This design comes from an exercise in tuning for small area and a short achievable clock period on the open sky130 flow, not from production work. Only simulation tests tie the RTL to the original design; equivalence was not proved. Some runs may be left out. An edit can pass the tests and still lose a function that they never use.

==> design/flow/design.v <==
module fft(
	input wire			clk,
	input wire			rst_n,
	input wire[16:0]	data_i0_R,
	input wire[16:0]	data_i0_I,
	input wire[16:0]	data_i1_R,
	input wire[16:0]	data_i1_I,
	output reg[16:0]	data_o0_R,
	output reg[16:0]	data_o0_I,
	output reg[16:0]	data_o1_R,
	output reg[16:0]	data_o1_I
);
  reg [2:0] ph;
  reg [1:0] fd;
  wire [2:0] pn = ph + 3'd1;
  wire [1:0] fdn = (ph == 3'd7 && fd != 2'd3) ? fd + 2'd1 : fd;
  reg [3:0] oplus, ominus;
  wire vnext = (fdn == 2'd3) || (fdn == 2'd2 && pn[2]);
  always @(posedge clk or negedge rst_n)
    if (!rst_n) begin ph <= 3'd7; fd <= 2'd0; oplus <= 4'd0; ominus <= 4'd0; end
    else begin ph <= pn; fd <= fdn; oplus <= {4{vnext & pn[2]}}; ominus <= {4{vnext & ~pn[2]}}; end
  reg [16:0] XA0_0_R, XA0_0_I;
  reg [16:0] XA1_0_R, XA1_0_I;
  reg [16:0] XA2_0_R, XA2_0_I;
  reg [16:0] PU_0_R, PU_0_I;
  reg [16:0] PV_0_R, PV_0_I;
  reg [16:0] PP_0_R, PP_0_I;
  reg [16:0] R0_0_R, R0_0_I;
  reg [16:0] R1_0_R, R1_0_I;
  reg [16:0] QP_0_R, QP_0_I;
  reg [16:0] QU_0_R, QU_0_I;
  reg [16:0] M0_0_R, M0_0_I;
  reg [16:0] M1_0_R, M1_0_I;
  reg [16:0] M2_0_R, M2_0_I;
  reg [16:0] M3_0_R, M3_0_I;
  reg [16:0] QT_0_x0, QT_0_x1, QT_0_y0, QT_0_y1;
  reg [16:0] XA0_1_R, XA0_1_I;
  reg [16:0] XA1_1_R, XA1_1_I;
  reg [16:0] XA2_1_R, XA2_1_I;
  reg [16:0] PU_1_R, PU_1_I;
  reg [16:0] PV_1_R, PV_1_I;
  reg [16:0] R0_1_R, R0_1_I;
  reg [16:0] R1_1_R, R1_1_I;
  reg [16:0] QP_1_R, QP_1_I;
  reg [16:0] QU_1_R, QU_1_I;
  reg [16:0] HV_1_R, HV_1_I;
  reg [16:0] M0_1_R, M0_1_I;
  reg [16:0] M1_1_R, M1_1_I;
  reg [16:0] M2_1_R, M2_1_I;
  reg [16:0] M3_1_R, M3_1_I;
  reg [16:0] QT_1_x0, QT_1_x1, QT_1_y0, QT_1_y1;
  reg s_w3a;
  reg s_w3b;
  reg s_Ppin0;
  reg s_mP0;
  reg s_mQ0;
  reg s_Ppin1;
  reg s_mP1;
  reg s_mQ1;
  reg s_XA0_0_R_0;
  reg s_XA0_0_R_1;
  reg s_PU_0_R_0;
  reg s_PU_0_R_1;
  reg s_PU_0_R_2;
  reg s_PV_0_R_0;
  reg s_PV_0_R_1;
  reg s_PV_0_R_2;
  reg s_PP_0_R_0;
  reg s_PP_0_R_1;
  reg s_PP_0_R_2;
  reg s_QP_0_R_0;
  reg s_QP_0_R_1;
  reg s_QP_0_R_2;
  reg s_QU_0_R_0;
  reg s_QU_0_R_1;
  reg s_QU_0_R_2;
  reg s_QU_0_R_3;
  reg s_QU_0_R_4;
  reg s_XA0_0_I_0;
  reg s_XA0_0_I_1;
  reg s_PU_0_I_0;
  reg s_PU_0_I_1;
  reg s_PU_0_I_2;
  reg s_PV_0_I_0;
  reg s_PV_0_I_1;
  reg s_PV_0_I_2;
  reg s_PP_0_I_0;
  reg s_PP_0_I_1;
  reg s_PP_0_I_2;
  reg s_QP_0_I_0;
  reg s_QP_0_I_1;
  reg s_QP_0_I_2;
  reg s_QU_0_I_0;
  reg s_QU_0_I_1;
  reg s_QU_0_I_2;
  reg s_QU_0_I_3;
  reg s_QU_0_I_4;
  reg s_QT_0_x0_0;
  reg s_QT_0_x0_1;
  reg s_QT_0_x0_2;
  reg s_QT_0_x0_3;
  reg s_QT_0_x0_4;
  reg s_QT_0_x0_5;
  reg s_QT_0_x1_0;
  reg s_QT_0_x1_1;
  reg s_QT_0_x1_2;
  reg s_QT_0_x1_3;
  reg s_QT_0_x1_4;
  reg s_QT_0_x1_5;
  reg s_QT_0_y0_0;
  reg s_QT_0_y0_1;
  reg s_QT_0_y0_2;
  reg s_QT_0_y0_3;
  reg s_QT_0_y0_4;
  reg s_QT_0_y0_5;
  reg s_QT_0_y0_6;
  reg s_QT_0_y1_0;
  reg s_QT_0_y1_1;
  reg s_QT_0_y1_2;
  reg s_QT_0_y1_3;
  reg s_QT_0_y1_4;
  reg s_QT_0_y1_5;
  reg s_QT_0_y1_6;
  reg s_XA0_1_R_0;
  reg s_XA0_1_R_1;
  reg s_PU_1_R_0;
  reg s_PU_1_R_1;
  reg s_PU_1_R_2;
  reg s_PV_1_R_0;
  reg s_PV_1_R_1;
  reg s_PV_1_R_2;
  reg s_QP_1_R_0;
  reg s_QP_1_R_1;
  reg s_QP_1_R_2;
  reg s_QP_1_R_3;
  reg s_QP_1_R_4;
  reg s_QU_1_R_0;
  reg s_QU_1_R_1;
  reg s_QU_1_R_2;
  reg s_QU_1_R_3;
  reg s_QU_1_R_4;
  reg s_HV_1_R_0;
  reg s_HV_1_R_1;
  reg s_HV_1_R_2;
  reg s_HV_1_R_3;
  reg s_HV_1_R_4;
  reg s_XA0_1_I_0;
  reg s_XA0_1_I_1;
  reg s_PU_1_I_0;
  reg s_PU_1_I_1;
  reg s_PU_1_I_2;
  reg s_PV_1_I_0;
  reg s_PV_1_I_1;
  reg s_PV_1_I_2;
  reg s_QP_1_I_0;
  reg s_QP_1_I_1;
  reg s_QP_1_I_2;
  reg s_QP_1_I_3;
  reg s_QP_1_I_4;
  reg s_QU_1_I_0;
  reg s_QU_1_I_1;
  reg s_QU_1_I_2;
  reg s_QU_1_I_3;
  reg s_QU_1_I_4;
  reg s_HV_1_I_0;
  reg s_HV_1_I_1;
  reg s_HV_1_I_2;
  reg s_HV_1_I_3;
  reg s_HV_1_I_4;
  reg s_QT_1_x0_0;
  reg s_QT_1_x0_1;
  reg s_QT_1_x0_2;
  reg s_QT_1_x0_3;
  reg s_QT_1_x1_0;
  reg s_QT_1_x1_1;
  reg s_QT_1_x1_2;
  reg s_QT_1_x1_3;
  reg s_QT_1_x1_4;
  reg s_QT_1_x1_5;
  reg s_QT_1_y0_0;
  reg s_QT_1_y0_1;
  reg s_QT_1_y0_2;
  reg s_QT_1_y0_3;
  reg s_QT_1_y0_4;
  reg s_QT_1_y1_0;
  reg s_QT_1_y1_1;
  reg s_QT_1_y1_2;
  reg s_QT_1_y1_3;
  reg s_QT_1_y1_4;
  reg s_QT_1_y1_5;
  wire [16:0] h0rs1 = {{1{QP_0_R[16]}}, QP_0_R[16:1]} ^ {{3{QP_0_R[16]}}, QP_0_R[16:3]} ^ {{4{QP_0_R[16]}}, QP_0_R[16:4]};
  wire [16:0] h0rm2 = (({{1{QP_0_R[16]}}, QP_0_R[16:1]} & {{3{QP_0_R[16]}}, QP_0_R[16:3]}) | ({{1{QP_0_R[16]}}, QP_0_R[16:1]} & {{4{QP_0_R[16]}}, QP_0_R[16:4]}) | ({{3{QP_0_R[16]}}, QP_0_R[16:3]} & {{4{QP_0_R[16]}}, QP_0_R[16:4]}));
  wire [16:0] h0rs3 = h0rs1 ^ {h0rm2[15:0], 1'b0} ^ {{6{QP_0_R[16]}}, QP_0_R[16:6]};
  wire [16:0] h0rm4 = ((h0rs1 & {h0rm2[15:0], 1'b0}) | (h0rs1 & {{6{QP_0_R[16]}}, QP_0_R[16:6]}) | ({h0rm2[15:0], 1'b0} & {{6{QP_0_R[16]}}, QP_0_R[16:6]}));
  wire [16:0] h0rs5 = h0rs3 ^ {h0rm4[15:0], 1'b0} ^ {{8{QP_0_R[16]}}, QP_0_R[16:8]};
  wire [16:0] h0rm6 = ((h0rs3 & {h0rm4[15:0], 1'b0}) | (h0rs3 & {{8{QP_0_R[16]}}, QP_0_R[16:8]}) | ({h0rm4[15:0], 1'b0} & {{8{QP_0_R[16]}}, QP_0_R[16:8]}));
  wire [16:0] h0is7 = {{1{QP_0_I[16]}}, QP_0_I[16:1]} ^ {{3{QP_0_I[16]}}, QP_0_I[16:3]} ^ {{4{QP_0_I[16]}}, QP_0_I[16:4]};
  wire [16:0] h0im8 = (({{1{QP_0_I[16]}}, QP_0_I[16:1]} & {{3{QP_0_I[16]}}, QP_0_I[16:3]}) | ({{1{QP_0_I[16]}}, QP_0_I[16:1]} & {{4{QP_0_I[16]}}, QP_0_I[16:4]}) | ({{3{QP_0_I[16]}}, QP_0_I[16:3]} & {{4{QP_0_I[16]}}, QP_0_I[16:4]}));
  wire [16:0] h0is9 = h0is7 ^ {h0im8[15:0], 1'b0} ^ {{6{QP_0_I[16]}}, QP_0_I[16:6]};
  wire [16:0] h0im10 = ((h0is7 & {h0im8[15:0], 1'b0}) | (h0is7 & {{6{QP_0_I[16]}}, QP_0_I[16:6]}) | ({h0im8[15:0], 1'b0} & {{6{QP_0_I[16]}}, QP_0_I[16:6]}));
  wire [16:0] h0is11 = h0is9 ^ {h0im10[15:0], 1'b0} ^ {{8{QP_0_I[16]}}, QP_0_I[16:8]};
  wire [16:0] h0im12 = ((h0is9 & {h0im10[15:0], 1'b0}) | (h0is9 & {{8{QP_0_I[16]}}, QP_0_I[16:8]}) | ({h0im10[15:0], 1'b0} & {{8{QP_0_I[16]}}, QP_0_I[16:8]}));
  wire [16:0] h0na13 = ~h0rs5;
  wire [16:0] h0nb14 = ~{h0rm6[15:0], 1'b0};
  wire [16:0] h0tras15 = h0rs5 ^ {h0rm6[15:0], 1'b0} ^ h0is11;
  wire [16:0] h0tram16 = ((h0rs5 & {h0rm6[15:0], 1'b0}) | (h0rs5 & h0is11) | ({h0rm6[15:0], 1'b0} & h0is11));
  wire [16:0] h0trbs17 = h0tras15 ^ {h0tram16[15:0], 1'b0} ^ {h0im12[15:0], 1'b0};
  wire [16:0] h0trbm18 = ((h0tras15 & {h0tram16[15:0], 1'b0}) | (h0tras15 & {h0im12[15:0], 1'b0}) | ({h0tram16[15:0], 1'b0} & {h0im12[15:0], 1'b0}));
  wire [16:0] h0tias19 = h0is11 ^ h0na13 ^ h0nb14;
  wire [16:0] h0tiam20 = ((h0is11 & h0na13) | (h0is11 & h0nb14) | (h0na13 & h0nb14));
  wire [16:0] h0tibs21 = h0tias19 ^ {h0tiam20[15:0], 1'b1} ^ ({h0im12[15:0], 1'b0} | 17'd1);
  wire [16:0] h0tibm22 = ((h0tias19 & {h0tiam20[15:0], 1'b1}) | (h0tias19 & ({h0im12[15:0], 1'b0} | 17'd1)) | ({h0tiam20[15:0], 1'b1} & ({h0im12[15:0], 1'b0} | 17'd1)));
  wire [16:0] h1rs23 = {{1{HV_1_R[16]}}, HV_1_R[16:1]} ^ {{3{HV_1_R[16]}}, HV_1_R[16:3]} ^ {{4{HV_1_R[16]}}, HV_1_R[16:4]};
  wire [16:0] h1rm24 = (({{1{HV_1_R[16]}}, HV_1_R[16:1]} & {{3{HV_1_R[16]}}, HV_1_R[16:3]}) | ({{1{HV_1_R[16]}}, HV_1_R[16:1]} & {{4{HV_1_R[16]}}, HV_1_R[16:4]}) | ({{3{HV_1_R[16]}}, HV_1_R[16:3]} & {{4{HV_1_R[16]}}, HV_1_R[16:4]}));
  wire [16:0] h1rs25 = h1rs23 ^ {h1rm24[15:0], 1'b0} ^ {{6{HV_1_R[16]}}, HV_1_R[16:6]};
  wire [16:0] h1rm26 = ((h1rs23 & {h1rm24[15:0], 1'b0}) | (h1rs23 & {{6{HV_1_R[16]}}, HV_1_R[16:6]}) | ({h1rm24[15:0], 1'b0} & {{6{HV_1_R[16]}}, HV_1_R[16:6]}));
  wire [16:0] h1rs27 = h1rs25 ^ {h1rm26[15:0], 1'b0} ^ {{8{HV_1_R[16]}}, HV_1_R[16:8]};
  wire [16:0] h1rm28 = ((h1rs25 & {h1rm26[15:0], 1'b0}) | (h1rs25 & {{8{HV_1_R[16]}}, HV_1_R[16:8]}) | ({h1rm26[15:0], 1'b0} & {{8{HV_1_R[16]}}, HV_1_R[16:8]}));
  wire [16:0] h1is29 = {{1{HV_1_I[16]}}, HV_1_I[16:1]} ^ {{3{HV_1_I[16]}}, HV_1_I[16:3]} ^ {{4{HV_1_I[16]}}, HV_1_I[16:4]};
  wire [16:0] h1im30 = (({{1{HV_1_I[16]}}, HV_1_I[16:1]} & {{3{HV_1_I[16]}}, HV_1_I[16:3]}) | ({{1{HV_1_I[16]}}, HV_1_I[16:1]} & {{4{HV_1_I[16]}}, HV_1_I[16:4]}) | ({{3{HV_1_I[16]}}, HV_1_I[16:3]} & {{4{HV_1_I[16]}}, HV_1_I[16:4]}));
  wire [16:0] h1is31 = h1is29 ^ {h1im30[15:0], 1'b0} ^ {{6{HV_1_I[16]}}, HV_1_I[16:6]};
  wire [16:0] h1im32 = ((h1is29 & {h1im30[15:0], 1'b0}) | (h1is29 & {{6{HV_1_I[16]}}, HV_1_I[16:6]}) | ({h1im30[15:0], 1'b0} & {{6{HV_1_I[16]}}, HV_1_I[16:6]}));
  wire [16:0] h1is33 = h1is31 ^ {h1im32[15:0], 1'b0} ^ {{8{HV_1_I[16]}}, HV_1_I[16:8]};
  wire [16:0] h1im34 = ((h1is31 & {h1im32[15:0], 1'b0}) | (h1is31 & {{8{HV_1_I[16]}}, HV_1_I[16:8]}) | ({h1im32[15:0], 1'b0} & {{8{HV_1_I[16]}}, HV_1_I[16:8]}));
  wire [16:0] h1na35 = ~h1rs27;
  wire [16:0] h1nb36 = ~{h1rm28[15:0], 1'b0};
  wire [16:0] h1tras37 = h1rs27 ^ {h1rm28[15:0], 1'b0} ^ h1is33;
  wire [16:0] h1tram38 = ((h1rs27 & {h1rm28[15:0], 1'b0}) | (h1rs27 & h1is33) | ({h1rm28[15:0], 1'b0} & h1is33));
  wire [16:0] h1trbs39 = h1tras37 ^ {h1tram38[15:0], 1'b0} ^ {h1im34[15:0], 1'b0};
  wire [16:0] h1trbm40 = ((h1tras37 & {h1tram38[15:0], 1'b0}) | (h1tras37 & {h1im34[15:0], 1'b0}) | ({h1tram38[15:0], 1'b0} & {h1im34[15:0], 1'b0}));
  wire [16:0] h1tias41 = h1is33 ^ h1na35 ^ h1nb36;
  wire [16:0] h1tiam42 = ((h1is33 & h1na35) | (h1is33 & h1nb36) | (h1na35 & h1nb36));
  wire [16:0] h1tibs43 = h1tias41 ^ {h1tiam42[15:0], 1'b1} ^ ({h1im34[15:0], 1'b0} | 17'd1);
  wire [16:0] h1tibm44 = ((h1tias41 & {h1tiam42[15:0], 1'b1}) | (h1tias41 & ({h1im34[15:0], 1'b0} | 17'd1)) | ({h1tiam42[15:0], 1'b1} & ({h1im34[15:0], 1'b0} | 17'd1)));
  wire [16:0] cpR = QP_1_R;
  wire [16:0] spR = QP_1_I;
  wire [16:0] cpI = QP_1_I;
  wire [16:0] spI = QP_1_R;
  wire [16:0] ucrs45 = {{1{cpR[16]}}, cpR[16:1]} ^ {{2{cpR[16]}}, cpR[16:2]} ^ {{3{cpR[16]}}, cpR[16:3]};
  wire [16:0] ucrm46 = (({{1{cpR[16]}}, cpR[16:1]} & {{2{cpR[16]}}, cpR[16:2]}) | ({{1{cpR[16]}}, cpR[16:1]} & {{3{cpR[16]}}, cpR[16:3]}) | ({{2{cpR[16]}}, cpR[16:2]} & {{3{cpR[16]}}, cpR[16:3]}));
  wire [16:0] ucrs47 = ucrs45 ^ {ucrm46[15:0], 1'b0} ^ {{5{cpR[16]}}, cpR[16:5]};
  wire [16:0] ucrm48 = ((ucrs45 & {ucrm46[15:0], 1'b0}) | (ucrs45 & {{5{cpR[16]}}, cpR[16:5]}) | ({ucrm46[15:0], 1'b0} & {{5{cpR[16]}}, cpR[16:5]}));
  wire [16:0] ucrs49 = ucrs47 ^ {ucrm48[15:0], 1'b0} ^ {{6{cpR[16]}}, cpR[16:6]};
  wire [16:0] ucrm50 = ((ucrs47 & {ucrm48[15:0], 1'b0}) | (ucrs47 & {{6{cpR[16]}}, cpR[16:6]}) | ({ucrm48[15:0], 1'b0} & {{6{cpR[16]}}, cpR[16:6]}));
  wire [16:0] usrs51 = {{2{spR[16]}}, spR[16:2]} ^ {{3{spR[16]}}, spR[16:3]} ^ {{8{spR[16]}}, spR[16:8]};
  wire [16:0] usrm52 = (({{2{spR[16]}}, spR[16:2]} & {{3{spR[16]}}, spR[16:3]}) | ({{2{spR[16]}}, spR[16:2]} & {{8{spR[16]}}, spR[16:8]}) | ({{3{spR[16]}}, spR[16:3]} & {{8{spR[16]}}, spR[16:8]}));
  wire [16:0] utras53 = ucrs49 ^ {ucrm50[15:0], 1'b0} ^ usrs51;
  wire [16:0] utram54 = ((ucrs49 & {ucrm50[15:0], 1'b0}) | (ucrs49 & usrs51) | ({ucrm50[15:0], 1'b0} & usrs51));
  wire [16:0] utrbs55 = utras53 ^ {utram54[15:0], 1'b0} ^ {usrm52[15:0], 1'b0};
  wire [16:0] utrbm56 = ((utras53 & {utram54[15:0], 1'b0}) | (utras53 & {usrm52[15:0], 1'b0}) | ({utram54[15:0], 1'b0} & {usrm52[15:0], 1'b0}));
  wire [16:0] ucis57 = {{1{cpI[16]}}, cpI[16:1]} ^ {{2{cpI[16]}}, cpI[16:2]} ^ {{3{cpI[16]}}, cpI[16:3]};
  wire [16:0] ucim58 = (({{1{cpI[16]}}, cpI[16:1]} & {{2{cpI[16]}}, cpI[16:2]}) | ({{1{cpI[16]}}, cpI[16:1]} & {{3{cpI[16]}}, cpI[16:3]}) | ({{2{cpI[16]}}, cpI[16:2]} & {{3{cpI[16]}}, cpI[16:3]}));
  wire [16:0] ucis59 = ucis57 ^ {ucim58[15:0], 1'b0} ^ {{5{cpI[16]}}, cpI[16:5]};
  wire [16:0] ucim60 = ((ucis57 & {ucim58[15:0], 1'b0}) | (ucis57 & {{5{cpI[16]}}, cpI[16:5]}) | ({ucim58[15:0], 1'b0} & {{5{cpI[16]}}, cpI[16:5]}));
  wire [16:0] ucis61 = ucis59 ^ {ucim60[15:0], 1'b0} ^ {{6{cpI[16]}}, cpI[16:6]};
  wire [16:0] ucim62 = ((ucis59 & {ucim60[15:0], 1'b0}) | (ucis59 & {{6{cpI[16]}}, cpI[16:6]}) | ({ucim60[15:0], 1'b0} & {{6{cpI[16]}}, cpI[16:6]}));
  wire [16:0] usis63 = {{2{spI[16]}}, spI[16:2]} ^ {{3{spI[16]}}, spI[16:3]} ^ {{8{spI[16]}}, spI[16:8]};
  wire [16:0] usim64 = (({{2{spI[16]}}, spI[16:2]} & {{3{spI[16]}}, spI[16:3]}) | ({{2{spI[16]}}, spI[16:2]} & {{8{spI[16]}}, spI[16:8]}) | ({{3{spI[16]}}, spI[16:3]} & {{8{spI[16]}}, spI[16:8]}));
  wire [16:0] uA65 = ucis61 ^ {17{s_w3b}};
  wire [16:0] uB66 = ({ucim62[15:0], 1'b0} ^ {17{s_w3b}}) | 17'd1;
  wire [16:0] uC67 = usis63 ^ {17{~s_w3b}};
  wire [16:0] uD68 = ({usim64[15:0], 1'b0} ^ {17{~s_w3b}}) | 17'd1;
  wire [16:0] utias69 = uA65 ^ uB66 ^ uC67;
  wire [16:0] utiam70 = ((uA65 & uB66) | (uA65 & uC67) | (uB66 & uC67));
  wire [16:0] utibs71 = utias69 ^ {utiam70[15:0], 1'b1} ^ uD68;
  wire [16:0] utibm72 = ((utias69 & {utiam70[15:0], 1'b1}) | (utias69 & uD68) | ({utiam70[15:0], 1'b1} & uD68));
  wire [16:0] vP0_R = s_Ppin0 ? data_i0_R : PV_0_R;
  wire [16:0] vP0_I = s_Ppin0 ? data_i0_I : PV_0_I;
  wire [16:0] plusP0_R = PU_0_R + vP0_R;
  wire [16:0] minusP0_R = PU_0_R - vP0_R;
  wire [17:0] sumP0_I = {PU_0_I, 1'b1} + {vP0_I, s_mP0};
  wire [17:0] difP0_I = {PU_0_I, 1'b1} + {~vP0_I, ~s_mP0};
  wire [16:0] plusP0_I = sumP0_I[17:1];
  wire [16:0] minusP0_I = difP0_I[17:1];
  wire mQc0 = s_mQ0;
  wire [16:0] nQU_0_R = ~QU_0_R;
  wire [16:0] nQU_0_I = ~QU_0_I;
  wire [16:0] nQTx0_0 = ~QT_0_x0, nQTx1_0 = ~QT_0_x1, nQTy0_0 = ~QT_0_y0, nQTy1_0 = ~QT_0_y1;
  wire nmQc0 = ~mQc0;
  wire [16:0] q0prs73 = QU_0_R ^ QT_0_x0 ^ QT_0_x1;
  wire [16:0] q0prm74 = ((QU_0_R & QT_0_x0) | (QU_0_R & QT_0_x1) | (QT_0_x0 & QT_0_x1));
  wire [16:0] q0mrs75 = QU_0_R ^ nQTx0_0 ^ nQTx1_0;
  wire [16:0] q0mrm76 = ((QU_0_R & nQTx0_0) | (QU_0_R & nQTx1_0) | (nQTx0_0 & nQTx1_0));
  wire [16:0] q0pis77 = QU_0_I ^ QT_0_y0 ^ QT_0_y1;
  wire [16:0] q0pim78 = ((QU_0_I & QT_0_y0) | (QU_0_I & QT_0_y1) | (QT_0_y0 & QT_0_y1));
  wire [16:0] q0mis79 = QU_0_I ^ nQTy0_0 ^ nQTy1_0;
  wire [16:0] q0mim80 = ((QU_0_I & nQTy0_0) | (QU_0_I & nQTy1_0) | (nQTy0_0 & nQTy1_0));
  wire [16:0] plusQ0_R = q0prs73 + {q0prm74[15:0], 1'b0};
  wire [17:0] msumR0 = {q0mrs75, 1'b1} + {{q0mrm76[15:0], 1'b1}, 1'b1};
  wire [16:0] minusQ0_R = msumR0[17:1];
  wire [17:0] ysum0_p = {q0pis77, 1'b1} + {{q0pim78[15:0], mQc0}, mQc0};
  wire [17:0] ysum0_m = {q0mis79, 1'b1} + {{q0mim80[15:0], nmQc0}, nmQc0};
  wire [16:0] plusQ0_I = ysum0_p[17:1];
  wire [16:0] minusQ0_I = ysum0_m[17:1];
  wire [16:0] vP1_R = s_Ppin1 ? data_i1_R : PV_1_R;
  wire [16:0] vP1_I = s_Ppin1 ? data_i1_I : PV_1_I;
  wire [16:0] plusP1_R = PU_1_R + vP1_R;
  wire [16:0] minusP1_R = PU_1_R - vP1_R;
  wire [17:0] sumP1_I = {PU_1_I, 1'b1} + {vP1_I, s_mP1};
  wire [17:0] difP1_I = {PU_1_I, 1'b1} + {~vP1_I, ~s_mP1};
  wire [16:0] plusP1_I = sumP1_I[17:1];
  wire [16:0] minusP1_I = difP1_I[17:1];
  wire mQc1 = s_mQ1;
  wire [16:0] nQU_1_R = ~QU_1_R;
  wire [16:0] nQU_1_I = ~QU_1_I;
  wire [16:0] nQTx0_1 = ~QT_1_x0, nQTx1_1 = ~QT_1_x1, nQTy0_1 = ~QT_1_y0, nQTy1_1 = ~QT_1_y1;
  wire nmQc1 = ~mQc1;
  wire [16:0] q1prs81 = QU_1_R ^ QT_1_x0 ^ QT_1_x1;
  wire [16:0] q1prm82 = ((QU_1_R & QT_1_x0) | (QU_1_R & QT_1_x1) | (QT_1_x0 & QT_1_x1));
  wire [16:0] q1mrs83 = QU_1_R ^ nQTx0_1 ^ nQTx1_1;
  wire [16:0] q1mrm84 = ((QU_1_R & nQTx0_1) | (QU_1_R & nQTx1_1) | (nQTx0_1 & nQTx1_1));
  wire [16:0] q1pis85 = QU_1_I ^ QT_1_y0 ^ QT_1_y1;
  wire [16:0] q1pim86 = ((QU_1_I & QT_1_y0) | (QU_1_I & QT_1_y1) | (QT_1_y0 & QT_1_y1));
  wire [16:0] q1mis87 = QU_1_I ^ nQTy0_1 ^ nQTy1_1;
  wire [16:0] q1mim88 = ((QU_1_I & nQTy0_1) | (QU_1_I & nQTy1_1) | (nQTy0_1 & nQTy1_1));
  wire [16:0] plusQ1_R = q1prs81 + {q1prm82[15:0], 1'b0};
  wire [17:0] msumR1 = {q1mrs83, 1'b1} + {{q1mrm84[15:0], 1'b1}, 1'b1};
  wire [16:0] minusQ1_R = msumR1[17:1];
  wire [17:0] ysum1_p = {q1pis85, 1'b1} + {{q1pim86[15:0], mQc1}, mQc1};
  wire [17:0] ysum1_m = {q1mis87, 1'b1} + {{q1mim88[15:0], nmQc1}, nmQc1};
  wire [16:0] plusQ1_I = ysum1_p[17:1];
  wire [16:0] minusQ1_I = ysum1_m[17:1];
  always @(posedge clk) begin
    s_w3a <= (pn == 3'd4) | (pn == 3'd6);
    s_w3b <= (pn == 3'd4) | (pn == 3'd6);
    s_Ppin0 <= (pn == 3'd4) | (pn == 3'd5) | (pn == 3'd6) | (pn == 3'd7);
    s_mP0 <= (pn == 3'd3);
    s_mQ0 <= (pn == 3'd0) | (pn == 3'd1) | (pn == 3'd3) | (pn == 3'd6) | (pn == 3'd7);
    s_Ppin1 <= (pn == 3'd4) | (pn == 3'd5) | (pn == 3'd6) | (pn == 3'd7);
    s_mP1 <= (pn == 3'd3);
    s_mQ1 <= (pn == 3'd0) | (pn == 3'd1) | (pn == 3'd3) | (pn == 3'd6) | (pn == 3'd7);
    s_XA0_0_R_0 <= (pn == 3'd4) | (pn == 3'd5) | (pn == 3'd6) | (pn == 3'd7);
    s_XA0_0_R_1 <= (pn == 3'd0) | (pn == 3'd1) | (pn == 3'd2) | (pn == 3'd3);
    s_PU_0_R_0 <= (pn == 3'd0) | (pn == 3'd3) | (pn == 3'd4) | (pn == 3'd5) | (pn == 3'd6) | (pn == 3'd7);
    s_PU_0_R_1 <= (pn == 3'd1);
    s_PU_0_R_2 <= (pn == 3'd2);
    s_PV_0_R_0 <= (pn == 3'd0) | (pn == 3'd7);
    s_PV_0_R_1 <= (pn == 3'd1);
    s_PV_0_R_2 <= (pn == 3'd2);
    s_PP_0_R_0 <= (pn == 3'd0) | (pn == 3'd1) | (pn == 3'd2) | (pn == 3'd3);
    s_PP_0_R_1 <= (pn == 3'd4) | (pn == 3'd5) | (pn == 3'd6);
    s_PP_0_R_2 <= (pn == 3'd7);
    s_QP_0_R_0 <= (pn == 3'd0) | (pn == 3'd2) | (pn == 3'd3);
    s_QP_0_R_1 <= (pn == 3'd1);
    s_QP_0_R_2 <= (pn == 3'd4) | (pn == 3'd5) | (pn == 3'd6) | (pn == 3'd7);
    s_QU_0_R_0 <= (pn == 3'd7);
    s_QU_0_R_1 <= (pn == 3'd0);
    s_QU_0_R_2 <= (pn == 3'd1);
    s_QU_0_R_3 <= (pn == 3'd2);
    s_QU_0_R_4 <= (pn == 3'd3) | (pn == 3'd4) | (pn == 3'd5) | (pn == 3'd6);
    s_XA0_0_I_0 <= (pn == 3'd4) | (pn == 3'd5) | (pn == 3'd6) | (pn == 3'd7);
    s_XA0_0_I_1 <= (pn == 3'd0) | (pn == 3'd1) | (pn == 3'd2) | (pn == 3'd3);
    s_PU_0_I_0 <= (pn == 3'd0) | (pn == 3'd3) | (pn == 3'd4) | (pn == 3'd5) | (pn == 3'd6) | (pn == 3'd7);
    s_PU_0_I_1 <= (pn == 3'd1);
    s_PU_0_I_2 <= (pn == 3'd2);
    s_PV_0_I_0 <= (pn == 3'd0) | (pn == 3'd7);
    s_PV_0_I_1 <= (pn == 3'd1);
    s_PV_0_I_2 <= (pn == 3'd2);
    s_PP_0_I_0 <= (pn == 3'd0) | (pn == 3'd1) | (pn == 3'd2) | (pn == 3'd3);
    s_PP_0_I_1 <= (pn == 3'd4) | (pn == 3'd5) | (pn == 3'd6);
    s_PP_0_I_2 <= (pn == 3'd7);
    s_QP_0_I_0 <= (pn == 3'd0) | (pn == 3'd2) | (pn == 3'd3);
    s_QP_0_I_1 <= (pn == 3'd1);
    s_QP_0_I_2 <= (pn == 3'd4) | (pn == 3'd5) | (pn == 3'd6) | (pn == 3'd7);
    s_QU_0_I_0 <= (pn == 3'd7);
    s_QU_0_I_1 <= (pn == 3'd0);
    s_QU_0_I_2 <= (pn == 3'd1);
    s_QU_0_I_3 <= (pn == 3'd2);
    s_QU_0_I_4 <= (pn == 3'd3) | (pn == 3'd4) | (pn == 3'd5) | (pn == 3'd6);
    s_QT_0_x0_0 <= (pn == 3'd1);
    s_QT_0_x0_1 <= (pn == 3'd2);
    s_QT_0_x0_2 <= (pn == 3'd3);
    s_QT_0_x0_3 <= (pn == 3'd4);
    s_QT_0_x0_4 <= (pn == 3'd5);
    s_QT_0_x0_5 <= (pn == 3'd6);
    s_QT_0_x1_0 <= (pn == 3'd7);
    s_QT_0_x1_1 <= (pn == 3'd0);
    s_QT_0_x1_2 <= (pn == 3'd1);
    s_QT_0_x1_3 <= (pn == 3'd2);
    s_QT_0_x1_4 <= (pn == 3'd4);
    s_QT_0_x1_5 <= (pn == 3'd6);
    s_QT_0_y0_0 <= (pn == 3'd1);
    s_QT_0_y0_1 <= (pn == 3'd2);
    s_QT_0_y0_2 <= (pn == 3'd3);
    s_QT_0_y0_3 <= (pn == 3'd4);
    s_QT_0_y0_4 <= (pn == 3'd5);
    s_QT_0_y0_5 <= (pn == 3'd6);
    s_QT_0_y0_6 <= (pn == 3'd0) | (pn == 3'd7);
    s_QT_0_y1_0 <= (pn == 3'd7);
    s_QT_0_y1_1 <= (pn == 3'd0);
    s_QT_0_y1_2 <= (pn == 3'd1);
    s_QT_0_y1_3 <= (pn == 3'd2);
    s_QT_0_y1_4 <= (pn == 3'd4);
    s_QT_0_y1_5 <= (pn == 3'd6);
    s_QT_0_y1_6 <= (pn == 3'd5);
    s_XA0_1_R_0 <= (pn == 3'd4) | (pn == 3'd5) | (pn == 3'd6) | (pn == 3'd7);
    s_XA0_1_R_1 <= (pn == 3'd0) | (pn == 3'd1) | (pn == 3'd2) | (pn == 3'd3);
    s_PU_1_R_0 <= (pn == 3'd0) | (pn == 3'd3) | (pn == 3'd4) | (pn == 3'd5) | (pn == 3'd6) | (pn == 3'd7);
    s_PU_1_R_1 <= (pn == 3'd1);
    s_PU_1_R_2 <= (pn == 3'd2);
    s_PV_1_R_0 <= (pn == 3'd0) | (pn == 3'd7);
    s_PV_1_R_1 <= (pn == 3'd1);
    s_PV_1_R_2 <= (pn == 3'd2);
    s_QP_1_R_0 <= (pn == 3'd0);
    s_QP_1_R_1 <= (pn == 3'd2);
    s_QP_1_R_2 <= (pn == 3'd3);
    s_QP_1_R_3 <= (pn == 3'd4);
    s_QP_1_R_4 <= (pn == 3'd5);
    s_QU_1_R_0 <= (pn == 3'd7);
    s_QU_1_R_1 <= (pn == 3'd0);
    s_QU_1_R_2 <= (pn == 3'd1);
    s_QU_1_R_3 <= (pn == 3'd2);
    s_QU_1_R_4 <= (pn == 3'd3) | (pn == 3'd4) | (pn == 3'd5) | (pn == 3'd6);
    s_HV_1_R_0 <= (pn == 3'd0);
    s_HV_1_R_1 <= (pn == 3'd1);
    s_HV_1_R_2 <= (pn == 3'd2) | (pn == 3'd3);
    s_HV_1_R_3 <= (pn == 3'd4) | (pn == 3'd5) | (pn == 3'd6);
    s_HV_1_R_4 <= (pn == 3'd7);
    s_XA0_1_I_0 <= (pn == 3'd4) | (pn == 3'd5) | (pn == 3'd6) | (pn == 3'd7);
    s_XA0_1_I_1 <= (pn == 3'd0) | (pn == 3'd1) | (pn == 3'd2) | (pn == 3'd3);
    s_PU_1_I_0 <= (pn == 3'd0) | (pn == 3'd3) | (pn == 3'd4) | (pn == 3'd5) | (pn == 3'd6) | (pn == 3'd7);
    s_PU_1_I_1 <= (pn == 3'd1);
    s_PU_1_I_2 <= (pn == 3'd2);
    s_PV_1_I_0 <= (pn == 3'd0) | (pn == 3'd7);
    s_PV_1_I_1 <= (pn == 3'd1);
    s_PV_1_I_2 <= (pn == 3'd2);
    s_QP_1_I_0 <= (pn == 3'd0);
    s_QP_1_I_1 <= (pn == 3'd2);
    s_QP_1_I_2 <= (pn == 3'd3);
    s_QP_1_I_3 <= (pn == 3'd4);
    s_QP_1_I_4 <= (pn == 3'd5);
    s_QU_1_I_0 <= (pn == 3'd7);
    s_QU_1_I_1 <= (pn == 3'd0);
    s_QU_1_I_2 <= (pn == 3'd1);
    s_QU_1_I_3 <= (pn == 3'd2);
    s_QU_1_I_4 <= (pn == 3'd3) | (pn == 3'd4) | (pn == 3'd5) | (pn == 3'd6);
    s_HV_1_I_0 <= (pn == 3'd0);
    s_HV_1_I_1 <= (pn == 3'd1);
    s_HV_1_I_2 <= (pn == 3'd2) | (pn == 3'd3);
    s_HV_1_I_3 <= (pn == 3'd4) | (pn == 3'd5) | (pn == 3'd6);
    s_HV_1_I_4 <= (pn == 3'd7);
    s_QT_1_x0_0 <= (pn == 3'd1);
    s_QT_1_x0_1 <= (pn == 3'd2);
    s_QT_1_x0_2 <= (pn == 3'd3) | (pn == 3'd4);
    s_QT_1_x0_3 <= (pn == 3'd5) | (pn == 3'd6);
    s_QT_1_x1_0 <= (pn == 3'd7);
    s_QT_1_x1_1 <= (pn == 3'd0);
    s_QT_1_x1_2 <= (pn == 3'd1);
    s_QT_1_x1_3 <= (pn == 3'd2);
    s_QT_1_x1_4 <= (pn == 3'd3) | (pn == 3'd4);
    s_QT_1_x1_5 <= (pn == 3'd5) | (pn == 3'd6);
    s_QT_1_y0_0 <= (pn == 3'd1);
    s_QT_1_y0_1 <= (pn == 3'd2);
    s_QT_1_y0_2 <= (pn == 3'd3) | (pn == 3'd4);
    s_QT_1_y0_3 <= (pn == 3'd5) | (pn == 3'd6);
    s_QT_1_y0_4 <= (pn == 3'd0) | (pn == 3'd7);
    s_QT_1_y1_0 <= (pn == 3'd7);
    s_QT_1_y1_1 <= (pn == 3'd0);
    s_QT_1_y1_2 <= (pn == 3'd1);
    s_QT_1_y1_3 <= (pn == 3'd2);
    s_QT_1_y1_4 <= (pn == 3'd3) | (pn == 3'd4);
    s_QT_1_y1_5 <= (pn == 3'd5) | (pn == 3'd6);
    XA0_0_R <= ({17{s_XA0_0_R_0}} & plusP0_R) | ({17{s_XA0_0_R_1}} & data_i0_R);
    XA1_0_R <= XA0_0_R; XA2_0_R <= XA1_0_R;
    PU_0_R <= ({17{s_PU_0_R_0}} & XA2_0_R) | ({17{s_PU_0_R_1}} & PP_0_R) | ({17{s_PU_0_R_2}} & R1_0_R);
    PV_0_R <= ({17{s_PV_0_R_0}} & XA0_0_R) | ({17{s_PV_0_R_1}} & plusP0_R) | ({17{s_PV_0_R_2}} & R0_0_I);
    PP_0_R <= ({17{s_PP_0_R_0}} & plusP0_R) | ({17{s_PP_0_R_1}} & R1_0_R) | ({17{s_PP_0_R_2}} & PP_0_R);
    R0_0_R <= minusP0_R; R1_0_R <= R0_0_R;
    QP_0_R <= ({17{s_QP_0_R_0}} & plusQ0_R) | ({17{s_QP_0_R_1}} & M0_0_R) | ({17{s_QP_0_R_2}} & M1_0_R);
    QU_0_R <= ({17{s_QU_0_R_0}} & R1_0_R) | ({17{s_QU_0_R_1}} & PP_0_R) | ({17{s_QU_0_R_2}} & plusQ0_R) | ({17{s_QU_0_R_3}} & M0_0_R) | ({17{s_QU_0_R_4}} & PP_0_R);
    M0_0_R <= minusQ0_R; M1_0_R <= M0_0_R; M2_0_R <= M1_0_R; M3_0_R <= M2_0_R;
    XA0_0_I <= ({17{s_XA0_0_I_0}} & plusP0_I) | ({17{s_XA0_0_I_1}} & data_i0_I);
    XA1_0_I <= XA0_0_I; XA2_0_I <= XA1_0_I;
    PU_0_I <= ({17{s_PU_0_I_0}} & XA2_0_I) | ({17{s_PU_0_I_1}} & PP_0_I) | ({17{s_PU_0_I_2}} & R1_0_I);
    PV_0_I <= ({17{s_PV_0_I_0}} & XA0_0_I) | ({17{s_PV_0_I_1}} & plusP0_I) | ({17{s_PV_0_I_2}} & (~R0_0_R));
    PP_0_I <= ({17{s_PP_0_I_0}} & plusP0_I) | ({17{s_PP_0_I_1}} & R1_0_I) | ({17{s_PP_0_I_2}} & PP_0_I);
    R0_0_I <= minusP0_I; R1_0_I <= R0_0_I;
    QP_0_I <= ({17{s_QP_0_I_0}} & plusQ0_I) | ({17{s_QP_0_I_1}} & M0_0_I) | ({17{s_QP_0_I_2}} & M1_0_I);
    QU_0_I <= ({17{s_QU_0_I_0}} & R1_0_I) | ({17{s_QU_0_I_1}} & PP_0_I) | ({17{s_QU_0_I_2}} & plusQ0_I) | ({17{s_QU_0_I_3}} & M0_0_I) | ({17{s_QU_0_I_4}} & PP_0_I);
    M0_0_I <= minusQ0_I; M1_0_I <= M0_0_I; M2_0_I <= M1_0_I; M3_0_I <= M2_0_I;
    QT_0_x0 <= ({17{s_QT_0_x0_0}} & h0trbs17) | ({17{s_QT_0_x0_1}} & h0tibs21) | ({17{s_QT_0_x0_2}} & HV_1_R) | ({17{s_QT_0_x0_3}} & h1trbs39) | ({17{s_QT_0_x0_4}} & HV_1_I) | ({17{s_QT_0_x0_5}} & h1tibs43);
    QT_0_x1 <= ({17{s_QT_0_x1_0}} & minusP0_I) | ({17{s_QT_0_x1_1}} & R1_0_I) | ({17{s_QT_0_x1_2}} & {h0trbm18[15:0], 1'b0}) | ({17{s_QT_0_x1_3}} & {h0tibm22[15:0], 1'b0}) | ({17{s_QT_0_x1_4}} & {h1trbm40[15:0], 1'b0}) | ({17{s_QT_0_x1_5}} & {h1tibm44[15:0], 1'b0});
    QT_0_y0 <= ({17{s_QT_0_y0_0}} & h0tibs21) | ({17{s_QT_0_y0_1}} & (~h0trbs17)) | ({17{s_QT_0_y0_2}} & HV_1_I) | ({17{s_QT_0_y0_3}} & h1tibs43) | ({17{s_QT_0_y0_4}} & (~HV_1_R)) | ({17{s_QT_0_y0_5}} & (~h1trbs39)) | ({17{s_QT_0_y0_6}} & 17'h1ffff);
    QT_0_y1 <= ({17{s_QT_0_y1_0}} & (~minusP0_R)) | ({17{s_QT_0_y1_1}} & (~R1_0_R)) | ({17{s_QT_0_y1_2}} & {h0tibm22[15:0], 1'b0}) | ({17{s_QT_0_y1_3}} & (~{h0trbm18[15:0], 1'b0})) | ({17{s_QT_0_y1_4}} & {h1tibm44[15:0], 1'b0}) | ({17{s_QT_0_y1_5}} & (~{h1trbm40[15:0], 1'b0})) | ({17{s_QT_0_y1_6}} & 17'h1ffff);
    XA0_1_R <= ({17{s_XA0_1_R_0}} & plusP1_R) | ({17{s_XA0_1_R_1}} & data_i1_R);
    XA1_1_R <= XA0_1_R; XA2_1_R <= XA1_1_R;
    PU_1_R <= ({17{s_PU_1_R_0}} & XA2_1_R) | ({17{s_PU_1_R_1}} & QP_1_R) | ({17{s_PU_1_R_2}} & R1_1_R);
    PV_1_R <= ({17{s_PV_1_R_0}} & XA0_1_R) | ({17{s_PV_1_R_1}} & plusP1_R) | ({17{s_PV_1_R_2}} & R0_1_I);
    R0_1_R <= minusP1_R; R1_1_R <= R0_1_R;
    QP_1_R <= ({17{s_QP_1_R_0}} & plusP1_R) | ({17{s_QP_1_R_1}} & plusQ1_R) | ({17{s_QP_1_R_2}} & plusQ1_I) | ({17{s_QP_1_R_3}} & M1_1_R) | ({17{s_QP_1_R_4}} & M1_1_I);
    QU_1_R <= ({17{s_QU_1_R_0}} & R1_1_R) | ({17{s_QU_1_R_1}} & HV_1_R) | ({17{s_QU_1_R_2}} & plusQ1_R) | ({17{s_QU_1_R_3}} & M0_1_R) | ({17{s_QU_1_R_4}} & QP_0_R);
    HV_1_R <= ({17{s_HV_1_R_0}} & plusQ1_R) | ({17{s_HV_1_R_1}} & M0_1_R) | ({17{s_HV_1_R_2}} & plusP1_R) | ({17{s_HV_1_R_3}} & R1_1_R) | ({17{s_HV_1_R_4}} & HV_1_R);
    M0_1_R <= minusQ1_R; M1_1_R <= M0_1_R; M2_1_R <= M1_1_R; M3_1_R <= M2_1_R;
    XA0_1_I <= ({17{s_XA0_1_I_0}} & plusP1_I) | ({17{s_XA0_1_I_1}} & data_i1_I);
    XA1_1_I <= XA0_1_I; XA2_1_I <= XA1_1_I;
    PU_1_I <= ({17{s_PU_1_I_0}} & XA2_1_I) | ({17{s_PU_1_I_1}} & QP_1_I) | ({17{s_PU_1_I_2}} & R1_1_I);
    PV_1_I <= ({17{s_PV_1_I_0}} & XA0_1_I) | ({17{s_PV_1_I_1}} & plusP1_I) | ({17{s_PV_1_I_2}} & (~R0_1_R));
    R0_1_I <= minusP1_I; R1_1_I <= R0_1_I;
    QP_1_I <= ({17{s_QP_1_I_0}} & plusP1_I) | ({17{s_QP_1_I_1}} & plusQ1_I) | ({17{s_QP_1_I_2}} & plusQ1_R) | ({17{s_QP_1_I_3}} & M1_1_I) | ({17{s_QP_1_I_4}} & M1_1_R);
    QU_1_I <= ({17{s_QU_1_I_0}} & R1_1_I) | ({17{s_QU_1_I_1}} & HV_1_I) | ({17{s_QU_1_I_2}} & plusQ1_I) | ({17{s_QU_1_I_3}} & M0_1_I) | ({17{s_QU_1_I_4}} & QP_0_I);
    HV_1_I <= ({17{s_HV_1_I_0}} & plusQ1_I) | ({17{s_HV_1_I_1}} & M0_1_I) | ({17{s_HV_1_I_2}} & plusP1_I) | ({17{s_HV_1_I_3}} & R1_1_I) | ({17{s_HV_1_I_4}} & HV_1_I);
    M0_1_I <= minusQ1_I; M1_1_I <= M0_1_I; M2_1_I <= M1_1_I; M3_1_I <= M2_1_I;
    QT_1_x0 <= ({17{s_QT_1_x0_0}} & h1trbs39) | ({17{s_QT_1_x0_1}} & h1tibs43) | ({17{s_QT_1_x0_2}} & utrbs55) | ({17{s_QT_1_x0_3}} & utibs71);
    QT_1_x1 <= ({17{s_QT_1_x1_0}} & minusP1_I) | ({17{s_QT_1_x1_1}} & R1_1_I) | ({17{s_QT_1_x1_2}} & {h1trbm40[15:0], 1'b0}) | ({17{s_QT_1_x1_3}} & {h1tibm44[15:0], 1'b0}) | ({17{s_QT_1_x1_4}} & {utrbm56[15:0], 1'b0}) | ({17{s_QT_1_x1_5}} & {utibm72[15:0], 1'b0});
    QT_1_y0 <= ({17{s_QT_1_y0_0}} & h1tibs43) | ({17{s_QT_1_y0_1}} & (~h1trbs39)) | ({17{s_QT_1_y0_2}} & utibs71) | ({17{s_QT_1_y0_3}} & (~utrbs55)) | ({17{s_QT_1_y0_4}} & 17'h1ffff);
    QT_1_y1 <= ({17{s_QT_1_y1_0}} & (~minusP1_R)) | ({17{s_QT_1_y1_1}} & (~R1_1_R)) | ({17{s_QT_1_y1_2}} & {h1tibm44[15:0], 1'b0}) | ({17{s_QT_1_y1_3}} & (~{h1trbm40[15:0], 1'b0})) | ({17{s_QT_1_y1_4}} & {utibm72[15:0], 1'b0}) | ({17{s_QT_1_y1_5}} & (~{utrbm56[15:0], 1'b0}));
  end
  always @(posedge clk) begin
    data_o0_R <= ({17{oplus[0]}} & plusQ0_R) | ({17{ominus[0]}} & M3_0_R);
    data_o0_I <= ({17{oplus[1]}} & plusQ0_I) | ({17{ominus[1]}} & M3_0_I);
    data_o1_R <= ({17{oplus[2]}} & plusQ1_R) | ({17{ominus[2]}} & M3_1_R);
    data_o1_I <= ({17{oplus[3]}} & plusQ1_I) | ({17{ominus[3]}} & M3_1_I);
  end
endmodule
==> design/flow/run.sh <==
#!/bin/bash
# synth_recipe.tcl (not shown) runs the flow's synth.tcl, then flattens the netlist and writes it again
# the make line also repeats each setting of config.mk as NAME=value (left out here)
make -C /OpenROAD-flow-scripts/flow DESIGN_CONFIG=/design/flow/config.mk WORK_HOME=/design/flow/orfs CLKGATE_MAP_FILE= SYNTH_SCRIPT=/design/flow/synth_recipe.tcl finish
==> design/flow/config.mk <==
export PLATFORM = sky130hd
export DESIGN_NAME = fft
export DESIGN_NICKNAME = fft
export VERILOG_FILES = /design/flow/design.v
export SDC_FILE = /design/flow/constraint.sdc
export NUM_CORES = 8
export LEC_CHECK = 0
export CAP_MARGIN = 20
export CORE_MARGIN = 2
export CORE_UTILIZATION = 50
export CTS_CLUSTER_DIAMETER = 100
export CTS_CLUSTER_SIZE = 20
export GPL_ROUTABILITY_DRIVEN = 0
export SETUP_SLACK_MARGIN = 3.5
export SLEW_MARGIN = 20
==> design/flow/constraint.sdc <==
create_clock -name core_clock -period 7.5 [get_ports {clk}]
set_input_delay 1.5000 -clock core_clock [delete_from_list [all_inputs] [get_ports {clk}]]
set_output_delay 1.5000 -clock core_clock [all_outputs]
set_load 0.01 [all_outputs]
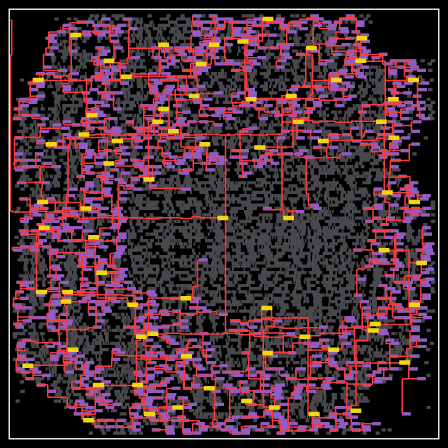
**Above:** run 1 (clock network drawn from the DEF).
[flip-flops] purple | count: 1183
[clock wires] red | length: 13700 microns
[cells driving clock nets] yellow | count: 72
routed clock nets: 73
flops lie: widely spread

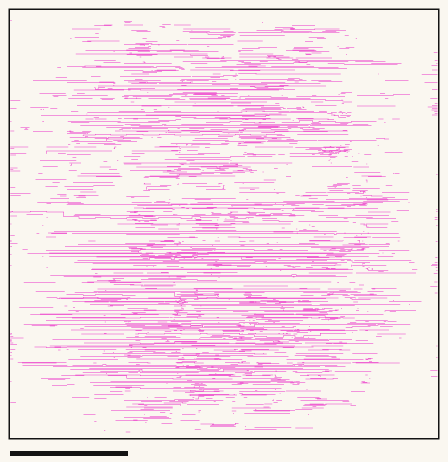
**Above:** run 1 (M3 wires).
Bar = 100 microns.
share of all routed wire: 14%
nets with wire on the layer: 836
main direction: horizontal
longest straight run: 298 microns
final wirelength: 241.2 mm
met3 GRT Util: 13.26%
vias after detailed routing: 51360

==> run_results.csv, run 1 <==
group,metric,value,unit
outcome,outcome,"complete, no violations",
synthesis,netlist_area,64290,sq um
global_route,antenna_found_initial,24,
cts,cts_setup_buffers,13,
timing,final-setup-viol-count,0,
worst_hold_path,hold_class,"reg -> reg",
timing,slew_violations,0,
timing,relSlewSlack,16.15,%
critical_path,reg2reg_to,"QT_1_y1[12]$_DFF_P_",
global_route,grt_usage,36.11,%
cts,cts_hold_buffers,0,
critical_path,reg2reg_from,"HV_1_R[15]$_DFF_P_",
global_route,met2_usage,50.62,%
routing,antenna_left,0,
finish,seq_area,23950,sq um
critical_path,startpoint,"HV_1_R[15]$_DFF_P_",
critical_path,reg2reg_slack,3.32,ns
critical_path,cpMostUsedCell,"fa_1",
timing,post-route-min-period,4.183,ns
global_route,grt_max_degree,162,
synthesis,netlist-cell-type-count,93,
finish,area_delta_synth_final,10.23,%
synthesis,synth_fp_nets,7321,
timing,tns,0,ns
worst_hold_path,hold_path.startpoint,"XA1_1_I[6]$_DFF_P_",
synthesis,synth_edf_count,0,
timing,hold_viol_final,0,
routing,wl_per_cell,29.65,microns
synthesis,yosysWarningCount,1,
critical_path,end_kind,"register",
cts,cts-root-buf,"clkbuf_16",
cts,cts_buffer_depth,3,
cts,cts_max_level,3,
timing,max_slew.worst_pin.slew,1.254,ns
placement,dp.cells,7949,
placement,post-place-ws,2.616,ns
critical_path,cpMaxStageDelayCell,"a222oi_1",
critical_path,critPathKind,"reg -> reg",
placement,dpl.hpwl,180.1,mm
critical_path,startpoint_type,"register",
critical_path,cp.arrival,4.79,ns
run,cap_violations,0,
cts,clk_pin_slew_worst_paths,0.09,ns
global_route,grt_first_pass_wirelength,342.0,mm
cts,numCtsBuffers,72,
critical_path,path_max_fanout,10,
die,io_pins,138,
routing,via_per_inst,6.313,
timing,period_share,55.77,%
finish,final_layout_size_suffix_gt1_share,8.472,%
finish,multi_input_area,36850,sq um
synthesis,synthTopCellsByCount,"1176 x dfxtp_1, 842 x inv_1, 522 x fa_1, 420 x nand2_1, 321 x ha_1",
finish,fillers,11240,
synthesis,synth_top_area_share,36.62,%
routing,drc,0,
global_route,grt_pass1_vias,48620,
die,fp.dieArea,131500,sq um
critical_path,path_cells,"buf_8, fa_1, inv_1, fa_1, xnor2_2, xnor2_2, fa_1, inv_2, fa_1, a222oi_1, o221ai_1, o21bai_1",
synthesis,ys_seq_elements,1183,
critical_path,cp_data_required_time,8.11,ns
critical_path,crit_cells,12,
synthesis,netlist_instances,6408,
synthesis,synth_area_leaders,"dfxtp_1 37%, fa_1 16%, ha_1 6.2%",
critical_path,endpoint,"QT_1_y1[12]$_DFF_P_",
timing,fmax,239.1,MHz
synthesis,yosysSeqAreaShare,36.90,%
synthesis,yosysTopAreaCell,"dfxtp_1",
worst_hold_path,holdPathStages,0,
finish,layout.cells.non_filler,8135,
synthesis,avgSynthCellArea,10.03,sq um
timing,finClkSkew,0.03117,ns
worst_hold_path,whs_endpoint,"XA2_1_I[6]$_DFF_P_",
global_route,overflow,0,
synthesis,async_flop_share,0.5917,%
cts,clock_sink_count,1183,
cts,cts_tree,"built",
timing,worst_slack,3.317,ns
routing,drtIter0Drc,7865,
critical_path,cpLargestDelayFamily,"adder cells",
global_route,use_met1,49.62,%
critical_path,crit_buf_inv,3,
critical_path,cp_slowest_stage_delay,0.62,ns
global_route,grt.busiest_layer,"met2",
timing,rsz0062_at_grt,"yes",
cts,clkLatencyLatePin,0.73,ns
synthesis,synth_flop_cell,"dfxtp_1",
cts,post_cts_resized,115,
finish,final_nets,7362,
critical_path,reg2reg_depth,12,
die,initial_core_util,50.42,%
routing,firstDrtPassIters,9,
synthesis,synth.most_common_cell,"dfxtp_1",
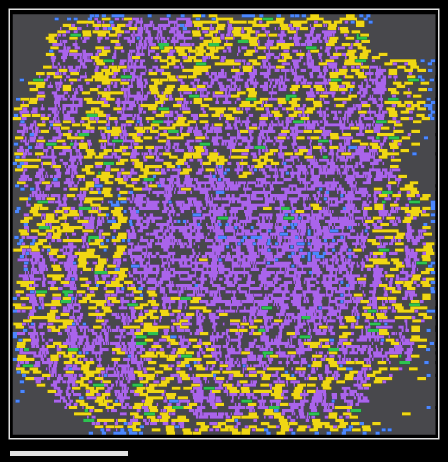
**Above:** run 1 (cell classes on the final placement).
Bar = 100 microns. Fill, decap, tap and diode cells in gray.
[clock drivers and dummy loads] green | cells: 93
[all other logic] purple | cells: 4896
[other buffers and delay cells] blue | cells: 296
[flip-flops] yellow | cells: 1183
Design Area, Final: 70860 sq um
Util after Layout: 55.57%
row cnt: 131
core area: 127500 sq um
fraction of area in registers: 33.80%

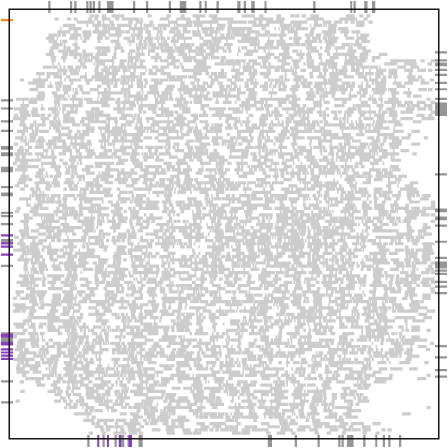
**Above:** run 1 (ports around the boundary).
Pins as bars across the die edge, other pins in gray.
[data_i1_I] purple | pins: 17 | direction: input | edge: 12 left, 5 bottom
[clk] orange | pins: 1 | direction: input | edge: left
all pins by edge: 39 left, 38 right, 34 top, 27 bottom
die height: 362.6 microns
I/O Buffers: 137
die extent in x: 362.6 microns

[run 1: worst register-to-register path: cells and delay by family, from the launching register on]
kind,cells,cell delay [ns]
adders and majority gates,4,1.82
AOI/OAI and AO/OA,3,1.20
DFF,1,0.36
xor gates and xnor gates,2,0.35
buffers and inverters,3,0.34
[run 1: per-layer routing]
layer / vias up / wire length [microns]
met1: 25560 / 96960
met3: 529 / 33260
li1: 22310 / -
met2: 2950 / 97860
met5: - / 28
met4: 4 / 13050
[run 1: logic make-up (layout without fill, tap and decap cells)]
logic type	after synthesis	in the layout	synth area share, %
AO/OA/AOI/OAI	1583	1583	18.78
other	0	5	0
XOR/XNOR	392	392	5.340
AND/OR/NAND/NOR	1147	1147	8.262
multiplexers	85	85	1.331
flip-flops	1183	1183	36.90
buffers and inverters	1175	1235	6.886
adder cells (fa/ha/maj)	843	843	22.50
[run 1: metrics by stage]
step,utilization (%),hold slack (ns),area [sq um]
after CTS,54.57,0.3172,69590
after global placement,52.64,0.3100,67130
after floorplan,-,0.3096,64300
final,55.57,0.3148,70860
after detailed placement,52.65,0.3121,67140
after global routing,55.56,0.3265,70850
[run 1: cells in the final DEF, fill, tap and decap left out, types with 22 or more instances in the layout]
master           netlist  layout
a21oi_1              203     201
o21ai_0              182     178
dfxtp_2                0      40
inv_2                  2      22
clkbuf_16              0      73
o221ai_1              32      25
inv_1                842     813
nand2_1              420     419
nand2b_1              42      41
o22ai_1               84      81
dfxtp_1             1176    1090
a21o_1                53      53
clkdlybuf4s50_1        0     137
buf_4                  1     133
xor2_1               135     130
and3_1                24      24
or2_2                 25      25
o31ai_1               24      22
a221o_1               53      53
o21a_1                45      45
a221oi_1              32      26
o21bai_1              39      39
o211ai_1              60      60
nor2b_1               48      48
fa_1                 522     499
nand3_1              132     130
mux2i_1               81      76
a211oi_1              40      34
or3_1                 46      41
a222oi_1             255     255
a22o_1               123     122
ha_1                 321     315
fa_2                   0      23
nor3_1                83      82
nor2_1               243     242
a22oi_1              164     163
dfxtp_4                0      46
xnor2_1              257     239
[run 1: area by class of cell]
class | instances | area share, %
antenna | 5 | 0.01766
clock buffer | 78 | 2.604
clock inverter | 15 | 0.2401
inverter | 846 | 4.515
multi-input combinational | 4050 | 52.00
sequential | 1183 | 33.80
tap | 1662 | 2.934
timing repair buffer | 296 | 3.891
==> inputs of run 2 (changes only) <==
--- a/design/flow/config.mk
+++ b/design/flow/config.mk
@@ -12,4 +12,4 @@
 export CTS_CLUSTER_SIZE = 20
-export GPL_ROUTABILITY_DRIVEN = 0
 export SETUP_SLACK_MARGIN = 3.5
 export SLEW_MARGIN = 20
+export TNS_END_PERCENT = 50
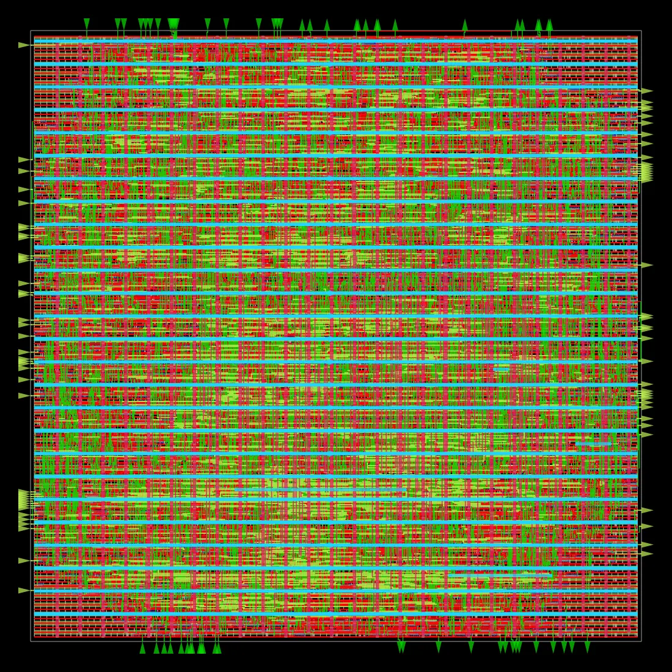
**Above:** run 2 (finished layout with every layer on).
Util after Layout: 55.42%
Boundary Pins: 138

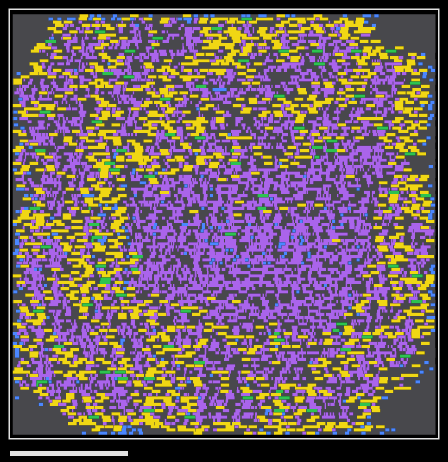
**Above:** run 2 (cell classes on the final placement).
Bar = 100 microns. Fill, decap, tap and diode cells in gray.
[clock drivers and dummy loads] green | cells: 88
[other buffers and delay cells] blue | cells: 294
[flip-flops] yellow | cells: 1183
[all other logic] purple | cells: 4896

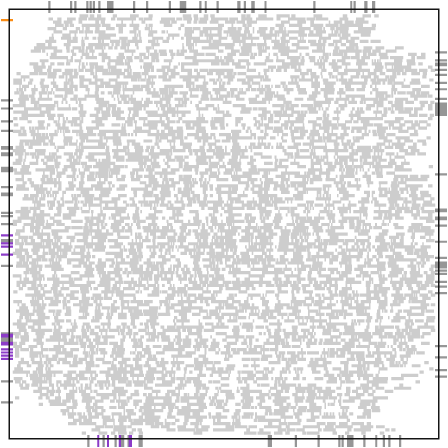
**Above:** run 2 (ports around the boundary).
Pins as bars across the die edge, other pins in gray.
[data_i1_I] purple | pins: 17 | direction: input | edge: 12 left, 5 bottom
[clk] orange | pins: 1 | direction: input | edge: left
all pins by edge: 39 left, 38 right, 34 top, 27 bottom

==> run 2 against run 1 <==
Flip-flop and latch count stayed put. Global-route usage grew 0.76 points. Still clean on timing, DRC and antenna. Hold slack gained 0.0049 ns. Sequential share of layout area up 0.11 points. Clock-buffer cell count is 3 higher.
==> run_results.csv, run 2 <==
group,metric,value,unit
outcome,outcome,"complete, no violations",
global_route,antenna_found_initial,22,
placement,place_congestion,1.019,
synthesis,ys_seq_elements,1183,
global_route,grt_usage,36.87,%
synthesis,synthMuxAreaShare,1.331,%
synthesis,synth_compound_area_share,18.78,%
critical_path,cp_slowest_stage_delay,0.58,ns
synthesis,synthTopCellsByCount,"1176 x dfxtp_1, 842 x inv_1, 522 x fa_1, 420 x nand2_1, 321 x ha_1",
synthesis,async_flop_share,0.5917,%
routing,firstDrtPassIters,12,
finish,final_layout_size_suffix_gt1_share,8.033,%
die,fp.dieArea,131500,sq um
synthesis,yosys.area_share.simple,8.262,%
cts,cts_buffer_depth,3,
placement,dpl.hpwl,185.3,mm
synthesis,synth_edf_count,0,
timing,period_share,55.54,%
critical_path,cp.arrival,4.71,ns
global_route,overflow,0,
routing,drtIter0Drc,7497,
timing,fmax,240.1,MHz
critical_path,cpMaxStageDelayCell,"a211oi_1",
synthesis,synth_xor_area_share,5.340,%
cts,cts_tree,"built",
placement,io_buffers,137,
finish,fillers,11350,
synthesis,synth_top_family_by_area,"adder cells",
timing,post-route-min-period,4.165,ns
critical_path,critPathKind,"reg -> reg",
synthesis,netlist_area,64290,sq um
timing,hold_viol_final,0,
die,initial_core_util,50.42,%
synthesis,yosysSeqAreaShare,36.90,%
routing,drc,0,
routing,via_count,51110,
critical_path,startpoint,"QU_1_I[1]$_DFF_P_",
synthesis,netlist-cell-type-count,93,
synthesis,synth_fp_nets,7321,
cts,clk_pin_slew_worst_paths,0.09,ns
finish,final_cell_mix,"1085 x dfxtp_1, 826 x inv_1, 500 x fa_1",
timing,final-setup-viol-count,0,
die,num_rows,131,
die,core-area,127500,sq um
finish,multi_input_area,36750,sq um
critical_path,path_max_fanout,6,
cts,cts-root-buf,"clkbuf_16",
run,cap_violations,0,
routing,via_per_inst,6.288,
critical_path,reg2reg_from,"QU_1_I[1]$_DFF_P_",
synthesis,synth_adder_area_share,22.50,%
synthesis,avgSynthCellArea,10.03,sq um
routing,wl_per_cell,30.33,microns
synthesis,netlist_instances,6408,
global_route,grt_pass1_vias,48170,
timing,tns,0,ns
cts,clock_sink_count,1183,
global_route,grt_first_pass_wirelength,347.3,mm
critical_path,crit_buf_inv,0,
timing,max_slew.worst_pin.slew,1.176,ns
timing,relSlewSlack,21.34,%
synthesis,synth.most_common_cell,"dfxtp_1",
global_route,grt_max_degree,79,
critical_path,startpoint_type,"register",
timing,rsz0062_at_grt,"yes",
cts,clkLatencyLatePin,0.71,ns
critical_path,cpLargestDelayFamily,"compound AO/OA/AOI/OAI gates",
timing,whs,0.3197,ns
synthesis,synth_top_area_share,36.62,%
finish,final_common_cell,"dfxtp_1",
timing,slew_violations,0,
timing,finClkSkew,0.03286,ns
die,die_h,362.6,microns
finish,area_delta_synth_final,9.926,%
critical_path,cp_data_required_time,8.04,ns
worst_hold_path,hold_path.startpoint,"M2_0_R[7]$_DFF_P_",
routing,drt_wl_total,246.6,mm
worst_hold_path,hold_class,"reg -> reg",
synthesis,yosysTopAreaCell,"dfxtp_1",
die,fp.dieW,362.6,microns
cts,numCtsBuffers,71,
critical_path,end_kind,"register",
critical_path,path_cells,"fa_1, ha_1, a211oi_1, o21ai_1, a22oi_1, a31oi_1, nor4_1, a311o_1, a22o_1",
cts,cts_max_level,3,
finish,final_nets,7359,
synthesis,yosysWarningCount,1,
synthesis,synth_flop_cell,"dfxtp_1",
routing,antenna_left,0,
finish,seq_area,23960,sq um
synthesis,synth_area_leaders,"dfxtp_1 37%, fa_1 16%, ha_1 6.2%",
-- run 2: per-layer routing --
layer / up-vias / global-route usage [%] / routed length (microns)
met2: 2953 / 51.10 / 99140
met3: 464 / 11.30 / 32130
met4: 8 / 16.16 / 12120
met1: 25390 / 52.58 / 103000
met5: - / 0 / 186
li1: 22300 / - / -
-- run 2: layout make-up --
| type | instances | share of cell area, % |
|---|---|---|
| multi-input combinational | 4050 | 52.00 |
| antenna | 6 | 0.02125 |
| inverter | 846 | 4.515 |
| sequential | 1183 | 33.91 |
| timing repair buffer | 294 | 3.775 |
| tap | 1662 | 2.943 |
| clock inverter | 7 | 0.1363 |
| clock buffer | 81 | 2.702 |
-- run 2: per-stage QoR --
step / instances / setup slack, ns / area, sq um / util (%)
floorplan: 6408 / 3.508 / 64300 / -
global placement: 7956 / 2.405 / 67150 / 52.66
detailed placement: 7956 / 2.551 / 67150 / 52.66
CTS: 8073 / 3.413 / 69780 / 54.72
global route: 8123 / 3.353 / 70660 / 55.41
finish: 8129 / 3.335 / 70670 / 55.42
-- run 2: timing repair --
action | 4_1_cts | 5_1_grt
gates cloned | 1 | 0
hold buffers | 0 | 0
gates resized for setup | 127 | 123
endpoints found under the setup margin | 176 | 174
pin swaps | 15 | 39
buffers inserted | 28 | 50
-- run 2: final timing paths --
| check | endpoint | slack [ns] | cells past startpoint |
|---|---|---|---|
| min | M3_0_R[7]$_DFF_P_ | 0.32 | 0 |
| min reg2reg | M3_0_R[7]$_DFF_P_ | 0.32 | 0 |
| max in group asynchronous | ph[2]$_DFF_PN1_ | 6.11 | 1 |
| max | data_o1_I[15]$_DFF_P_ | 3.33 | 9 |
| min in group asynchronous | fd[0]$_DFF_PN0_ | 1.08 | 1 |
| max reg2reg | data_o1_I[15]$_DFF_P_ | 3.33 | 9 |
==> inputs of run 3 (changes only) <==
--- a/design/flow/config.mk
+++ b/design/flow/config.mk
@@ -12,4 +12,3 @@
 export CTS_CLUSTER_SIZE = 20
-export SETUP_SLACK_MARGIN = 3.5
+export SETUP_SLACK_MARGIN = 3.65
 export SLEW_MARGIN = 20
-export TNS_END_PERCENT = 50
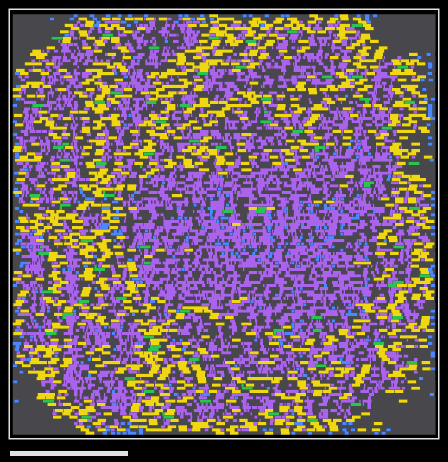
**Above:** run 3 (cell classes on the final placement).
Bar = 100 microns. Fill, decap, tap and diode cells in gray.
[flip-flops] yellow | cells: 1183
[clock drivers and dummy loads] green | cells: 91
[all other logic] purple | cells: 4896
[other buffers and delay cells] blue | cells: 373
Design Area, Final: 72090 sq um
Util after Layout: 56.53%
fraction of area in registers: 33.34%

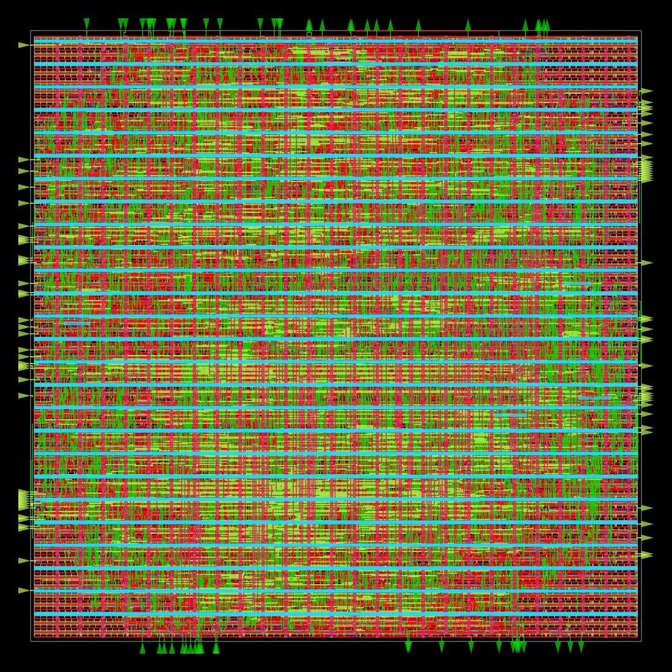
**Above:** run 3 (finished layout with every layer on).
Finished Layout Cells: 8217
final wirelength: 243.3 mm
DIE AREA: 131500 sq um

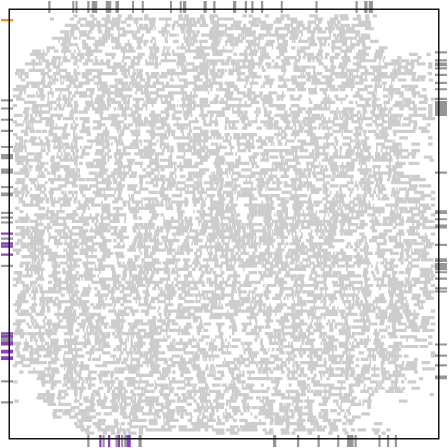
**Above:** run 3 (ports around the boundary).
Pins as bars across the die edge, other pins in gray.
[clk] orange | pins: 1 | direction: input | edge: left
[data_i1_I] purple | pins: 17 | direction: input | edge: 12 left, 5 bottom
all pins by edge: 40 right, 39 left, 33 top, 26 bottom

==> run 3 against run 2 <==
First-iteration DRC count rose by 4.9%. Critical endpoint is now QT_0_y0[9]$_DFF_P_. Hold slack better by 0.0040 ns. Clock-buffer cell count is 1 lower. Clock skew increased by 0.0033 ns. Register-to-register slack gained 0.18 ns. Still clean on timing, DRC and antenna. Die area stayed put.
==> run_results.csv, run 3 <==
group,metric,value,unit
outcome,outcome,"complete, no violations",
critical_path,reg2reg_slack,3.52,ns
finish,final_layout_size_suffix_gt1_share,11.31,%
cts,clkLatencyLatePin,0.74,ns
critical_path,path_max_fanout,6,
routing,via_count,51540,
routing,firstDrtPassIters,7,
timing,max_slew.worst_pin.slew,1.196,ns
cts,cts_tree,"built",
timing,tns,0,ns
critical_path,reg2reg_depth,9,
critical_path,reg2reg_from,"HV_1_R[10]$_DFF_P_",
synthesis,synthTopCellsByCount,"1176 x dfxtp_1, 842 x inv_1, 522 x fa_1, 420 x nand2_1, 321 x ha_1",
worst_hold_path,hold_path.startpoint,"XA1_0_I[11]$_DFF_P_",
critical_path,reg2reg_to,"QT_0_y0[9]$_DFF_P_",
die,io_pins,138,
timing,final-setup-viol-count,0,
synthesis,synth.most_common_cell,"dfxtp_1",
worst_hold_path,hold_class,"reg -> reg",
timing,relSlewSlack,20.00,%
routing,drc,0,
global_route,antenna_found_initial,26,
worst_hold_path,holdPathStages,0,
global_route,grt_usage,36.39,%
cts,numCtsBuffers,71,
finish,final_cell_mix,"1073 x dfxtp_1, 797 x inv_1, 483 x fa_1",
global_route,grt_max_degree,159,
timing,finClkSkew,0.03615,ns
die,core-area,127500,sq um
timing,rsz0062_at_grt,"yes",
timing,post-route-min-period,3.980,ns
finish,final_nets,7438,
die,initial_core_util,50.42,%
synthesis,netlist-cell-type-count,93,
die,die_h,362.6,microns
routing,antenna_left,0,
finish,area_delta_synth_final,12.13,%
cts,cts-root-buf,"clkbuf_16",
critical_path,end_kind,"register",
critical_path,critPathKind,"reg -> reg",
finish,final_common_cell,"dfxtp_1",
synthesis,synth_top_area_share,36.62,%
timing,slew_violations,0,
run,cap_violations,0,
cts,cts_buffer_depth,3,
timing,worst_slack,3.520,ns
routing,via_per_inst,6.272,
placement,dpl.hpwl,182.3,mm
synthesis,avgSynthCellArea,10.03,sq um
global_route,overflow,0,
global_route,grt_pass1_vias,48760,
placement,io_buffers,137,
global_route,grt_first_pass_wirelength,344.4,mm
routing,drtIter0Drc,7861,
synthesis,synth_edf_count,0,
worst_hold_path,whs_endpoint,"XA2_0_I[11]$_DFF_P_",
cts,clk_pin_slew_worst_paths,0.09,ns
timing,fmax,251.2,MHz
placement,place_congestion,1.000,
critical_path,cp.arrival,4.58,ns
routing,wl_per_cell,29.61,microns
cts,clock_sink_count,1183,
synthesis,synth_fp_nets,7321,
synthesis,synth_flop_cell,"dfxtp_1",
die,num_rows,131,
placement,post-place-ws,2.624,ns
synthesis,netlist_instances,6408,
synthesis,synth_area_leaders,"dfxtp_1 37%, fa_1 16%, ha_1 6.2%",
cts,cts_hold_buffers,0,
timing,period_share,53.07,%
synthesis,yosysTopAreaCell,"dfxtp_1",
critical_path,cp_data_required_time,8.10,ns
synthesis,ys_seq_elements,1183,
cts,cts_max_level,3,
timing,hold_viol_final,0,
die,fp.dieW,362.6,microns
synthesis,netlist_area,64290,sq um
synthesis,yosysWarningCount,1,
synthesis,async_flop_share,0.5917,%
synthesis,yosysSeqAreaShare,36.90,%
critical_path,startpoint_type,"register",
## run 3: cell counts after synthesis
No cell type changed its count.
## run 3: worst max path at each step
stage | start | to | slack [ns] | depth (start not counted)
final | HV_1_R[10]$_DFF_P_ | QT_0_y0[9]$_DFF_P_ | 3.52 | 9
after global placement | data_i1_R[2] | HV_1_R[16]$_DFF_P_ | 2.66 | 11
after detailed placement | data_i1_R[4] | QP_1_R[15]$_DFF_P_ | 2.62 | 11
after CTS | HV_1_I[10]$_DFF_P_ | QT_0_y0[9]$_DFF_P_ | 3.53 | 10
after floorplan | HV_1_R[12]$_DFF_P_ | QT_0_y0[9]$_DFF_P_ | 3.64 | 9
after global routing | HV_1_R[10]$_DFF_P_ | QT_0_y0[9]$_DFF_P_ | 3.45 | 9
## run 3: per-layer routing
| layer | track usage [%] | routed length (microns) |
|---|---|---|
| met5 | 0 | 61 |
| met4 | 16.52 | 13160 |
| met3 | 12.48 | 31840 |
| met2 | 50.55 | 98420 |
| met1 | 50.72 | 99860 |
## run 3: what timing repair did
action                     4_1_cts  5_1_grt
pin swaps                       54      113
resized for setup              229      220
setup endpoints to repair      198      200
buffers inserted                79       87
## run 3: worst max-delay path, stage by stage (launching register included)
cell and delay, ns:
dfxtp_4 0.41, fa_1 0.58, fa_1 0.45, fa_2 0.58, inv_2 0.05, fa_1 0.48, inv_2 0.05, fa_2 0.44
a222oi_1 0.29, or4b_4 0.51
## run 3: cell type report
cell class	instances	area [sq um]
antenna	12	30.03
clock buffer	80	1832
clock inverter	11	151.4
fill	11250	55430
inverter	846	3204
multi-input combinational	4050	37400
sequential	1183	24040
tap	1662	2079
timing repair buffer	373	3348
## run 3: cells by family after synthesis
logic type	synth area share [%]
compound gates	18.78
flops	36.90
buf+inv	6.886
simple gates	8.262
fa+ha+maj	22.50
xor+xnor	5.340
mux	1.331
## run 3: metrics by stage
stage	cell area [sq um]	instances	hold slack [ns]	utilization [%]
finish	72090	8217	0.3238	56.53
global placement	67150	7948	0.3098	52.66
global route	72060	8205	0.3365	56.51
floorplan	64330	6408	0.3096	-
CTS	70450	8118	0.3255	55.25
detailed placement	67150	7948	0.3121	52.66
==> inputs of run 4 (changes only) <==
--- a/design/flow/config.mk
+++ b/design/flow/config.mk
@@ -12,3 +12,3 @@
 export CTS_CLUSTER_SIZE = 20
-export SETUP_SLACK_MARGIN = 3.65
+export SETUP_SLACK_MARGIN = 3.9
 export SLEW_MARGIN = 20
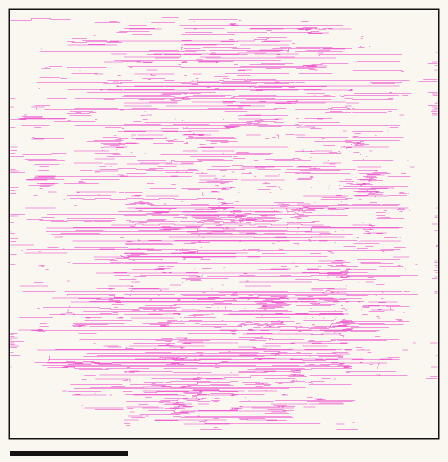
**Above:** run 4 (M3 wires).
Bar = 100 microns.
wire length on this layer: 32.6 mm
main direction: horizontal

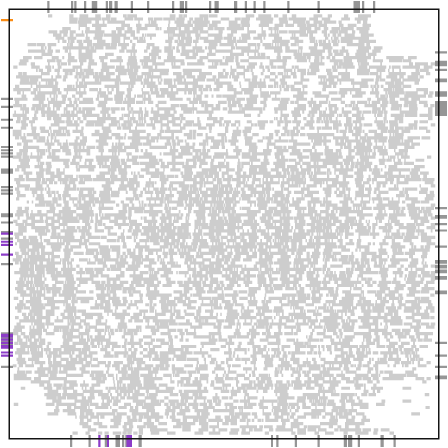
**Above:** run 4 (ports around the boundary).
Pins as bars across the die edge, other pins in gray.
[data_i1_I] purple | pins: 17 | direction: input | edge: 12 left, 5 bottom
[clk] orange | pins: 1 | direction: input | edge: left
all pins by edge: 40 right, 38 left, 33 top, 27 bottom

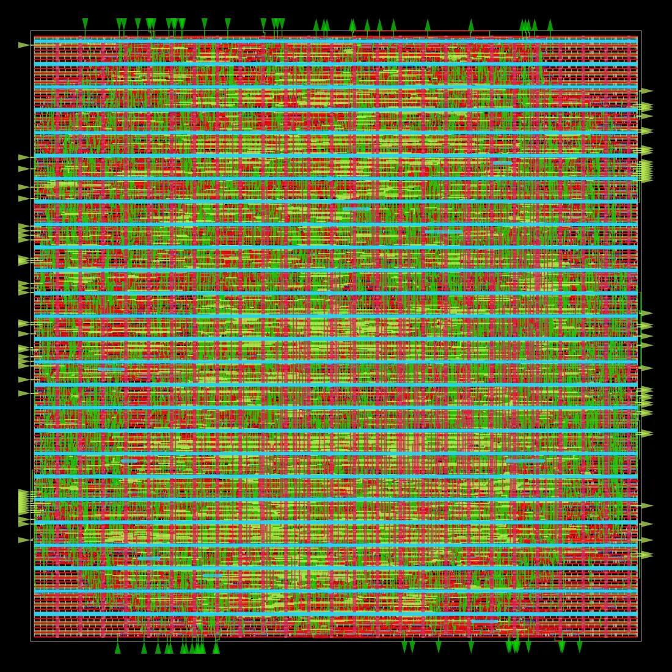
**Above:** run 4 (finished layout with every layer on).
Finished Layout Cells: 8335
Design Area, Final: 74840 sq um

==> run 4 against run 3 <==
Still clean on timing, DRC and antenna. Area after synthesis stayed put. Flip-flop and latch count did not move. Utilization grew 2.2 points. Highest routed layer unchanged.
==> run_results.csv, run 4 <==
group,metric,value,unit
synthesis,synth_fp_nets,7321,
cts,clk_pin_slew_worst_paths,0.09,ns
placement,placed_cell_area,67330,sq um
critical_path,reg2reg_slack,3.50,ns
die,fp.dieW,362.6,microns
finish,final_layout_size_suffix_gt1_share,16.39,%
global_route,grt.busiest_layer,"met2",
synthesis,synth_area_leaders,"dfxtp_1 37%, fa_1 16%, ha_1 6.2%",
critical_path,cp.arrival,4.61,ns
critical_path,cpLargestDelayFamily,"adder cells",
worst_hold_path,whs_endpoint,"XA2_0_R[13]$_DFF_P_",
synthesis,synth_flop_cell,"dfxtp_1",
routing,wl_per_cell,30.04,microns
global_route,grt_usage,37.40,%
timing,relSlewSlack,15.87,%
critical_path,cp_data_required_time,8.10,ns
synthesis,synth_top_area_share,36.62,%
critical_path,endpoint,"QT_0_y0[9]$_DFF_P_",
timing,max_slew.worst_pin.slew,1.253,ns
synthesis,yosysTopAreaCell,"dfxtp_1",
critical_path,cpMaxStageDelayCell,"fa_1",
global_route,grt_max_degree,135,
outcome,outcome,"complete, no violations",
timing,post-route-min-period,4.005,ns
routing,firstDrtPassIters,10,
cts,cts_max_level,3,
finish,final_util,58.69,%
synthesis,synth.most_common_cell,"dfxtp_1",
routing,drc,0,
synthesis,netlist-cell-type-count,93,
critical_path,cp_slowest_stage_delay,0.54,ns
timing,rsz0062_at_grt,"yes",
timing,final-setup-viol-count,0,
critical_path,crit_buf_inv,3,
timing,fmax,249.7,MHz
critical_path,crit_cells,10,
global_route,grt_first_pass_wirelength,353.0,mm
critical_path,startpoint,"HV_1_I[13]$_DFF_P_",
routing,antenna_left,0,
critical_path,critPathKind,"reg -> reg",
critical_path,reg2reg_depth,10,
placement,io_buffers,137,
finish,area_delta_synth_final,16.40,%
cts,cts_buffer_depth,3,
finish,final_common_cell,"dfxtp_1",
timing,finClkSkew,0.02990,ns
synthesis,synth_edf_count,0,
run,cap_violations,0,
finish,final_cell_mix,"1068 x dfxtp_1, 781 x inv_1, 462 x fa_1",
synthesis,netlist_area,64290,sq um
routing,via_per_inst,6.294,
critical_path,reg2reg_from,"HV_1_I[13]$_DFF_P_",
cts,numCtsBuffers,73,
worst_hold_path,holdPathStages,0,
die,core-area,127500,sq um
global_route,overflow,0,
global_route,met2_usage,53.44,%
timing,period_share,53.40,%
global_route,grt_util_met3,11.69,%
critical_path,reg2reg_to,"QT_0_y0[9]$_DFF_P_",
cts,cts_tree,"built",
synthesis,avgSynthCellArea,10.03,sq um
global_route,grt_pass1_vias,49810,
synthesis,synthTopCellsByCount,"1176 x dfxtp_1, 842 x inv_1, 522 x fa_1, 420 x nand2_1, 321 x ha_1",
die,num_rows,131,
cts,cts-root-buf,"clkbuf_16",
cts,clock_sink_count,1183,
timing,slew_violations,0,
die,io_pins,138,
die,fp.dieArea,131500,sq um
placement,dpl.hpwl,184.0,mm
timing,hold_viol_final,0,
critical_path,startpoint_type,"register",
worst_hold_path,hold_path.startpoint,"XA1_0_R[13]$_DFF_P_",
critical_path,path_cells,"fa_1, inv_1, fa_1, fa_1, inv_2, fa_1, inv_2, fa_2, a222oi_1, or4b_4",
synthesis,ys_seq_elements,1183,
timing,tns,0,ns
die,initial_core_util,50.42,%
[run 4: cell counts after synthesis]
Identical to the previous run, type by type.
[run 4: routing by layer]
layer | up-vias | part of all wire [%]
met4 | 18 | 5.0
met5 | - | 0.048
met1 | 26250 | 40
met3 | 527 | 13
met2 | 2971 | 42
li1 | 22700 | -
[run 4: stage by stage]
step	worst slack (ns)	hold WS, ns	cells
2_1_floorplan	3.666	0.3096	6408
3_3_place_gp	2.681	0.3095	7944
3_5_place_dp	2.598	0.3121	7944
4_1_cts	3.555	0.3174	8234
5_1_grt	3.442	0.3264	8324
6_report	3.495	0.3144	8335
[run 4: cell type report]
class	count	area [sq um]	share of cell area [%]
antenna	11	27.53	0.03678
clock buffer	84	1952	2.608
clock inverter	11	143.9	0.1923
inverter	846	3249	4.342
multi-input combinational	4050	38960	52.06
sequential	1183	24070	32.17
tap	1662	2079	2.779
timing repair buffer	488	4348	5.810
[run 4: what timing repair did]
item / 4_1_cts / 5_1_grt
gates cloned: 0 / 1
pin swaps: 168 / 197
setup endpoints to repair: 288 / 259
gates resized for setup: 467 / 326
hold buffers: 0 / 0
setup buffers: 195 / 89
[run 4: kinds of logic (layout without fill, tap and decap cells)]
kind of cell / after synthesis / count (layout) / share of synthesized area, %
AO/OA/AOI/OAI: 1583 / 1583 / 18.78
buffers and inverters: 1175 / 1429 / 6.886
XOR/XNOR: 392 / 392 / 5.340
AND/OR/NAND/NOR: 1147 / 1147 / 8.262
multiplexers: 85 / 85 / 1.331
flip-flops: 1183 / 1183 / 36.90
adder cells (fa/ha/maj): 843 / 843 / 22.50
other: 0 / 11 / 0
[run 4: worst reg2reg max path: stages (launching register included)]
cell,delay (ns)
dfxtp_4,0.41
fa_1,0.54
inv_1,0.05
fa_1,0.45
fa_1,0.54
inv_2,0.07
fa_1,0.52
inv_2,0.05
fa_2,0.46
a222oi_1,0.29
or4b_4,0.52
==> inputs of run 5 (changes only) <==
--- a/design/flow/config.mk
+++ b/design/flow/config.mk
@@ -12,3 +12,3 @@
 export CTS_CLUSTER_SIZE = 20
-export SETUP_SLACK_MARGIN = 3.9
+export SETUP_SLACK_MARGIN = 3.6
 export SLEW_MARGIN = 20
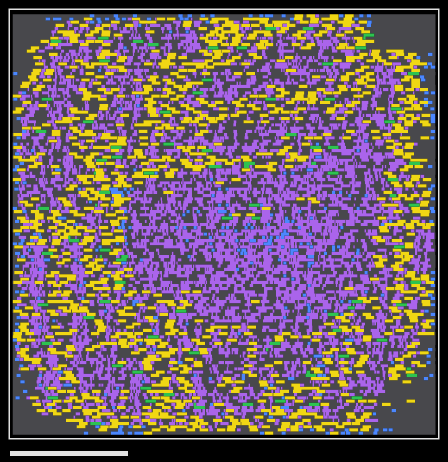
**Above:** run 5 (cell classes on the final placement).
Bar = 100 microns. Fill, decap, tap and diode cells in gray.
[all other logic] purple | cells: 4896
[other buffers and delay cells] blue | cells: 352
[clock drivers and dummy loads] green | cells: 93
[flip-flops] yellow | cells: 1183
Util after Layout: 56.33%
Design Area, Final: 71830 sq um

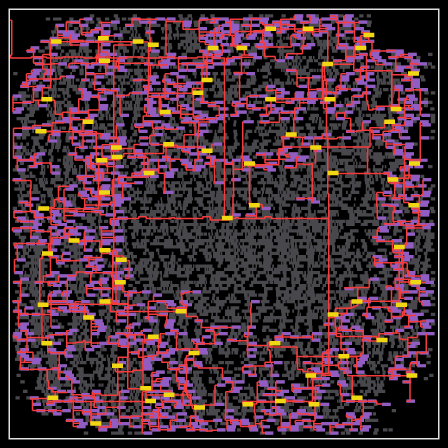
**Above:** run 5 (clock network drawn from the DEF).
[flip-flops] purple | count: 1183
[clock wires] red | length: 13900 microns
[cells driving clock nets] yellow | count: 73
flops lie: widely spread
routed clock nets: 74

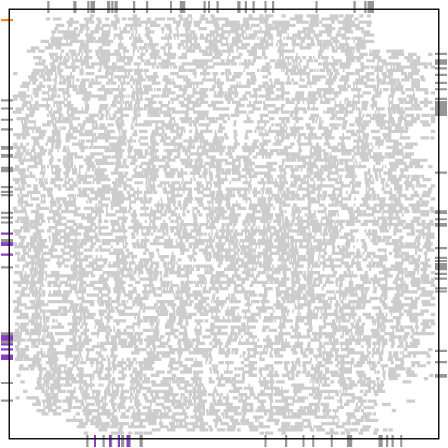
**Above:** run 5 (ports around the boundary).
Pins as bars across the die edge, other pins in gray.
[data_i1_I] purple | pins: 17 | direction: input | edge: 12 left, 5 bottom
[clk] orange | pins: 1 | direction: input | edge: left
all pins by edge: 39 left, 39 right, 33 top, 27 bottom

==> run 5 against run 4 <==
Synthesized cell count unchanged. Still clean on timing, DRC and antenna. Largest cell class unchanged. Wire length decreased by 2.4%. Utilization decreased by 2.4 points. Hold slack improved by 0.0084 ns. Critical endpoint is now QT_1_y1[12]$_DFF_P_. Fmax decreased by 0.52%.
==> run_results.csv, run 5 <==
group,metric,value,unit
critical_path,startpoint,"HV_1_I[11]$_DFF_P_",
critical_path,reg2reg_to,"QT_1_y1[12]$_DFF_P_",
routing,via_per_inst,6.274,
finish,fillers,11320,
placement,dpl.hpwl,182.8,mm
global_route,grt_max_degree,154,
synthesis,synth_edf_count,0,
die,fp.dieArea,131500,sq um
finish,final_cell_mix,"1082 x dfxtp_1, 800 x inv_1, 489 x fa_1",
synthesis,async_flop_share,0.5917,%
outcome,outcome,"complete, no violations",
die,num_rows,131,
cts,cts_buffer_depth,3,
cts,clock_sink_count,1183,
cts,clk_pin_slew_worst_paths,0.09,ns
routing,wl_per_cell,29.83,microns
global_route,overflow,0,
cts,cts-root-buf,"clkbuf_16",
synthesis,synth_fp_nets,7321,
timing,tns,0,ns
synthesis,avgSynthCellArea,10.03,sq um
synthesis,yosysTopAreaCell,"dfxtp_1",
critical_path,cp.arrival,4.61,ns
die,core-area,127500,sq um
finish,multi_input_area,37310,sq um
run,cap_violations,0,
critical_path,endpoint,"QT_1_y1[12]$_DFF_P_",
routing,wl_met3,31.79,mm
critical_path,end_kind,"register",
finish,area_delta_synth_final,11.73,%
synthesis,synth_adder_area_share,22.50,%
critical_path,reg2reg_from,"HV_1_I[11]$_DFF_P_",
placement,place_congestion,1.012,
routing,routed.top_layer,"met5",
synthesis,synth_top_family_by_area,"adder cells",
synthesis,netlist_area,64290,sq um
routing,firstDrtPassIters,8,
routing,wl_met1,101.2,mm
synthesis,ys_seq_elements,1183,
synthesis,netlist-cell-type-count,93,
timing,whs,0.3227,ns
timing,slew_violations,0,
timing,post-route-min-period,4.026,ns
die,initial_core_util,50.42,%
synthesis,synth_compound_area_share,18.78,%
synthesis,netlist_instances,6408,
finish,final_nets,7419,
timing,finClkSkew,0.03484,ns
cts,cts_max_level,3,
die,fp.dieW,362.6,microns
global_route,grt_pass1_vias,49140,
global_route,antenna_found_initial,24,
finish,final_common_cell,"dfxtp_1",
cts,numCtsBuffers,73,
worst_hold_path,hold_class,"reg -> reg",
synthesis,yosysSeqAreaShare,36.90,%
synthesis,yosysWarningCount,1,
synthesis,synth_flop_cell,"dfxtp_1",
critical_path,reg2reg_depth,14,
timing,fmax,248.4,MHz
routing,drc,0,
routing,antenna_left,0,
synthesis,synth_top_area_share,36.62,%
synthesis,yosys.area_share.simple,8.262,%
critical_path,startpoint_type,"register",
cts,cts_tree,"built",
timing,rsz0062_at_grt,"yes",
synthesis,synth.most_common_cell,"dfxtp_1",
routing,drtIter0Drc,7244,
timing,period_share,53.68,%
routing,drt_wl_total,244.3,mm
global_route,grt_first_pass_wirelength,345.8,mm
timing,hold_viol_final,0,
critical_path,critPathKind,"reg -> reg",
die,io_pins,138,
cts,clkLatencyLatePin,0.72,ns
global_route,grt_usage,36.65,%
routing,via_count,51390,
routing,wl_met2,99.48,mm
timing,final-setup-viol-count,0,
placement,io_buffers,137,
synthesis,synthMuxAreaShare,1.331,%
timing,max_slew.worst_pin.slew,1.196,ns
timing,relSlewSlack,20.28,%
synthesis,synthTopCellsByCount,"1176 x dfxtp_1, 842 x inv_1, 522 x fa_1, 420 x nand2_1, 321 x ha_1",
finish,seq_area,23980,sq um
critical_path,reg2reg_slack,3.47,ns
critical_path,path_max_fanout,5,
synthesis,synth_area_leaders,"dfxtp_1 37%, fa_1 16%, ha_1 6.2%",
critical_path,cp_data_required_time,8.08,ns
die,die_h,362.6,microns
finish,final_layout_size_suffix_gt1_share,10.74,%
synthesis,synth_xor_area_share,5.340,%
==> run 5: worst min path at each step <==
| stage | start | to | slack [ns] | cells after the start |
|---|---|---|---|---|
| 2_1_floorplan | M2_0_I[0]$_DFF_P_ | M3_0_I[0]$_DFF_P_ | 0.31 | 0 |
| 3_3_place_gp | XA1_1_I[0]$_DFF_P_ | XA2_1_I[0]$_DFF_P_ | 0.31 | 0 |
| 3_5_place_dp | M2_0_I[14]$_DFF_P_ | M3_0_I[14]$_DFF_P_ | 0.31 | 0 |
| 4_1_cts | M2_1_R[1]$_DFF_P_ | M3_1_R[1]$_DFF_P_ | 0.32 | 0 |
| 5_1_grt | M2_1_R[1]$_DFF_P_ | M3_1_R[1]$_DFF_P_ | 0.32 | 0 |
| 6_report | M2_1_R[1]$_DFF_P_ | M3_1_R[1]$_DFF_P_ | 0.32 | 0 |
==> run 5: layer usage <==
layer | vias up | GRT usage, %
met4 | 6 | 15.69
met1 | 25690 | 51.14
met5 | - | 0
met3 | 467 | 12.08
met2 | 2817 | 51.67
li1 | 22400 | -
==> run 5: timing repair <==
item / 4_1_cts / 5_1_grt
endpoints found under the setup margin: 249 / 210
resized for setup: 208 / 210
endpoints found under the hold margin: 0 / 0
pin swaps: 55 / 107
hold buffers: 0 / 0
setup buffers: 56 / 82
==> run 5: metrics by stage <==
step                      cell area, sq um  setup slack, ns  cells  util, %
after global routing                 71820            3.421   8186    56.32
final                                71830            3.474   8190    56.33
after CTS                            70320            3.491   8104    55.15
after floorplan                      64320            3.594   6408        -
after global placement               67160            2.605   7955    52.66
after detailed placement             67160            2.575   7955    52.66
==> run 5: critical path: stages, from the launching register on <==
cell and delay (ns):
dfxtp_4 0.41, buf_4 0.17, fa_1 0.55, inv_1 0.06
fa_2 0.54, xnor2_2 0.13, xnor2_2 0.16, buf_4 0.15
buf_4 0.10, ha_1 0.13, nor2_1 0.06, fa_2 0.39
a222oi_1 0.52, o221ai_1 0.32, o21bai_1 0.23
==> run 5: layout make-up <==
| class | instances | area share [%] |
|---|---|---|
| multi-input combinational | 4050 | 51.95 |
| sequential | 1183 | 33.39 |
| inverter | 846 | 4.454 |
| timing repair buffer | 352 | 4.426 |
| tap | 1662 | 2.895 |
| clock buffer | 83 | 2.655 |
| clock inverter | 10 | 0.2247 |
| antenna | 4 | 0.01393 |
==> inputs of run 6 (changes only) <==
--- a/design/flow/config.mk
+++ b/design/flow/config.mk
@@ -12,3 +12,3 @@
 export CTS_CLUSTER_SIZE = 20
-export SETUP_SLACK_MARGIN = 3.6
+export SETUP_SLACK_MARGIN = 3.7
 export SLEW_MARGIN = 20
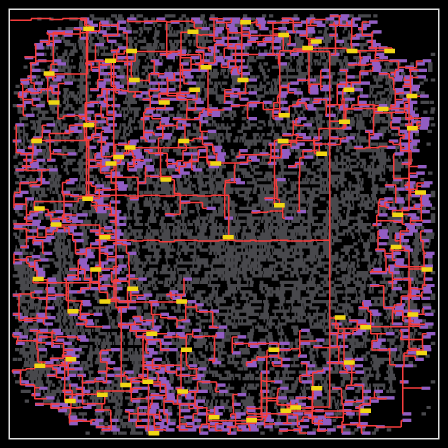
**Above:** run 6 (clock network drawn from the DEF).
[flip-flops] purple | count: 1183
[cells driving clock nets] yellow | count: 71
[clock wires] red | length: 13900 microns
flops lie: widely spread
routed clock nets: 72
Clock Latency Late Sink: 0.73 ns

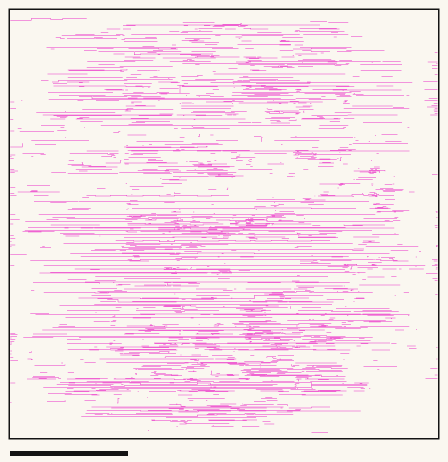
**Above:** run 6 (M3 wires).
Bar = 100 microns.
main direction: horizontal
longest straight run: 294 microns
share of all routed wire: 12%
wire length on this layer: 30.5 mm
vias after detailed routing: 51520
met3 GRT Util: 11.99%
final wirelength: 245.6 mm

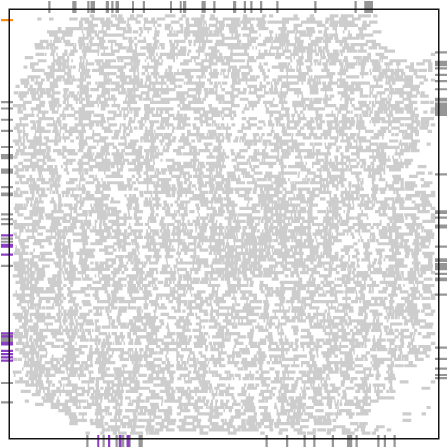
**Above:** run 6 (ports around the boundary).
Pins as bars across the die edge, other pins in gray.
[clk] orange | pins: 1 | direction: input | edge: left
[data_i1_I] purple | pins: 17 | direction: input | edge: 12 left, 5 bottom
all pins by edge: 40 right, 39 left, 33 top, 26 bottom

==> run 6 against run 5 <==
Still clean on timing, DRC and antenna. Clock-buffer cell count down 4. Synthesized cell count unchanged. Non-clock buffer count is 44 higher. Wire length rose by 0.54%. Critical endpoint is now QT_0_y0[9]$_DFF_P_.
==> run_results.csv, run 6 <==
group,metric,value,unit
routing,drc,0,
synthesis,netlist-cell-type-count,93,
die,fp.dieW,362.6,microns
critical_path,path_cells,"buf_6, fa_1, inv_2, fa_2, fa_1, inv_2, fa_2, inv_2, fa_2, a222oi_1, or4b_4",
critical_path,cpLargestDelayFamily,"adder cells",
synthesis,ys_seq_elements,1183,
synthesis,synth_xor_area_share,5.340,%
synthesis,yosys.area_share.simple,8.262,%
global_route,grt_usage,36.65,%
die,io_pins,138,
critical_path,cp.arrival,4.70,ns
timing,max_slew.worst_pin.slew,1.233,ns
routing,firstDrtPassIters,10,
critical_path,cpMaxStageDelayCell,"fa_1",
global_route,antenna_found_initial,29,
placement,io_buffers,137,
die,fp.dieArea,131500,sq um
synthesis,avgSynthCellArea,10.03,sq um
outcome,outcome,"complete, no violations",
timing,fmax,244.1,MHz
synthesis,synth_top_family_by_area,"adder cells",
timing,finClkSkew,0.03359,ns
critical_path,cp_data_required_time,8.10,ns
timing,relSlewSlack,17.18,%
timing,period_share,54.63,%
synthesis,synth_fp_nets,7321,
die,num_rows,131,
synthesis,synth.most_common_cell,"dfxtp_1",
die,core-area,127500,sq um
synthesis,netlist_area,64290,sq um
routing,wl_per_cell,29.81,microns
global_route,grt_first_pass_wirelength,346.2,mm
cts,clk_pin_slew_worst_paths,0.09,ns
timing,slew_violations,0,
cts,cts_buffer_depth,3,
timing,final-setup-viol-count,0,
die,die_h,362.6,microns
synthesis,yosysTopAreaCell,"dfxtp_1",
timing,post-route-min-period,4.097,ns
routing,antenna_left,0,
cts,cts_max_level,3,
synthesis,yosysSeqAreaShare,36.90,%
finish,final_util,56.99,%
cts,clock_sink_count,1183,
critical_path,crit_buf_inv,4,
cts,cts_hold_buffers,0,
synthesis,async_flop_share,0.5917,%
placement,place_congestion,1.001,
critical_path,startpoint_type,"register",
routing,drtIter0Drc,7230,
global_route,grt_pass1_vias,49090,
timing,hold_viol_final,0,
cts,numCtsBuffers,71,
finish,final_layout_size_suffix_gt1_share,12.66,%
synthesis,synthTopCellsByCount,"1176 x dfxtp_1, 842 x inv_1, 522 x fa_1, 420 x nand2_1, 321 x ha_1",
synthesis,yosysWarningCount,1,
worst_hold_path,hold_class,"reg -> reg",
timing,whs,0.3057,ns
synthesis,synthMuxAreaShare,1.331,%
critical_path,cp_slowest_stage_delay,0.57,ns
critical_path,end_kind,"register",
synthesis,synth_adder_area_share,22.50,%
finish,final_cell_mix,"1071 x dfxtp_1, 792 x inv_1, 484 x fa_1",
synthesis,synth_area_leaders,"dfxtp_1 37%, fa_1 16%, ha_1 6.2%",
finish,final_nets,7461,
synthesis,synth_edf_count,0,
placement,dpl.hpwl,183.6,mm
synthesis,netlist_instances,6408,
synthesis,synth_flop_cell,"dfxtp_1",
critical_path,critPathKind,"reg -> reg",
run,cap_violations,0,
cts,cts_tree,"built",
finish,final_common_cell,"dfxtp_1",
## run 6: final cells by class
type                            instances  area, sq um
Clock buffer                           79         1827
Multi-Input combinational cell       4050        37810
Inverter                              846         3223
Clock inverter                         10        113.9
Fill cell                           11110        54850
Tap cell                             1662         2079
Timing Repair Buffer                  396         3546
Antenna cell                           14        35.03
Sequential cell                      1183        24040
## run 6: path summary, 6_finish.rpt
kind	startpoint	to	slack, ns	depth (start not counted)
setup / recovery	HV_1_I[12]$_DFF_P_	QT_0_y0[9]$_DFF_P_	3.40	11
min in group asynchronous	rst_n	fd[1]$_DFF_PN0_	1.07	1
setup reg to reg	HV_1_I[12]$_DFF_P_	QT_0_y0[9]$_DFF_P_	3.40	11
hold / removal	M2_1_I[2]$_DFF_P_	M3_1_I[2]$_DFF_P_	0.31	0
hold reg to reg	M2_1_I[2]$_DFF_P_	M3_1_I[2]$_DFF_P_	0.31	0
max in group asynchronous	rst_n	ph[2]$_DFF_PN1_	6.12	1
## run 6: logic make-up after synthesis
| kind of cell | count (synthesis) |
|---|---|
| buf+inv | 1175 |
| simple gates | 1147 |
| compound gates | 1583 |
| fa+ha+maj | 843 |
| flops | 1183 |
| xor+xnor | 392 |
| mux | 85 |
## run 6: what timing repair did
| action | 4_1_cts | 5_1_grt |
|---|---|---|
| pin swaps | 86 | 139 |
| setup endpoints to repair | 240 | 222 |
| buffers inserted | 109 | 80 |
| resized for setup | 287 | 272 |
## run 6: per-layer routing
metal	vias to the layer above	GRT usage, %	wire (microns)
met2	2741	52.24	101600
met1	25830	50.68	101300
met5	-	0	63
met3	468	11.99	30470
met4	10	15.77	12180
li1	22470	-	-
## run 6: stage by stage
stage | std cells | setup slack [ns] | area, sq um
global placement | 7948 | 2.587 | 67120
finish | 8240 | 3.403 | 72670
detailed placement | 7948 | 2.538 | 67120
CTS | 8146 | 3.489 | 70900
floorplan | 6408 | 3.644 | 64340
global route | 8229 | 3.402 | 72640
==> inputs of run 7 (changes only) <==
--- a/design/flow/config.mk
+++ b/design/flow/config.mk
@@ -10,5 +10,5 @@
 export CORE_UTILIZATION = 50
-export CTS_CLUSTER_DIAMETER = 100
-export CTS_CLUSTER_SIZE = 20
-export SETUP_SLACK_MARGIN = 3.7
+export CTS_CLUSTER_DIAMETER = 120
+export CTS_CLUSTER_SIZE = 18
+export SETUP_SLACK_MARGIN = 3.5
 export SLEW_MARGIN = 20
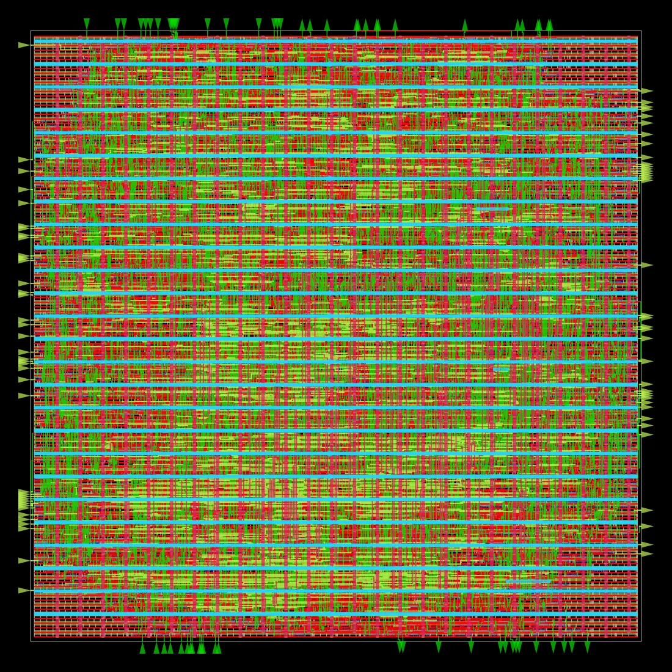
**Above:** run 7 (finished layout with every layer on).
Finished Layout Cells: 8146
Design Area, Final: 71030 sq um
final wirelength: 247.0 mm
Util after Layout: 55.70%

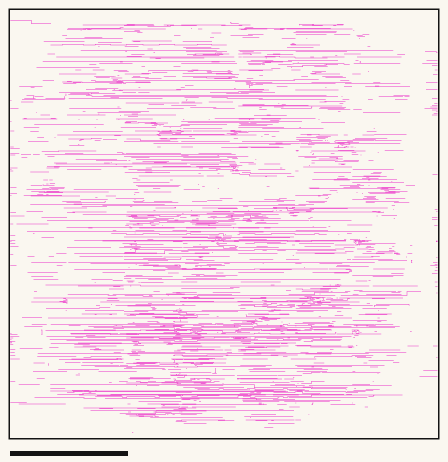
**Above:** run 7 (M3 wires).
Bar = 100 microns.
share of all routed wire: 13%
wire length on this layer: 32.8 mm
nets with wire on the layer: 851
main direction: horizontal
longest straight run: 290 microns

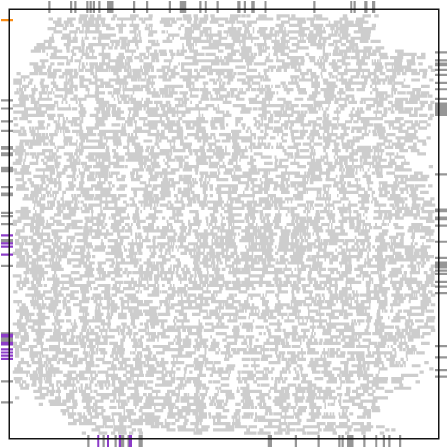
**Above:** run 7 (ports around the boundary).
Pins as bars across the die edge, other pins in gray.
[data_i1_I] purple | pins: 17 | direction: input | edge: 12 left, 5 bottom
[clk] orange | pins: 1 | direction: input | edge: left
all pins by edge: 39 left, 38 right, 34 top, 27 bottom

==> run 7 against run 6 <==
Register-to-register slack about the same. Die area unchanged. Critical endpoint is now QT_1_y1[12]$_DFF_P_. Cell area decreased by 2.3%. Utilization decreased by 1.3 points. Hold slack improved by 0.016 ns. Sequential share of layout area increased by 0.66 points. First-iteration DRC count increased by 3.3%. Area after synthesis unchanged. Non-clock buffer count decreased by 87. Highest routed layer unchanged. Still clean on timing, DRC and antenna.
==> run_results.csv, run 7 <==
group,metric,value,unit
outcome,outcome,"complete, no violations",
global_route,use_met1,52.25,%
cts,cts_max_level,3,
finish,seq_area,23960,sq um
timing,rsz0062_at_grt,"yes",
die,num_rows,131,
die,initial_core_util,50.42,%
synthesis,synth_area_leaders,"dfxtp_1 37%, fa_1 16%, ha_1 6.2%",
worst_hold_path,holdPathStages,0,
synthesis,yosys.area_share.simple,8.262,%
cts,clk_pin_slew_worst_paths,0.08,ns
timing,period_share,54.61,%
routing,wl_met3,32.82,mm
critical_path,end_kind,"register",
synthesis,synth_xor_area_share,5.340,%
routing,antenna_left,0,
worst_hold_path,hold_class,"reg -> reg",
cts,cts_hold_buffers,0,
finish,multi_input_area,36900,sq um
synthesis,synth_top_area_share,36.62,%
critical_path,reg2reg_from,"HV_1_R[12]$_DFF_P_",
synthesis,yosysWarningCount,1,
synthesis,synthTopCellsByCount,"1176 x dfxtp_1, 842 x inv_1, 522 x fa_1, 420 x nand2_1, 321 x ha_1",
finish,fillers,11300,
timing,post-route-min-period,4.096,ns
critical_path,startpoint_type,"register",
synthesis,netlist_area,64290,sq um
synthesis,synth_top_family_by_area,"adder cells",
timing,hold_viol_final,0,
global_route,antenna_found_initial,20,
routing,wl_met2,99.96,mm
synthesis,async_flop_share,0.5917,%
synthesis,ys_seq_elements,1183,
synthesis,synth.most_common_cell,"dfxtp_1",
cts,clkLatencyLatePin,0.73,ns
synthesis,avgSynthCellArea,10.03,sq um
routing,via_per_inst,6.287,
critical_path,path_max_fanout,3,
routing,routed.top_layer,"met5",
placement,dpl.hpwl,185.3,mm
finish,final_common_cell,"dfxtp_1",
finish,final_nets,7379,
cts,cts_buffer_depth,3,
timing,whs,0.3222,ns
timing,finClkSkew,0.04074,ns
placement,placed_cell_area,67150,sq um
global_route,grt_usage,36.88,%
timing,fmax,244.1,MHz
global_route,grt_first_pass_wirelength,347.4,mm
die,fp.dieW,362.6,microns
run,cap_violations,0,
critical_path,cp_data_required_time,8.10,ns
worst_hold_path,hold_path.startpoint,"XA1_0_I[2]$_DFF_P_",
die,die_h,362.6,microns
synthesis,synthMuxAreaShare,1.331,%
die,io_pins,138,
critical_path,reg2reg_depth,13,
critical_path,reg2reg_slack,3.40,ns
global_route,grt.busiest_layer,"met1",
synthesis,yosysTopAreaCell,"dfxtp_1",
critical_path,reg2reg_to,"QT_1_y1[12]$_DFF_P_",
placement,post-place-ws,2.551,ns
global_route,grt_util_met3,11.78,%
routing,drc,0,
timing,relSlewSlack,18.39,%
synthesis,yosysSeqAreaShare,36.90,%
critical_path,cp_slowest_stage_delay,0.59,ns
synthesis,netlist-cell-type-count,93,
placement,io_buffers,137,
-- run 7: cell types whose count changed in the layout (fill, tap and decap cells not counted), moves of 10 or more --
cell             change
buf_4               -79
clkdlybuf4s50_1     +11
dfxtp_1             +15
dfxtp_4             -23
fa_1                +11
fa_2                -11
ha_1                +25
ha_2                -16
inv_1               +19
mux2i_1             +10
xnor2_1             +16
xnor2_2             -15
xor2_1              +11
xor2_2              -10
-- run 7: cell type report --
class	count	share of cell area (%)
Multi-Input combinational cell	4050	51.96
Antenna cell	9	0.03171
Inverter	846	4.492
Timing Repair Buffer	309	3.999
Tap cell	1662	2.928
Sequential cell	1183	33.73
Clock inverter	6	0.1251
Clock buffer	81	2.734
-- run 7: cell families after synthesis --
logic type / Yosys count
AOI/OAI and AO/OA: 1583
xor gates and xnor gates: 392
muxes: 85
and+or+nand+nor: 1147
DFF: 1183
adders and majority gates: 843
buffers and inverters: 1175
-- run 7: timing repair --
action | CTS | global route
pin swaps | 19 | 67
endpoints found under the setup margin | 178 | 149
hold endpoints to repair | 0 | 0
gates cloned | 1 | 0
resized for setup | 130 | 171
buffers inserted | 33 | 60
-- run 7: how the worst max path moves through the flow --
stage / start / to / slack [ns]
after global placement: HV_1_R[7]$_DFF_P_ / QT_1_y1[4]$_DFF_P_ / 2.40
after CTS: HV_1_R[6]$_DFF_P_ / QT_1_y1[4]$_DFF_P_ / 3.42
after global routing: HV_1_R[6]$_DFF_P_ / QT_1_y1[4]$_DFF_P_ / 3.33
after floorplan: data_i1_R[0] / PV_1_R[16]$_DFF_P_ / 3.51
final: HV_1_R[12]$_DFF_P_ / QT_1_y1[12]$_DFF_P_ / 3.40
after detailed placement: data_i1_R[0] / PV_1_R[16]$_DFF_P_ / 2.55
-- run 7: through the flow --
| stage | utilization [%] | cells |
|---|---|---|
| 2_1_floorplan | - | 6408 |
| 3_3_place_gp | 52.66 | 7956 |
| 3_5_place_dp | 52.66 | 7956 |
| 4_1_cts | 54.79 | 8077 |
| 5_1_grt | 55.68 | 8137 |
| 6_report | 55.70 | 8146 |
--- run 8: outline of the changes from run 7 ---
design/flow/design.v: 514 -> 530 lines; modules unchanged: 0
  fft: edited, 514 -> 530 lines
--- a/design/flow/config.mk
+++ b/design/flow/config.mk
@@ -9,6 +9,6 @@
 export CORE_MARGIN = 2
 export CORE_UTILIZATION = 50
-export CTS_CLUSTER_DIAMETER = 120
-export CTS_CLUSTER_SIZE = 18
-export SETUP_SLACK_MARGIN = 3.5
+export CTS_CLUSTER_DIAMETER = 100
+export CTS_CLUSTER_SIZE = 20
+export SETUP_SLACK_MARGIN = 3.65
 export SLEW_MARGIN = 20
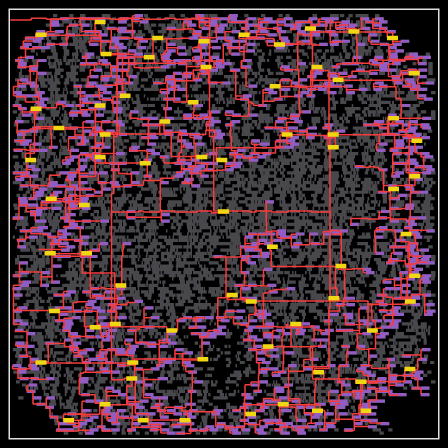
**Above:** run 8 (clock network drawn from the DEF).
[cells driving clock nets] yellow | count: 71
[flip-flops] purple | count: 1183
[clock wires] red | length: 14300 microns
flops lie: widely spread
routed clock nets: 72

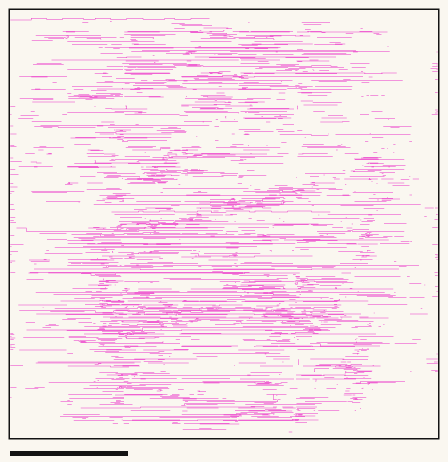
**Above:** run 8 (M3 wires).
Bar = 100 microns.
share of all routed wire: 12%
nets with wire on the layer: 865
met3 GRT Util: 9.498%
final wirelength: 252.4 mm
vias after detailed routing: 51500

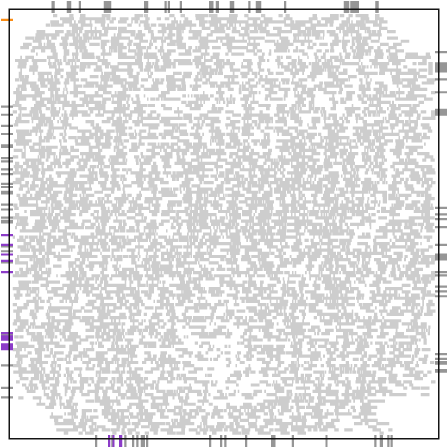
**Above:** run 8 (ports around the boundary).
Pins as bars across the die edge, other pins in gray.
[clk] orange | pins: 1 | direction: input | edge: left
[data_i1_I] purple | pins: 17 | direction: input | edge: 13 left, 4 bottom

==> run 8 against run 7 <==
Fmax fell by 0.64%. Still clean on timing, DRC and antenna. Hold slack got worse by 0.0066 ns. Clock-buffer cell count fell by 2. Die area fell by 0.12%. Final cell count rose by 0.98%. Critical path depth rose by 1.
==> run_results.csv, run 8 <==
group,metric,value,unit
finish,final_nets,7561,
global_route,overflow,0,
finish,final_layout_size_suffix_gt1_share,11.99,%
finish,multi_input_area,37170,sq um
routing,drtIter0Drc,7900,
synthesis,yosysWarningCount,1,
finish,area_delta_synth_final,12.99,%
synthesis,synthMuxAreaShare,1.268,%
cts,cts_buffer_depth,3,
timing,post-route-min-period,4.122,ns
timing,tns,0,ns
routing,wl_per_cell,30.69,microns
die,core-area,127500,sq um
cts,clkLatencyLatePin,0.73,ns
global_route,antenna_found_initial,18,
critical_path,path_cells,"fa_1, inv_2, fa_2, fa_1, inv_2, fa_1, inv_2, fa_2, buf_6, buf_6, buf_6, nand2_4, o21ai_2, or3_4",
synthesis,synth_edf_count,0,
critical_path,crit_buf_inv,6,
cts,clock_sink_count,1183,
global_route,grt_pass1_vias,48820,
critical_path,cpMaxStageDelayCell,"fa_1",
cts,clk_pin_slew_worst_paths,0.09,ns
synthesis,avgSynthCellArea,10.04,sq um
synthesis,async_flop_share,0.5917,%
timing,worst_slack,3.378,ns
global_route,grt_usage,37.83,%
critical_path,critPathKind,"reg -> reg",
die,die_h,362.4,microns
synthesis,synth_flop_cell,"dfxtp_1",
finish,final_cell_mix,"1090 x dfxtp_1, 951 x inv_1, 447 x fa_1",
die,fp.dieArea,131300,sq um
global_route,grt_first_pass_wirelength,355.6,mm
critical_path,end_kind,"register",
timing,finClkSkew,0.05274,ns
die,fp.dieW,362.4,microns
synthesis,synth.most_common_cell,"dfxtp_1",
global_route,grt_max_degree,141,
timing,relSlewSlack,14.35,%
timing,max_slew.worst_pin.slew,1.283,ns
timing,fmax,242.6,MHz
finish,seq_area,23970,sq um
critical_path,cp.arrival,4.74,ns
placement,placed_cell_area,67240,sq um
routing,antenna_left,0,
die,initial_core_util,50.36,%
placement,place_congestion,0.9965,
cts,numCtsBuffers,71,
synthesis,synth_fp_nets,7419,
synthesis,yosysSeqAreaShare,36.94,%
synthesis,netlist_area,64220,sq um
critical_path,cpLargestDelayFamily,"adder cells",
synthesis,synthTopCellsByCount,"1176 x dfxtp_1, 1008 x inv_1, 509 x fa_1, 442 x ha_1, 393 x nand2_1",
routing,firstDrtPassIters,13,
synthesis,synth_xor_area_share,4.583,%
placement,io_buffers,137,
synthesis,synth_adder_area_share,24.59,%
routing,via_per_inst,6.260,
routing,drc,0,
critical_path,startpoint_type,"register",
critical_path,cp_slowest_stage_delay,0.56,ns
synthesis,yosysTopAreaCell,"dfxtp_1",
synthesis,yosys.area_share.simple,7.307,%
placement,dp.cells,7961,
synthesis,synth_top_family_by_area,"adder cells",
critical_path,path_max_fanout,4,
synthesis,netlist-cell-type-count,88,
timing,hold_viol_final,0,
finish,design_area,72560,sq um
finish,fillers,11210,
timing,final-setup-viol-count,0,
critical_path,cp_data_required_time,8.11,ns
worst_hold_path,hold_class,"reg -> reg",
cts,cts_tree,"built",
synthesis,netlist_instances,6398,
cts,cts_max_level,3,
synthesis,synth_area_leaders,"dfxtp_1 37%, fa_1 16%, ha_1 8.6%",
synthesis,synth_compound_area_share,17.58,%
timing,slew_violations,0,
finish,final_common_cell,"dfxtp_1",
run,cap_violations,0,
synthesis,ys_seq_elements,1183,
outcome,outcome,"complete, no violations",
placement,post-place-ws,2.454,ns
timing,rsz0062_at_grt,"yes",
placement,dpl.hpwl,187.0,mm
synthesis,synth_top_area_share,36.66,%
timing,whs,0.3155,ns
die,io_pins,138,
die,num_rows,131,
finish,layout.cells.non_filler,8226,
timing,period_share,54.97,%
finish,final_util,56.90,%
cts,cts-root-buf,"clkbuf_16",
## run 8: changes by cell type in the layout (fill, tap and decap cells not counted), moves of 17 or more
cell      previous run  this run
fa_2                27        62
buf_4              151       193
inv_2               26        43
nand2_1            418       389
nor2_1             241       210
a221o_1             53        36
xor2_1             127        91
a221oi_1            28        10
inv_1              811       951
fa_1               495       447
o22ai_1             80        60
xnor2_1            242       209
ha_1               313       422
## run 8: kinds of logic after synthesis
| kind of cell | after synthesis |
|---|---|
| and+or+nand+nor | 1023 |
| AOI/OAI and AO/OA | 1498 |
| adders and majority gates | 958 |
| DFF | 1183 |
| xor gates and xnor gates | 336 |
| muxes | 81 |
| buffers and inverters | 1319 |
## run 8: metal layers
layer	vias up	share of wire, %	track usage (%)
met1	25830	43	55.08
met2	3012	40	52.57
met4	6	4.9	16.87
met5	-	0.016	0
met3	465	12	9.498
li1	22190	-	-
## run 8: final timing paths
kind / slack [ns] / depth (start not counted) / end / start
max: 3.38 / 14 / QT_1_y0[8]$_DFF_P_ / HV_1_I[11]$_DFF_P_
min: 0.32 / 0 / M3_0_I[16]$_DFF_P_ / M2_0_I[16]$_DFF_P_
max reg2reg: 3.38 / 14 / QT_1_y0[8]$_DFF_P_ / HV_1_I[11]$_DFF_P_
min reg2reg: 0.32 / 0 / M3_0_I[16]$_DFF_P_ / M2_0_I[16]$_DFF_P_
max in group asynchronous: 6.20 / 1 / ph[0]$_DFF_PN1_ / rst_n
min in group asynchronous: 1.02 / 1 / fd[1]$_DFF_PN0_ / rst_n
## run 8: area by class of cell
cell class / instances / share of cell area [%]
Antenna cell: 6 / 0.02069
Clock buffer: 79 / 2.518
Clock inverter: 12 / 0.2052
Inverter: 1011 / 5.291
Multi-Input combinational cell: 3896 / 51.22
Sequential cell: 1183 / 33.04
Tap cell: 1662 / 2.866
Timing Repair Buffer: 377 / 4.835
## run 8: repair_timing
action,CTS,global route
pin swaps,84,165
resized for setup,308,257
hold buffers,0,0
setup endpoints to repair,217,194
setup buffers,100,68

==> re-timing with driven ports <==
No port has a modelled driver above. Below, the same layouts with a new extraction and two added sets of constraints.
Step 1, drivers: a clkbuf_16 drives clk and a buf_2 each remaining input, both assumed.
Step 2 also shifts input and output timing later by t, the mid clock arrival at the registers, as if the neighbouring blocks saw the same clock.
Three values: ideal ports, drivers, drivers and shift; two values: the first two.
run	shift t [ns]	setup slack, ns	worst data-port slew with drivers (ns)
run 1	0.788	3.317 / 3.317 / 2.795	0.07
run 2	0.790	3.335 / 3.335 / 2.774	0.08
run 3	0.801	3.520 / 3.520 / 2.903	0.05
run 4	0.798	3.495 / 3.495 / 3.089	0.05
run 5	0.784	3.474 / 3.474 / 2.879	0.07
run 6	0.800	3.403 / 3.403 / 2.915	0.09
run 7	0.796	3.404 / 3.404 / 2.747	0.08
run 8	0.788	3.378 / 3.378 / 2.975	0.05
After both steps every run listed still meets setup and hold. The setup slack of run 7, which loses most, moves by 0.000 ns with the drivers and by -0.657 ns with both steps.
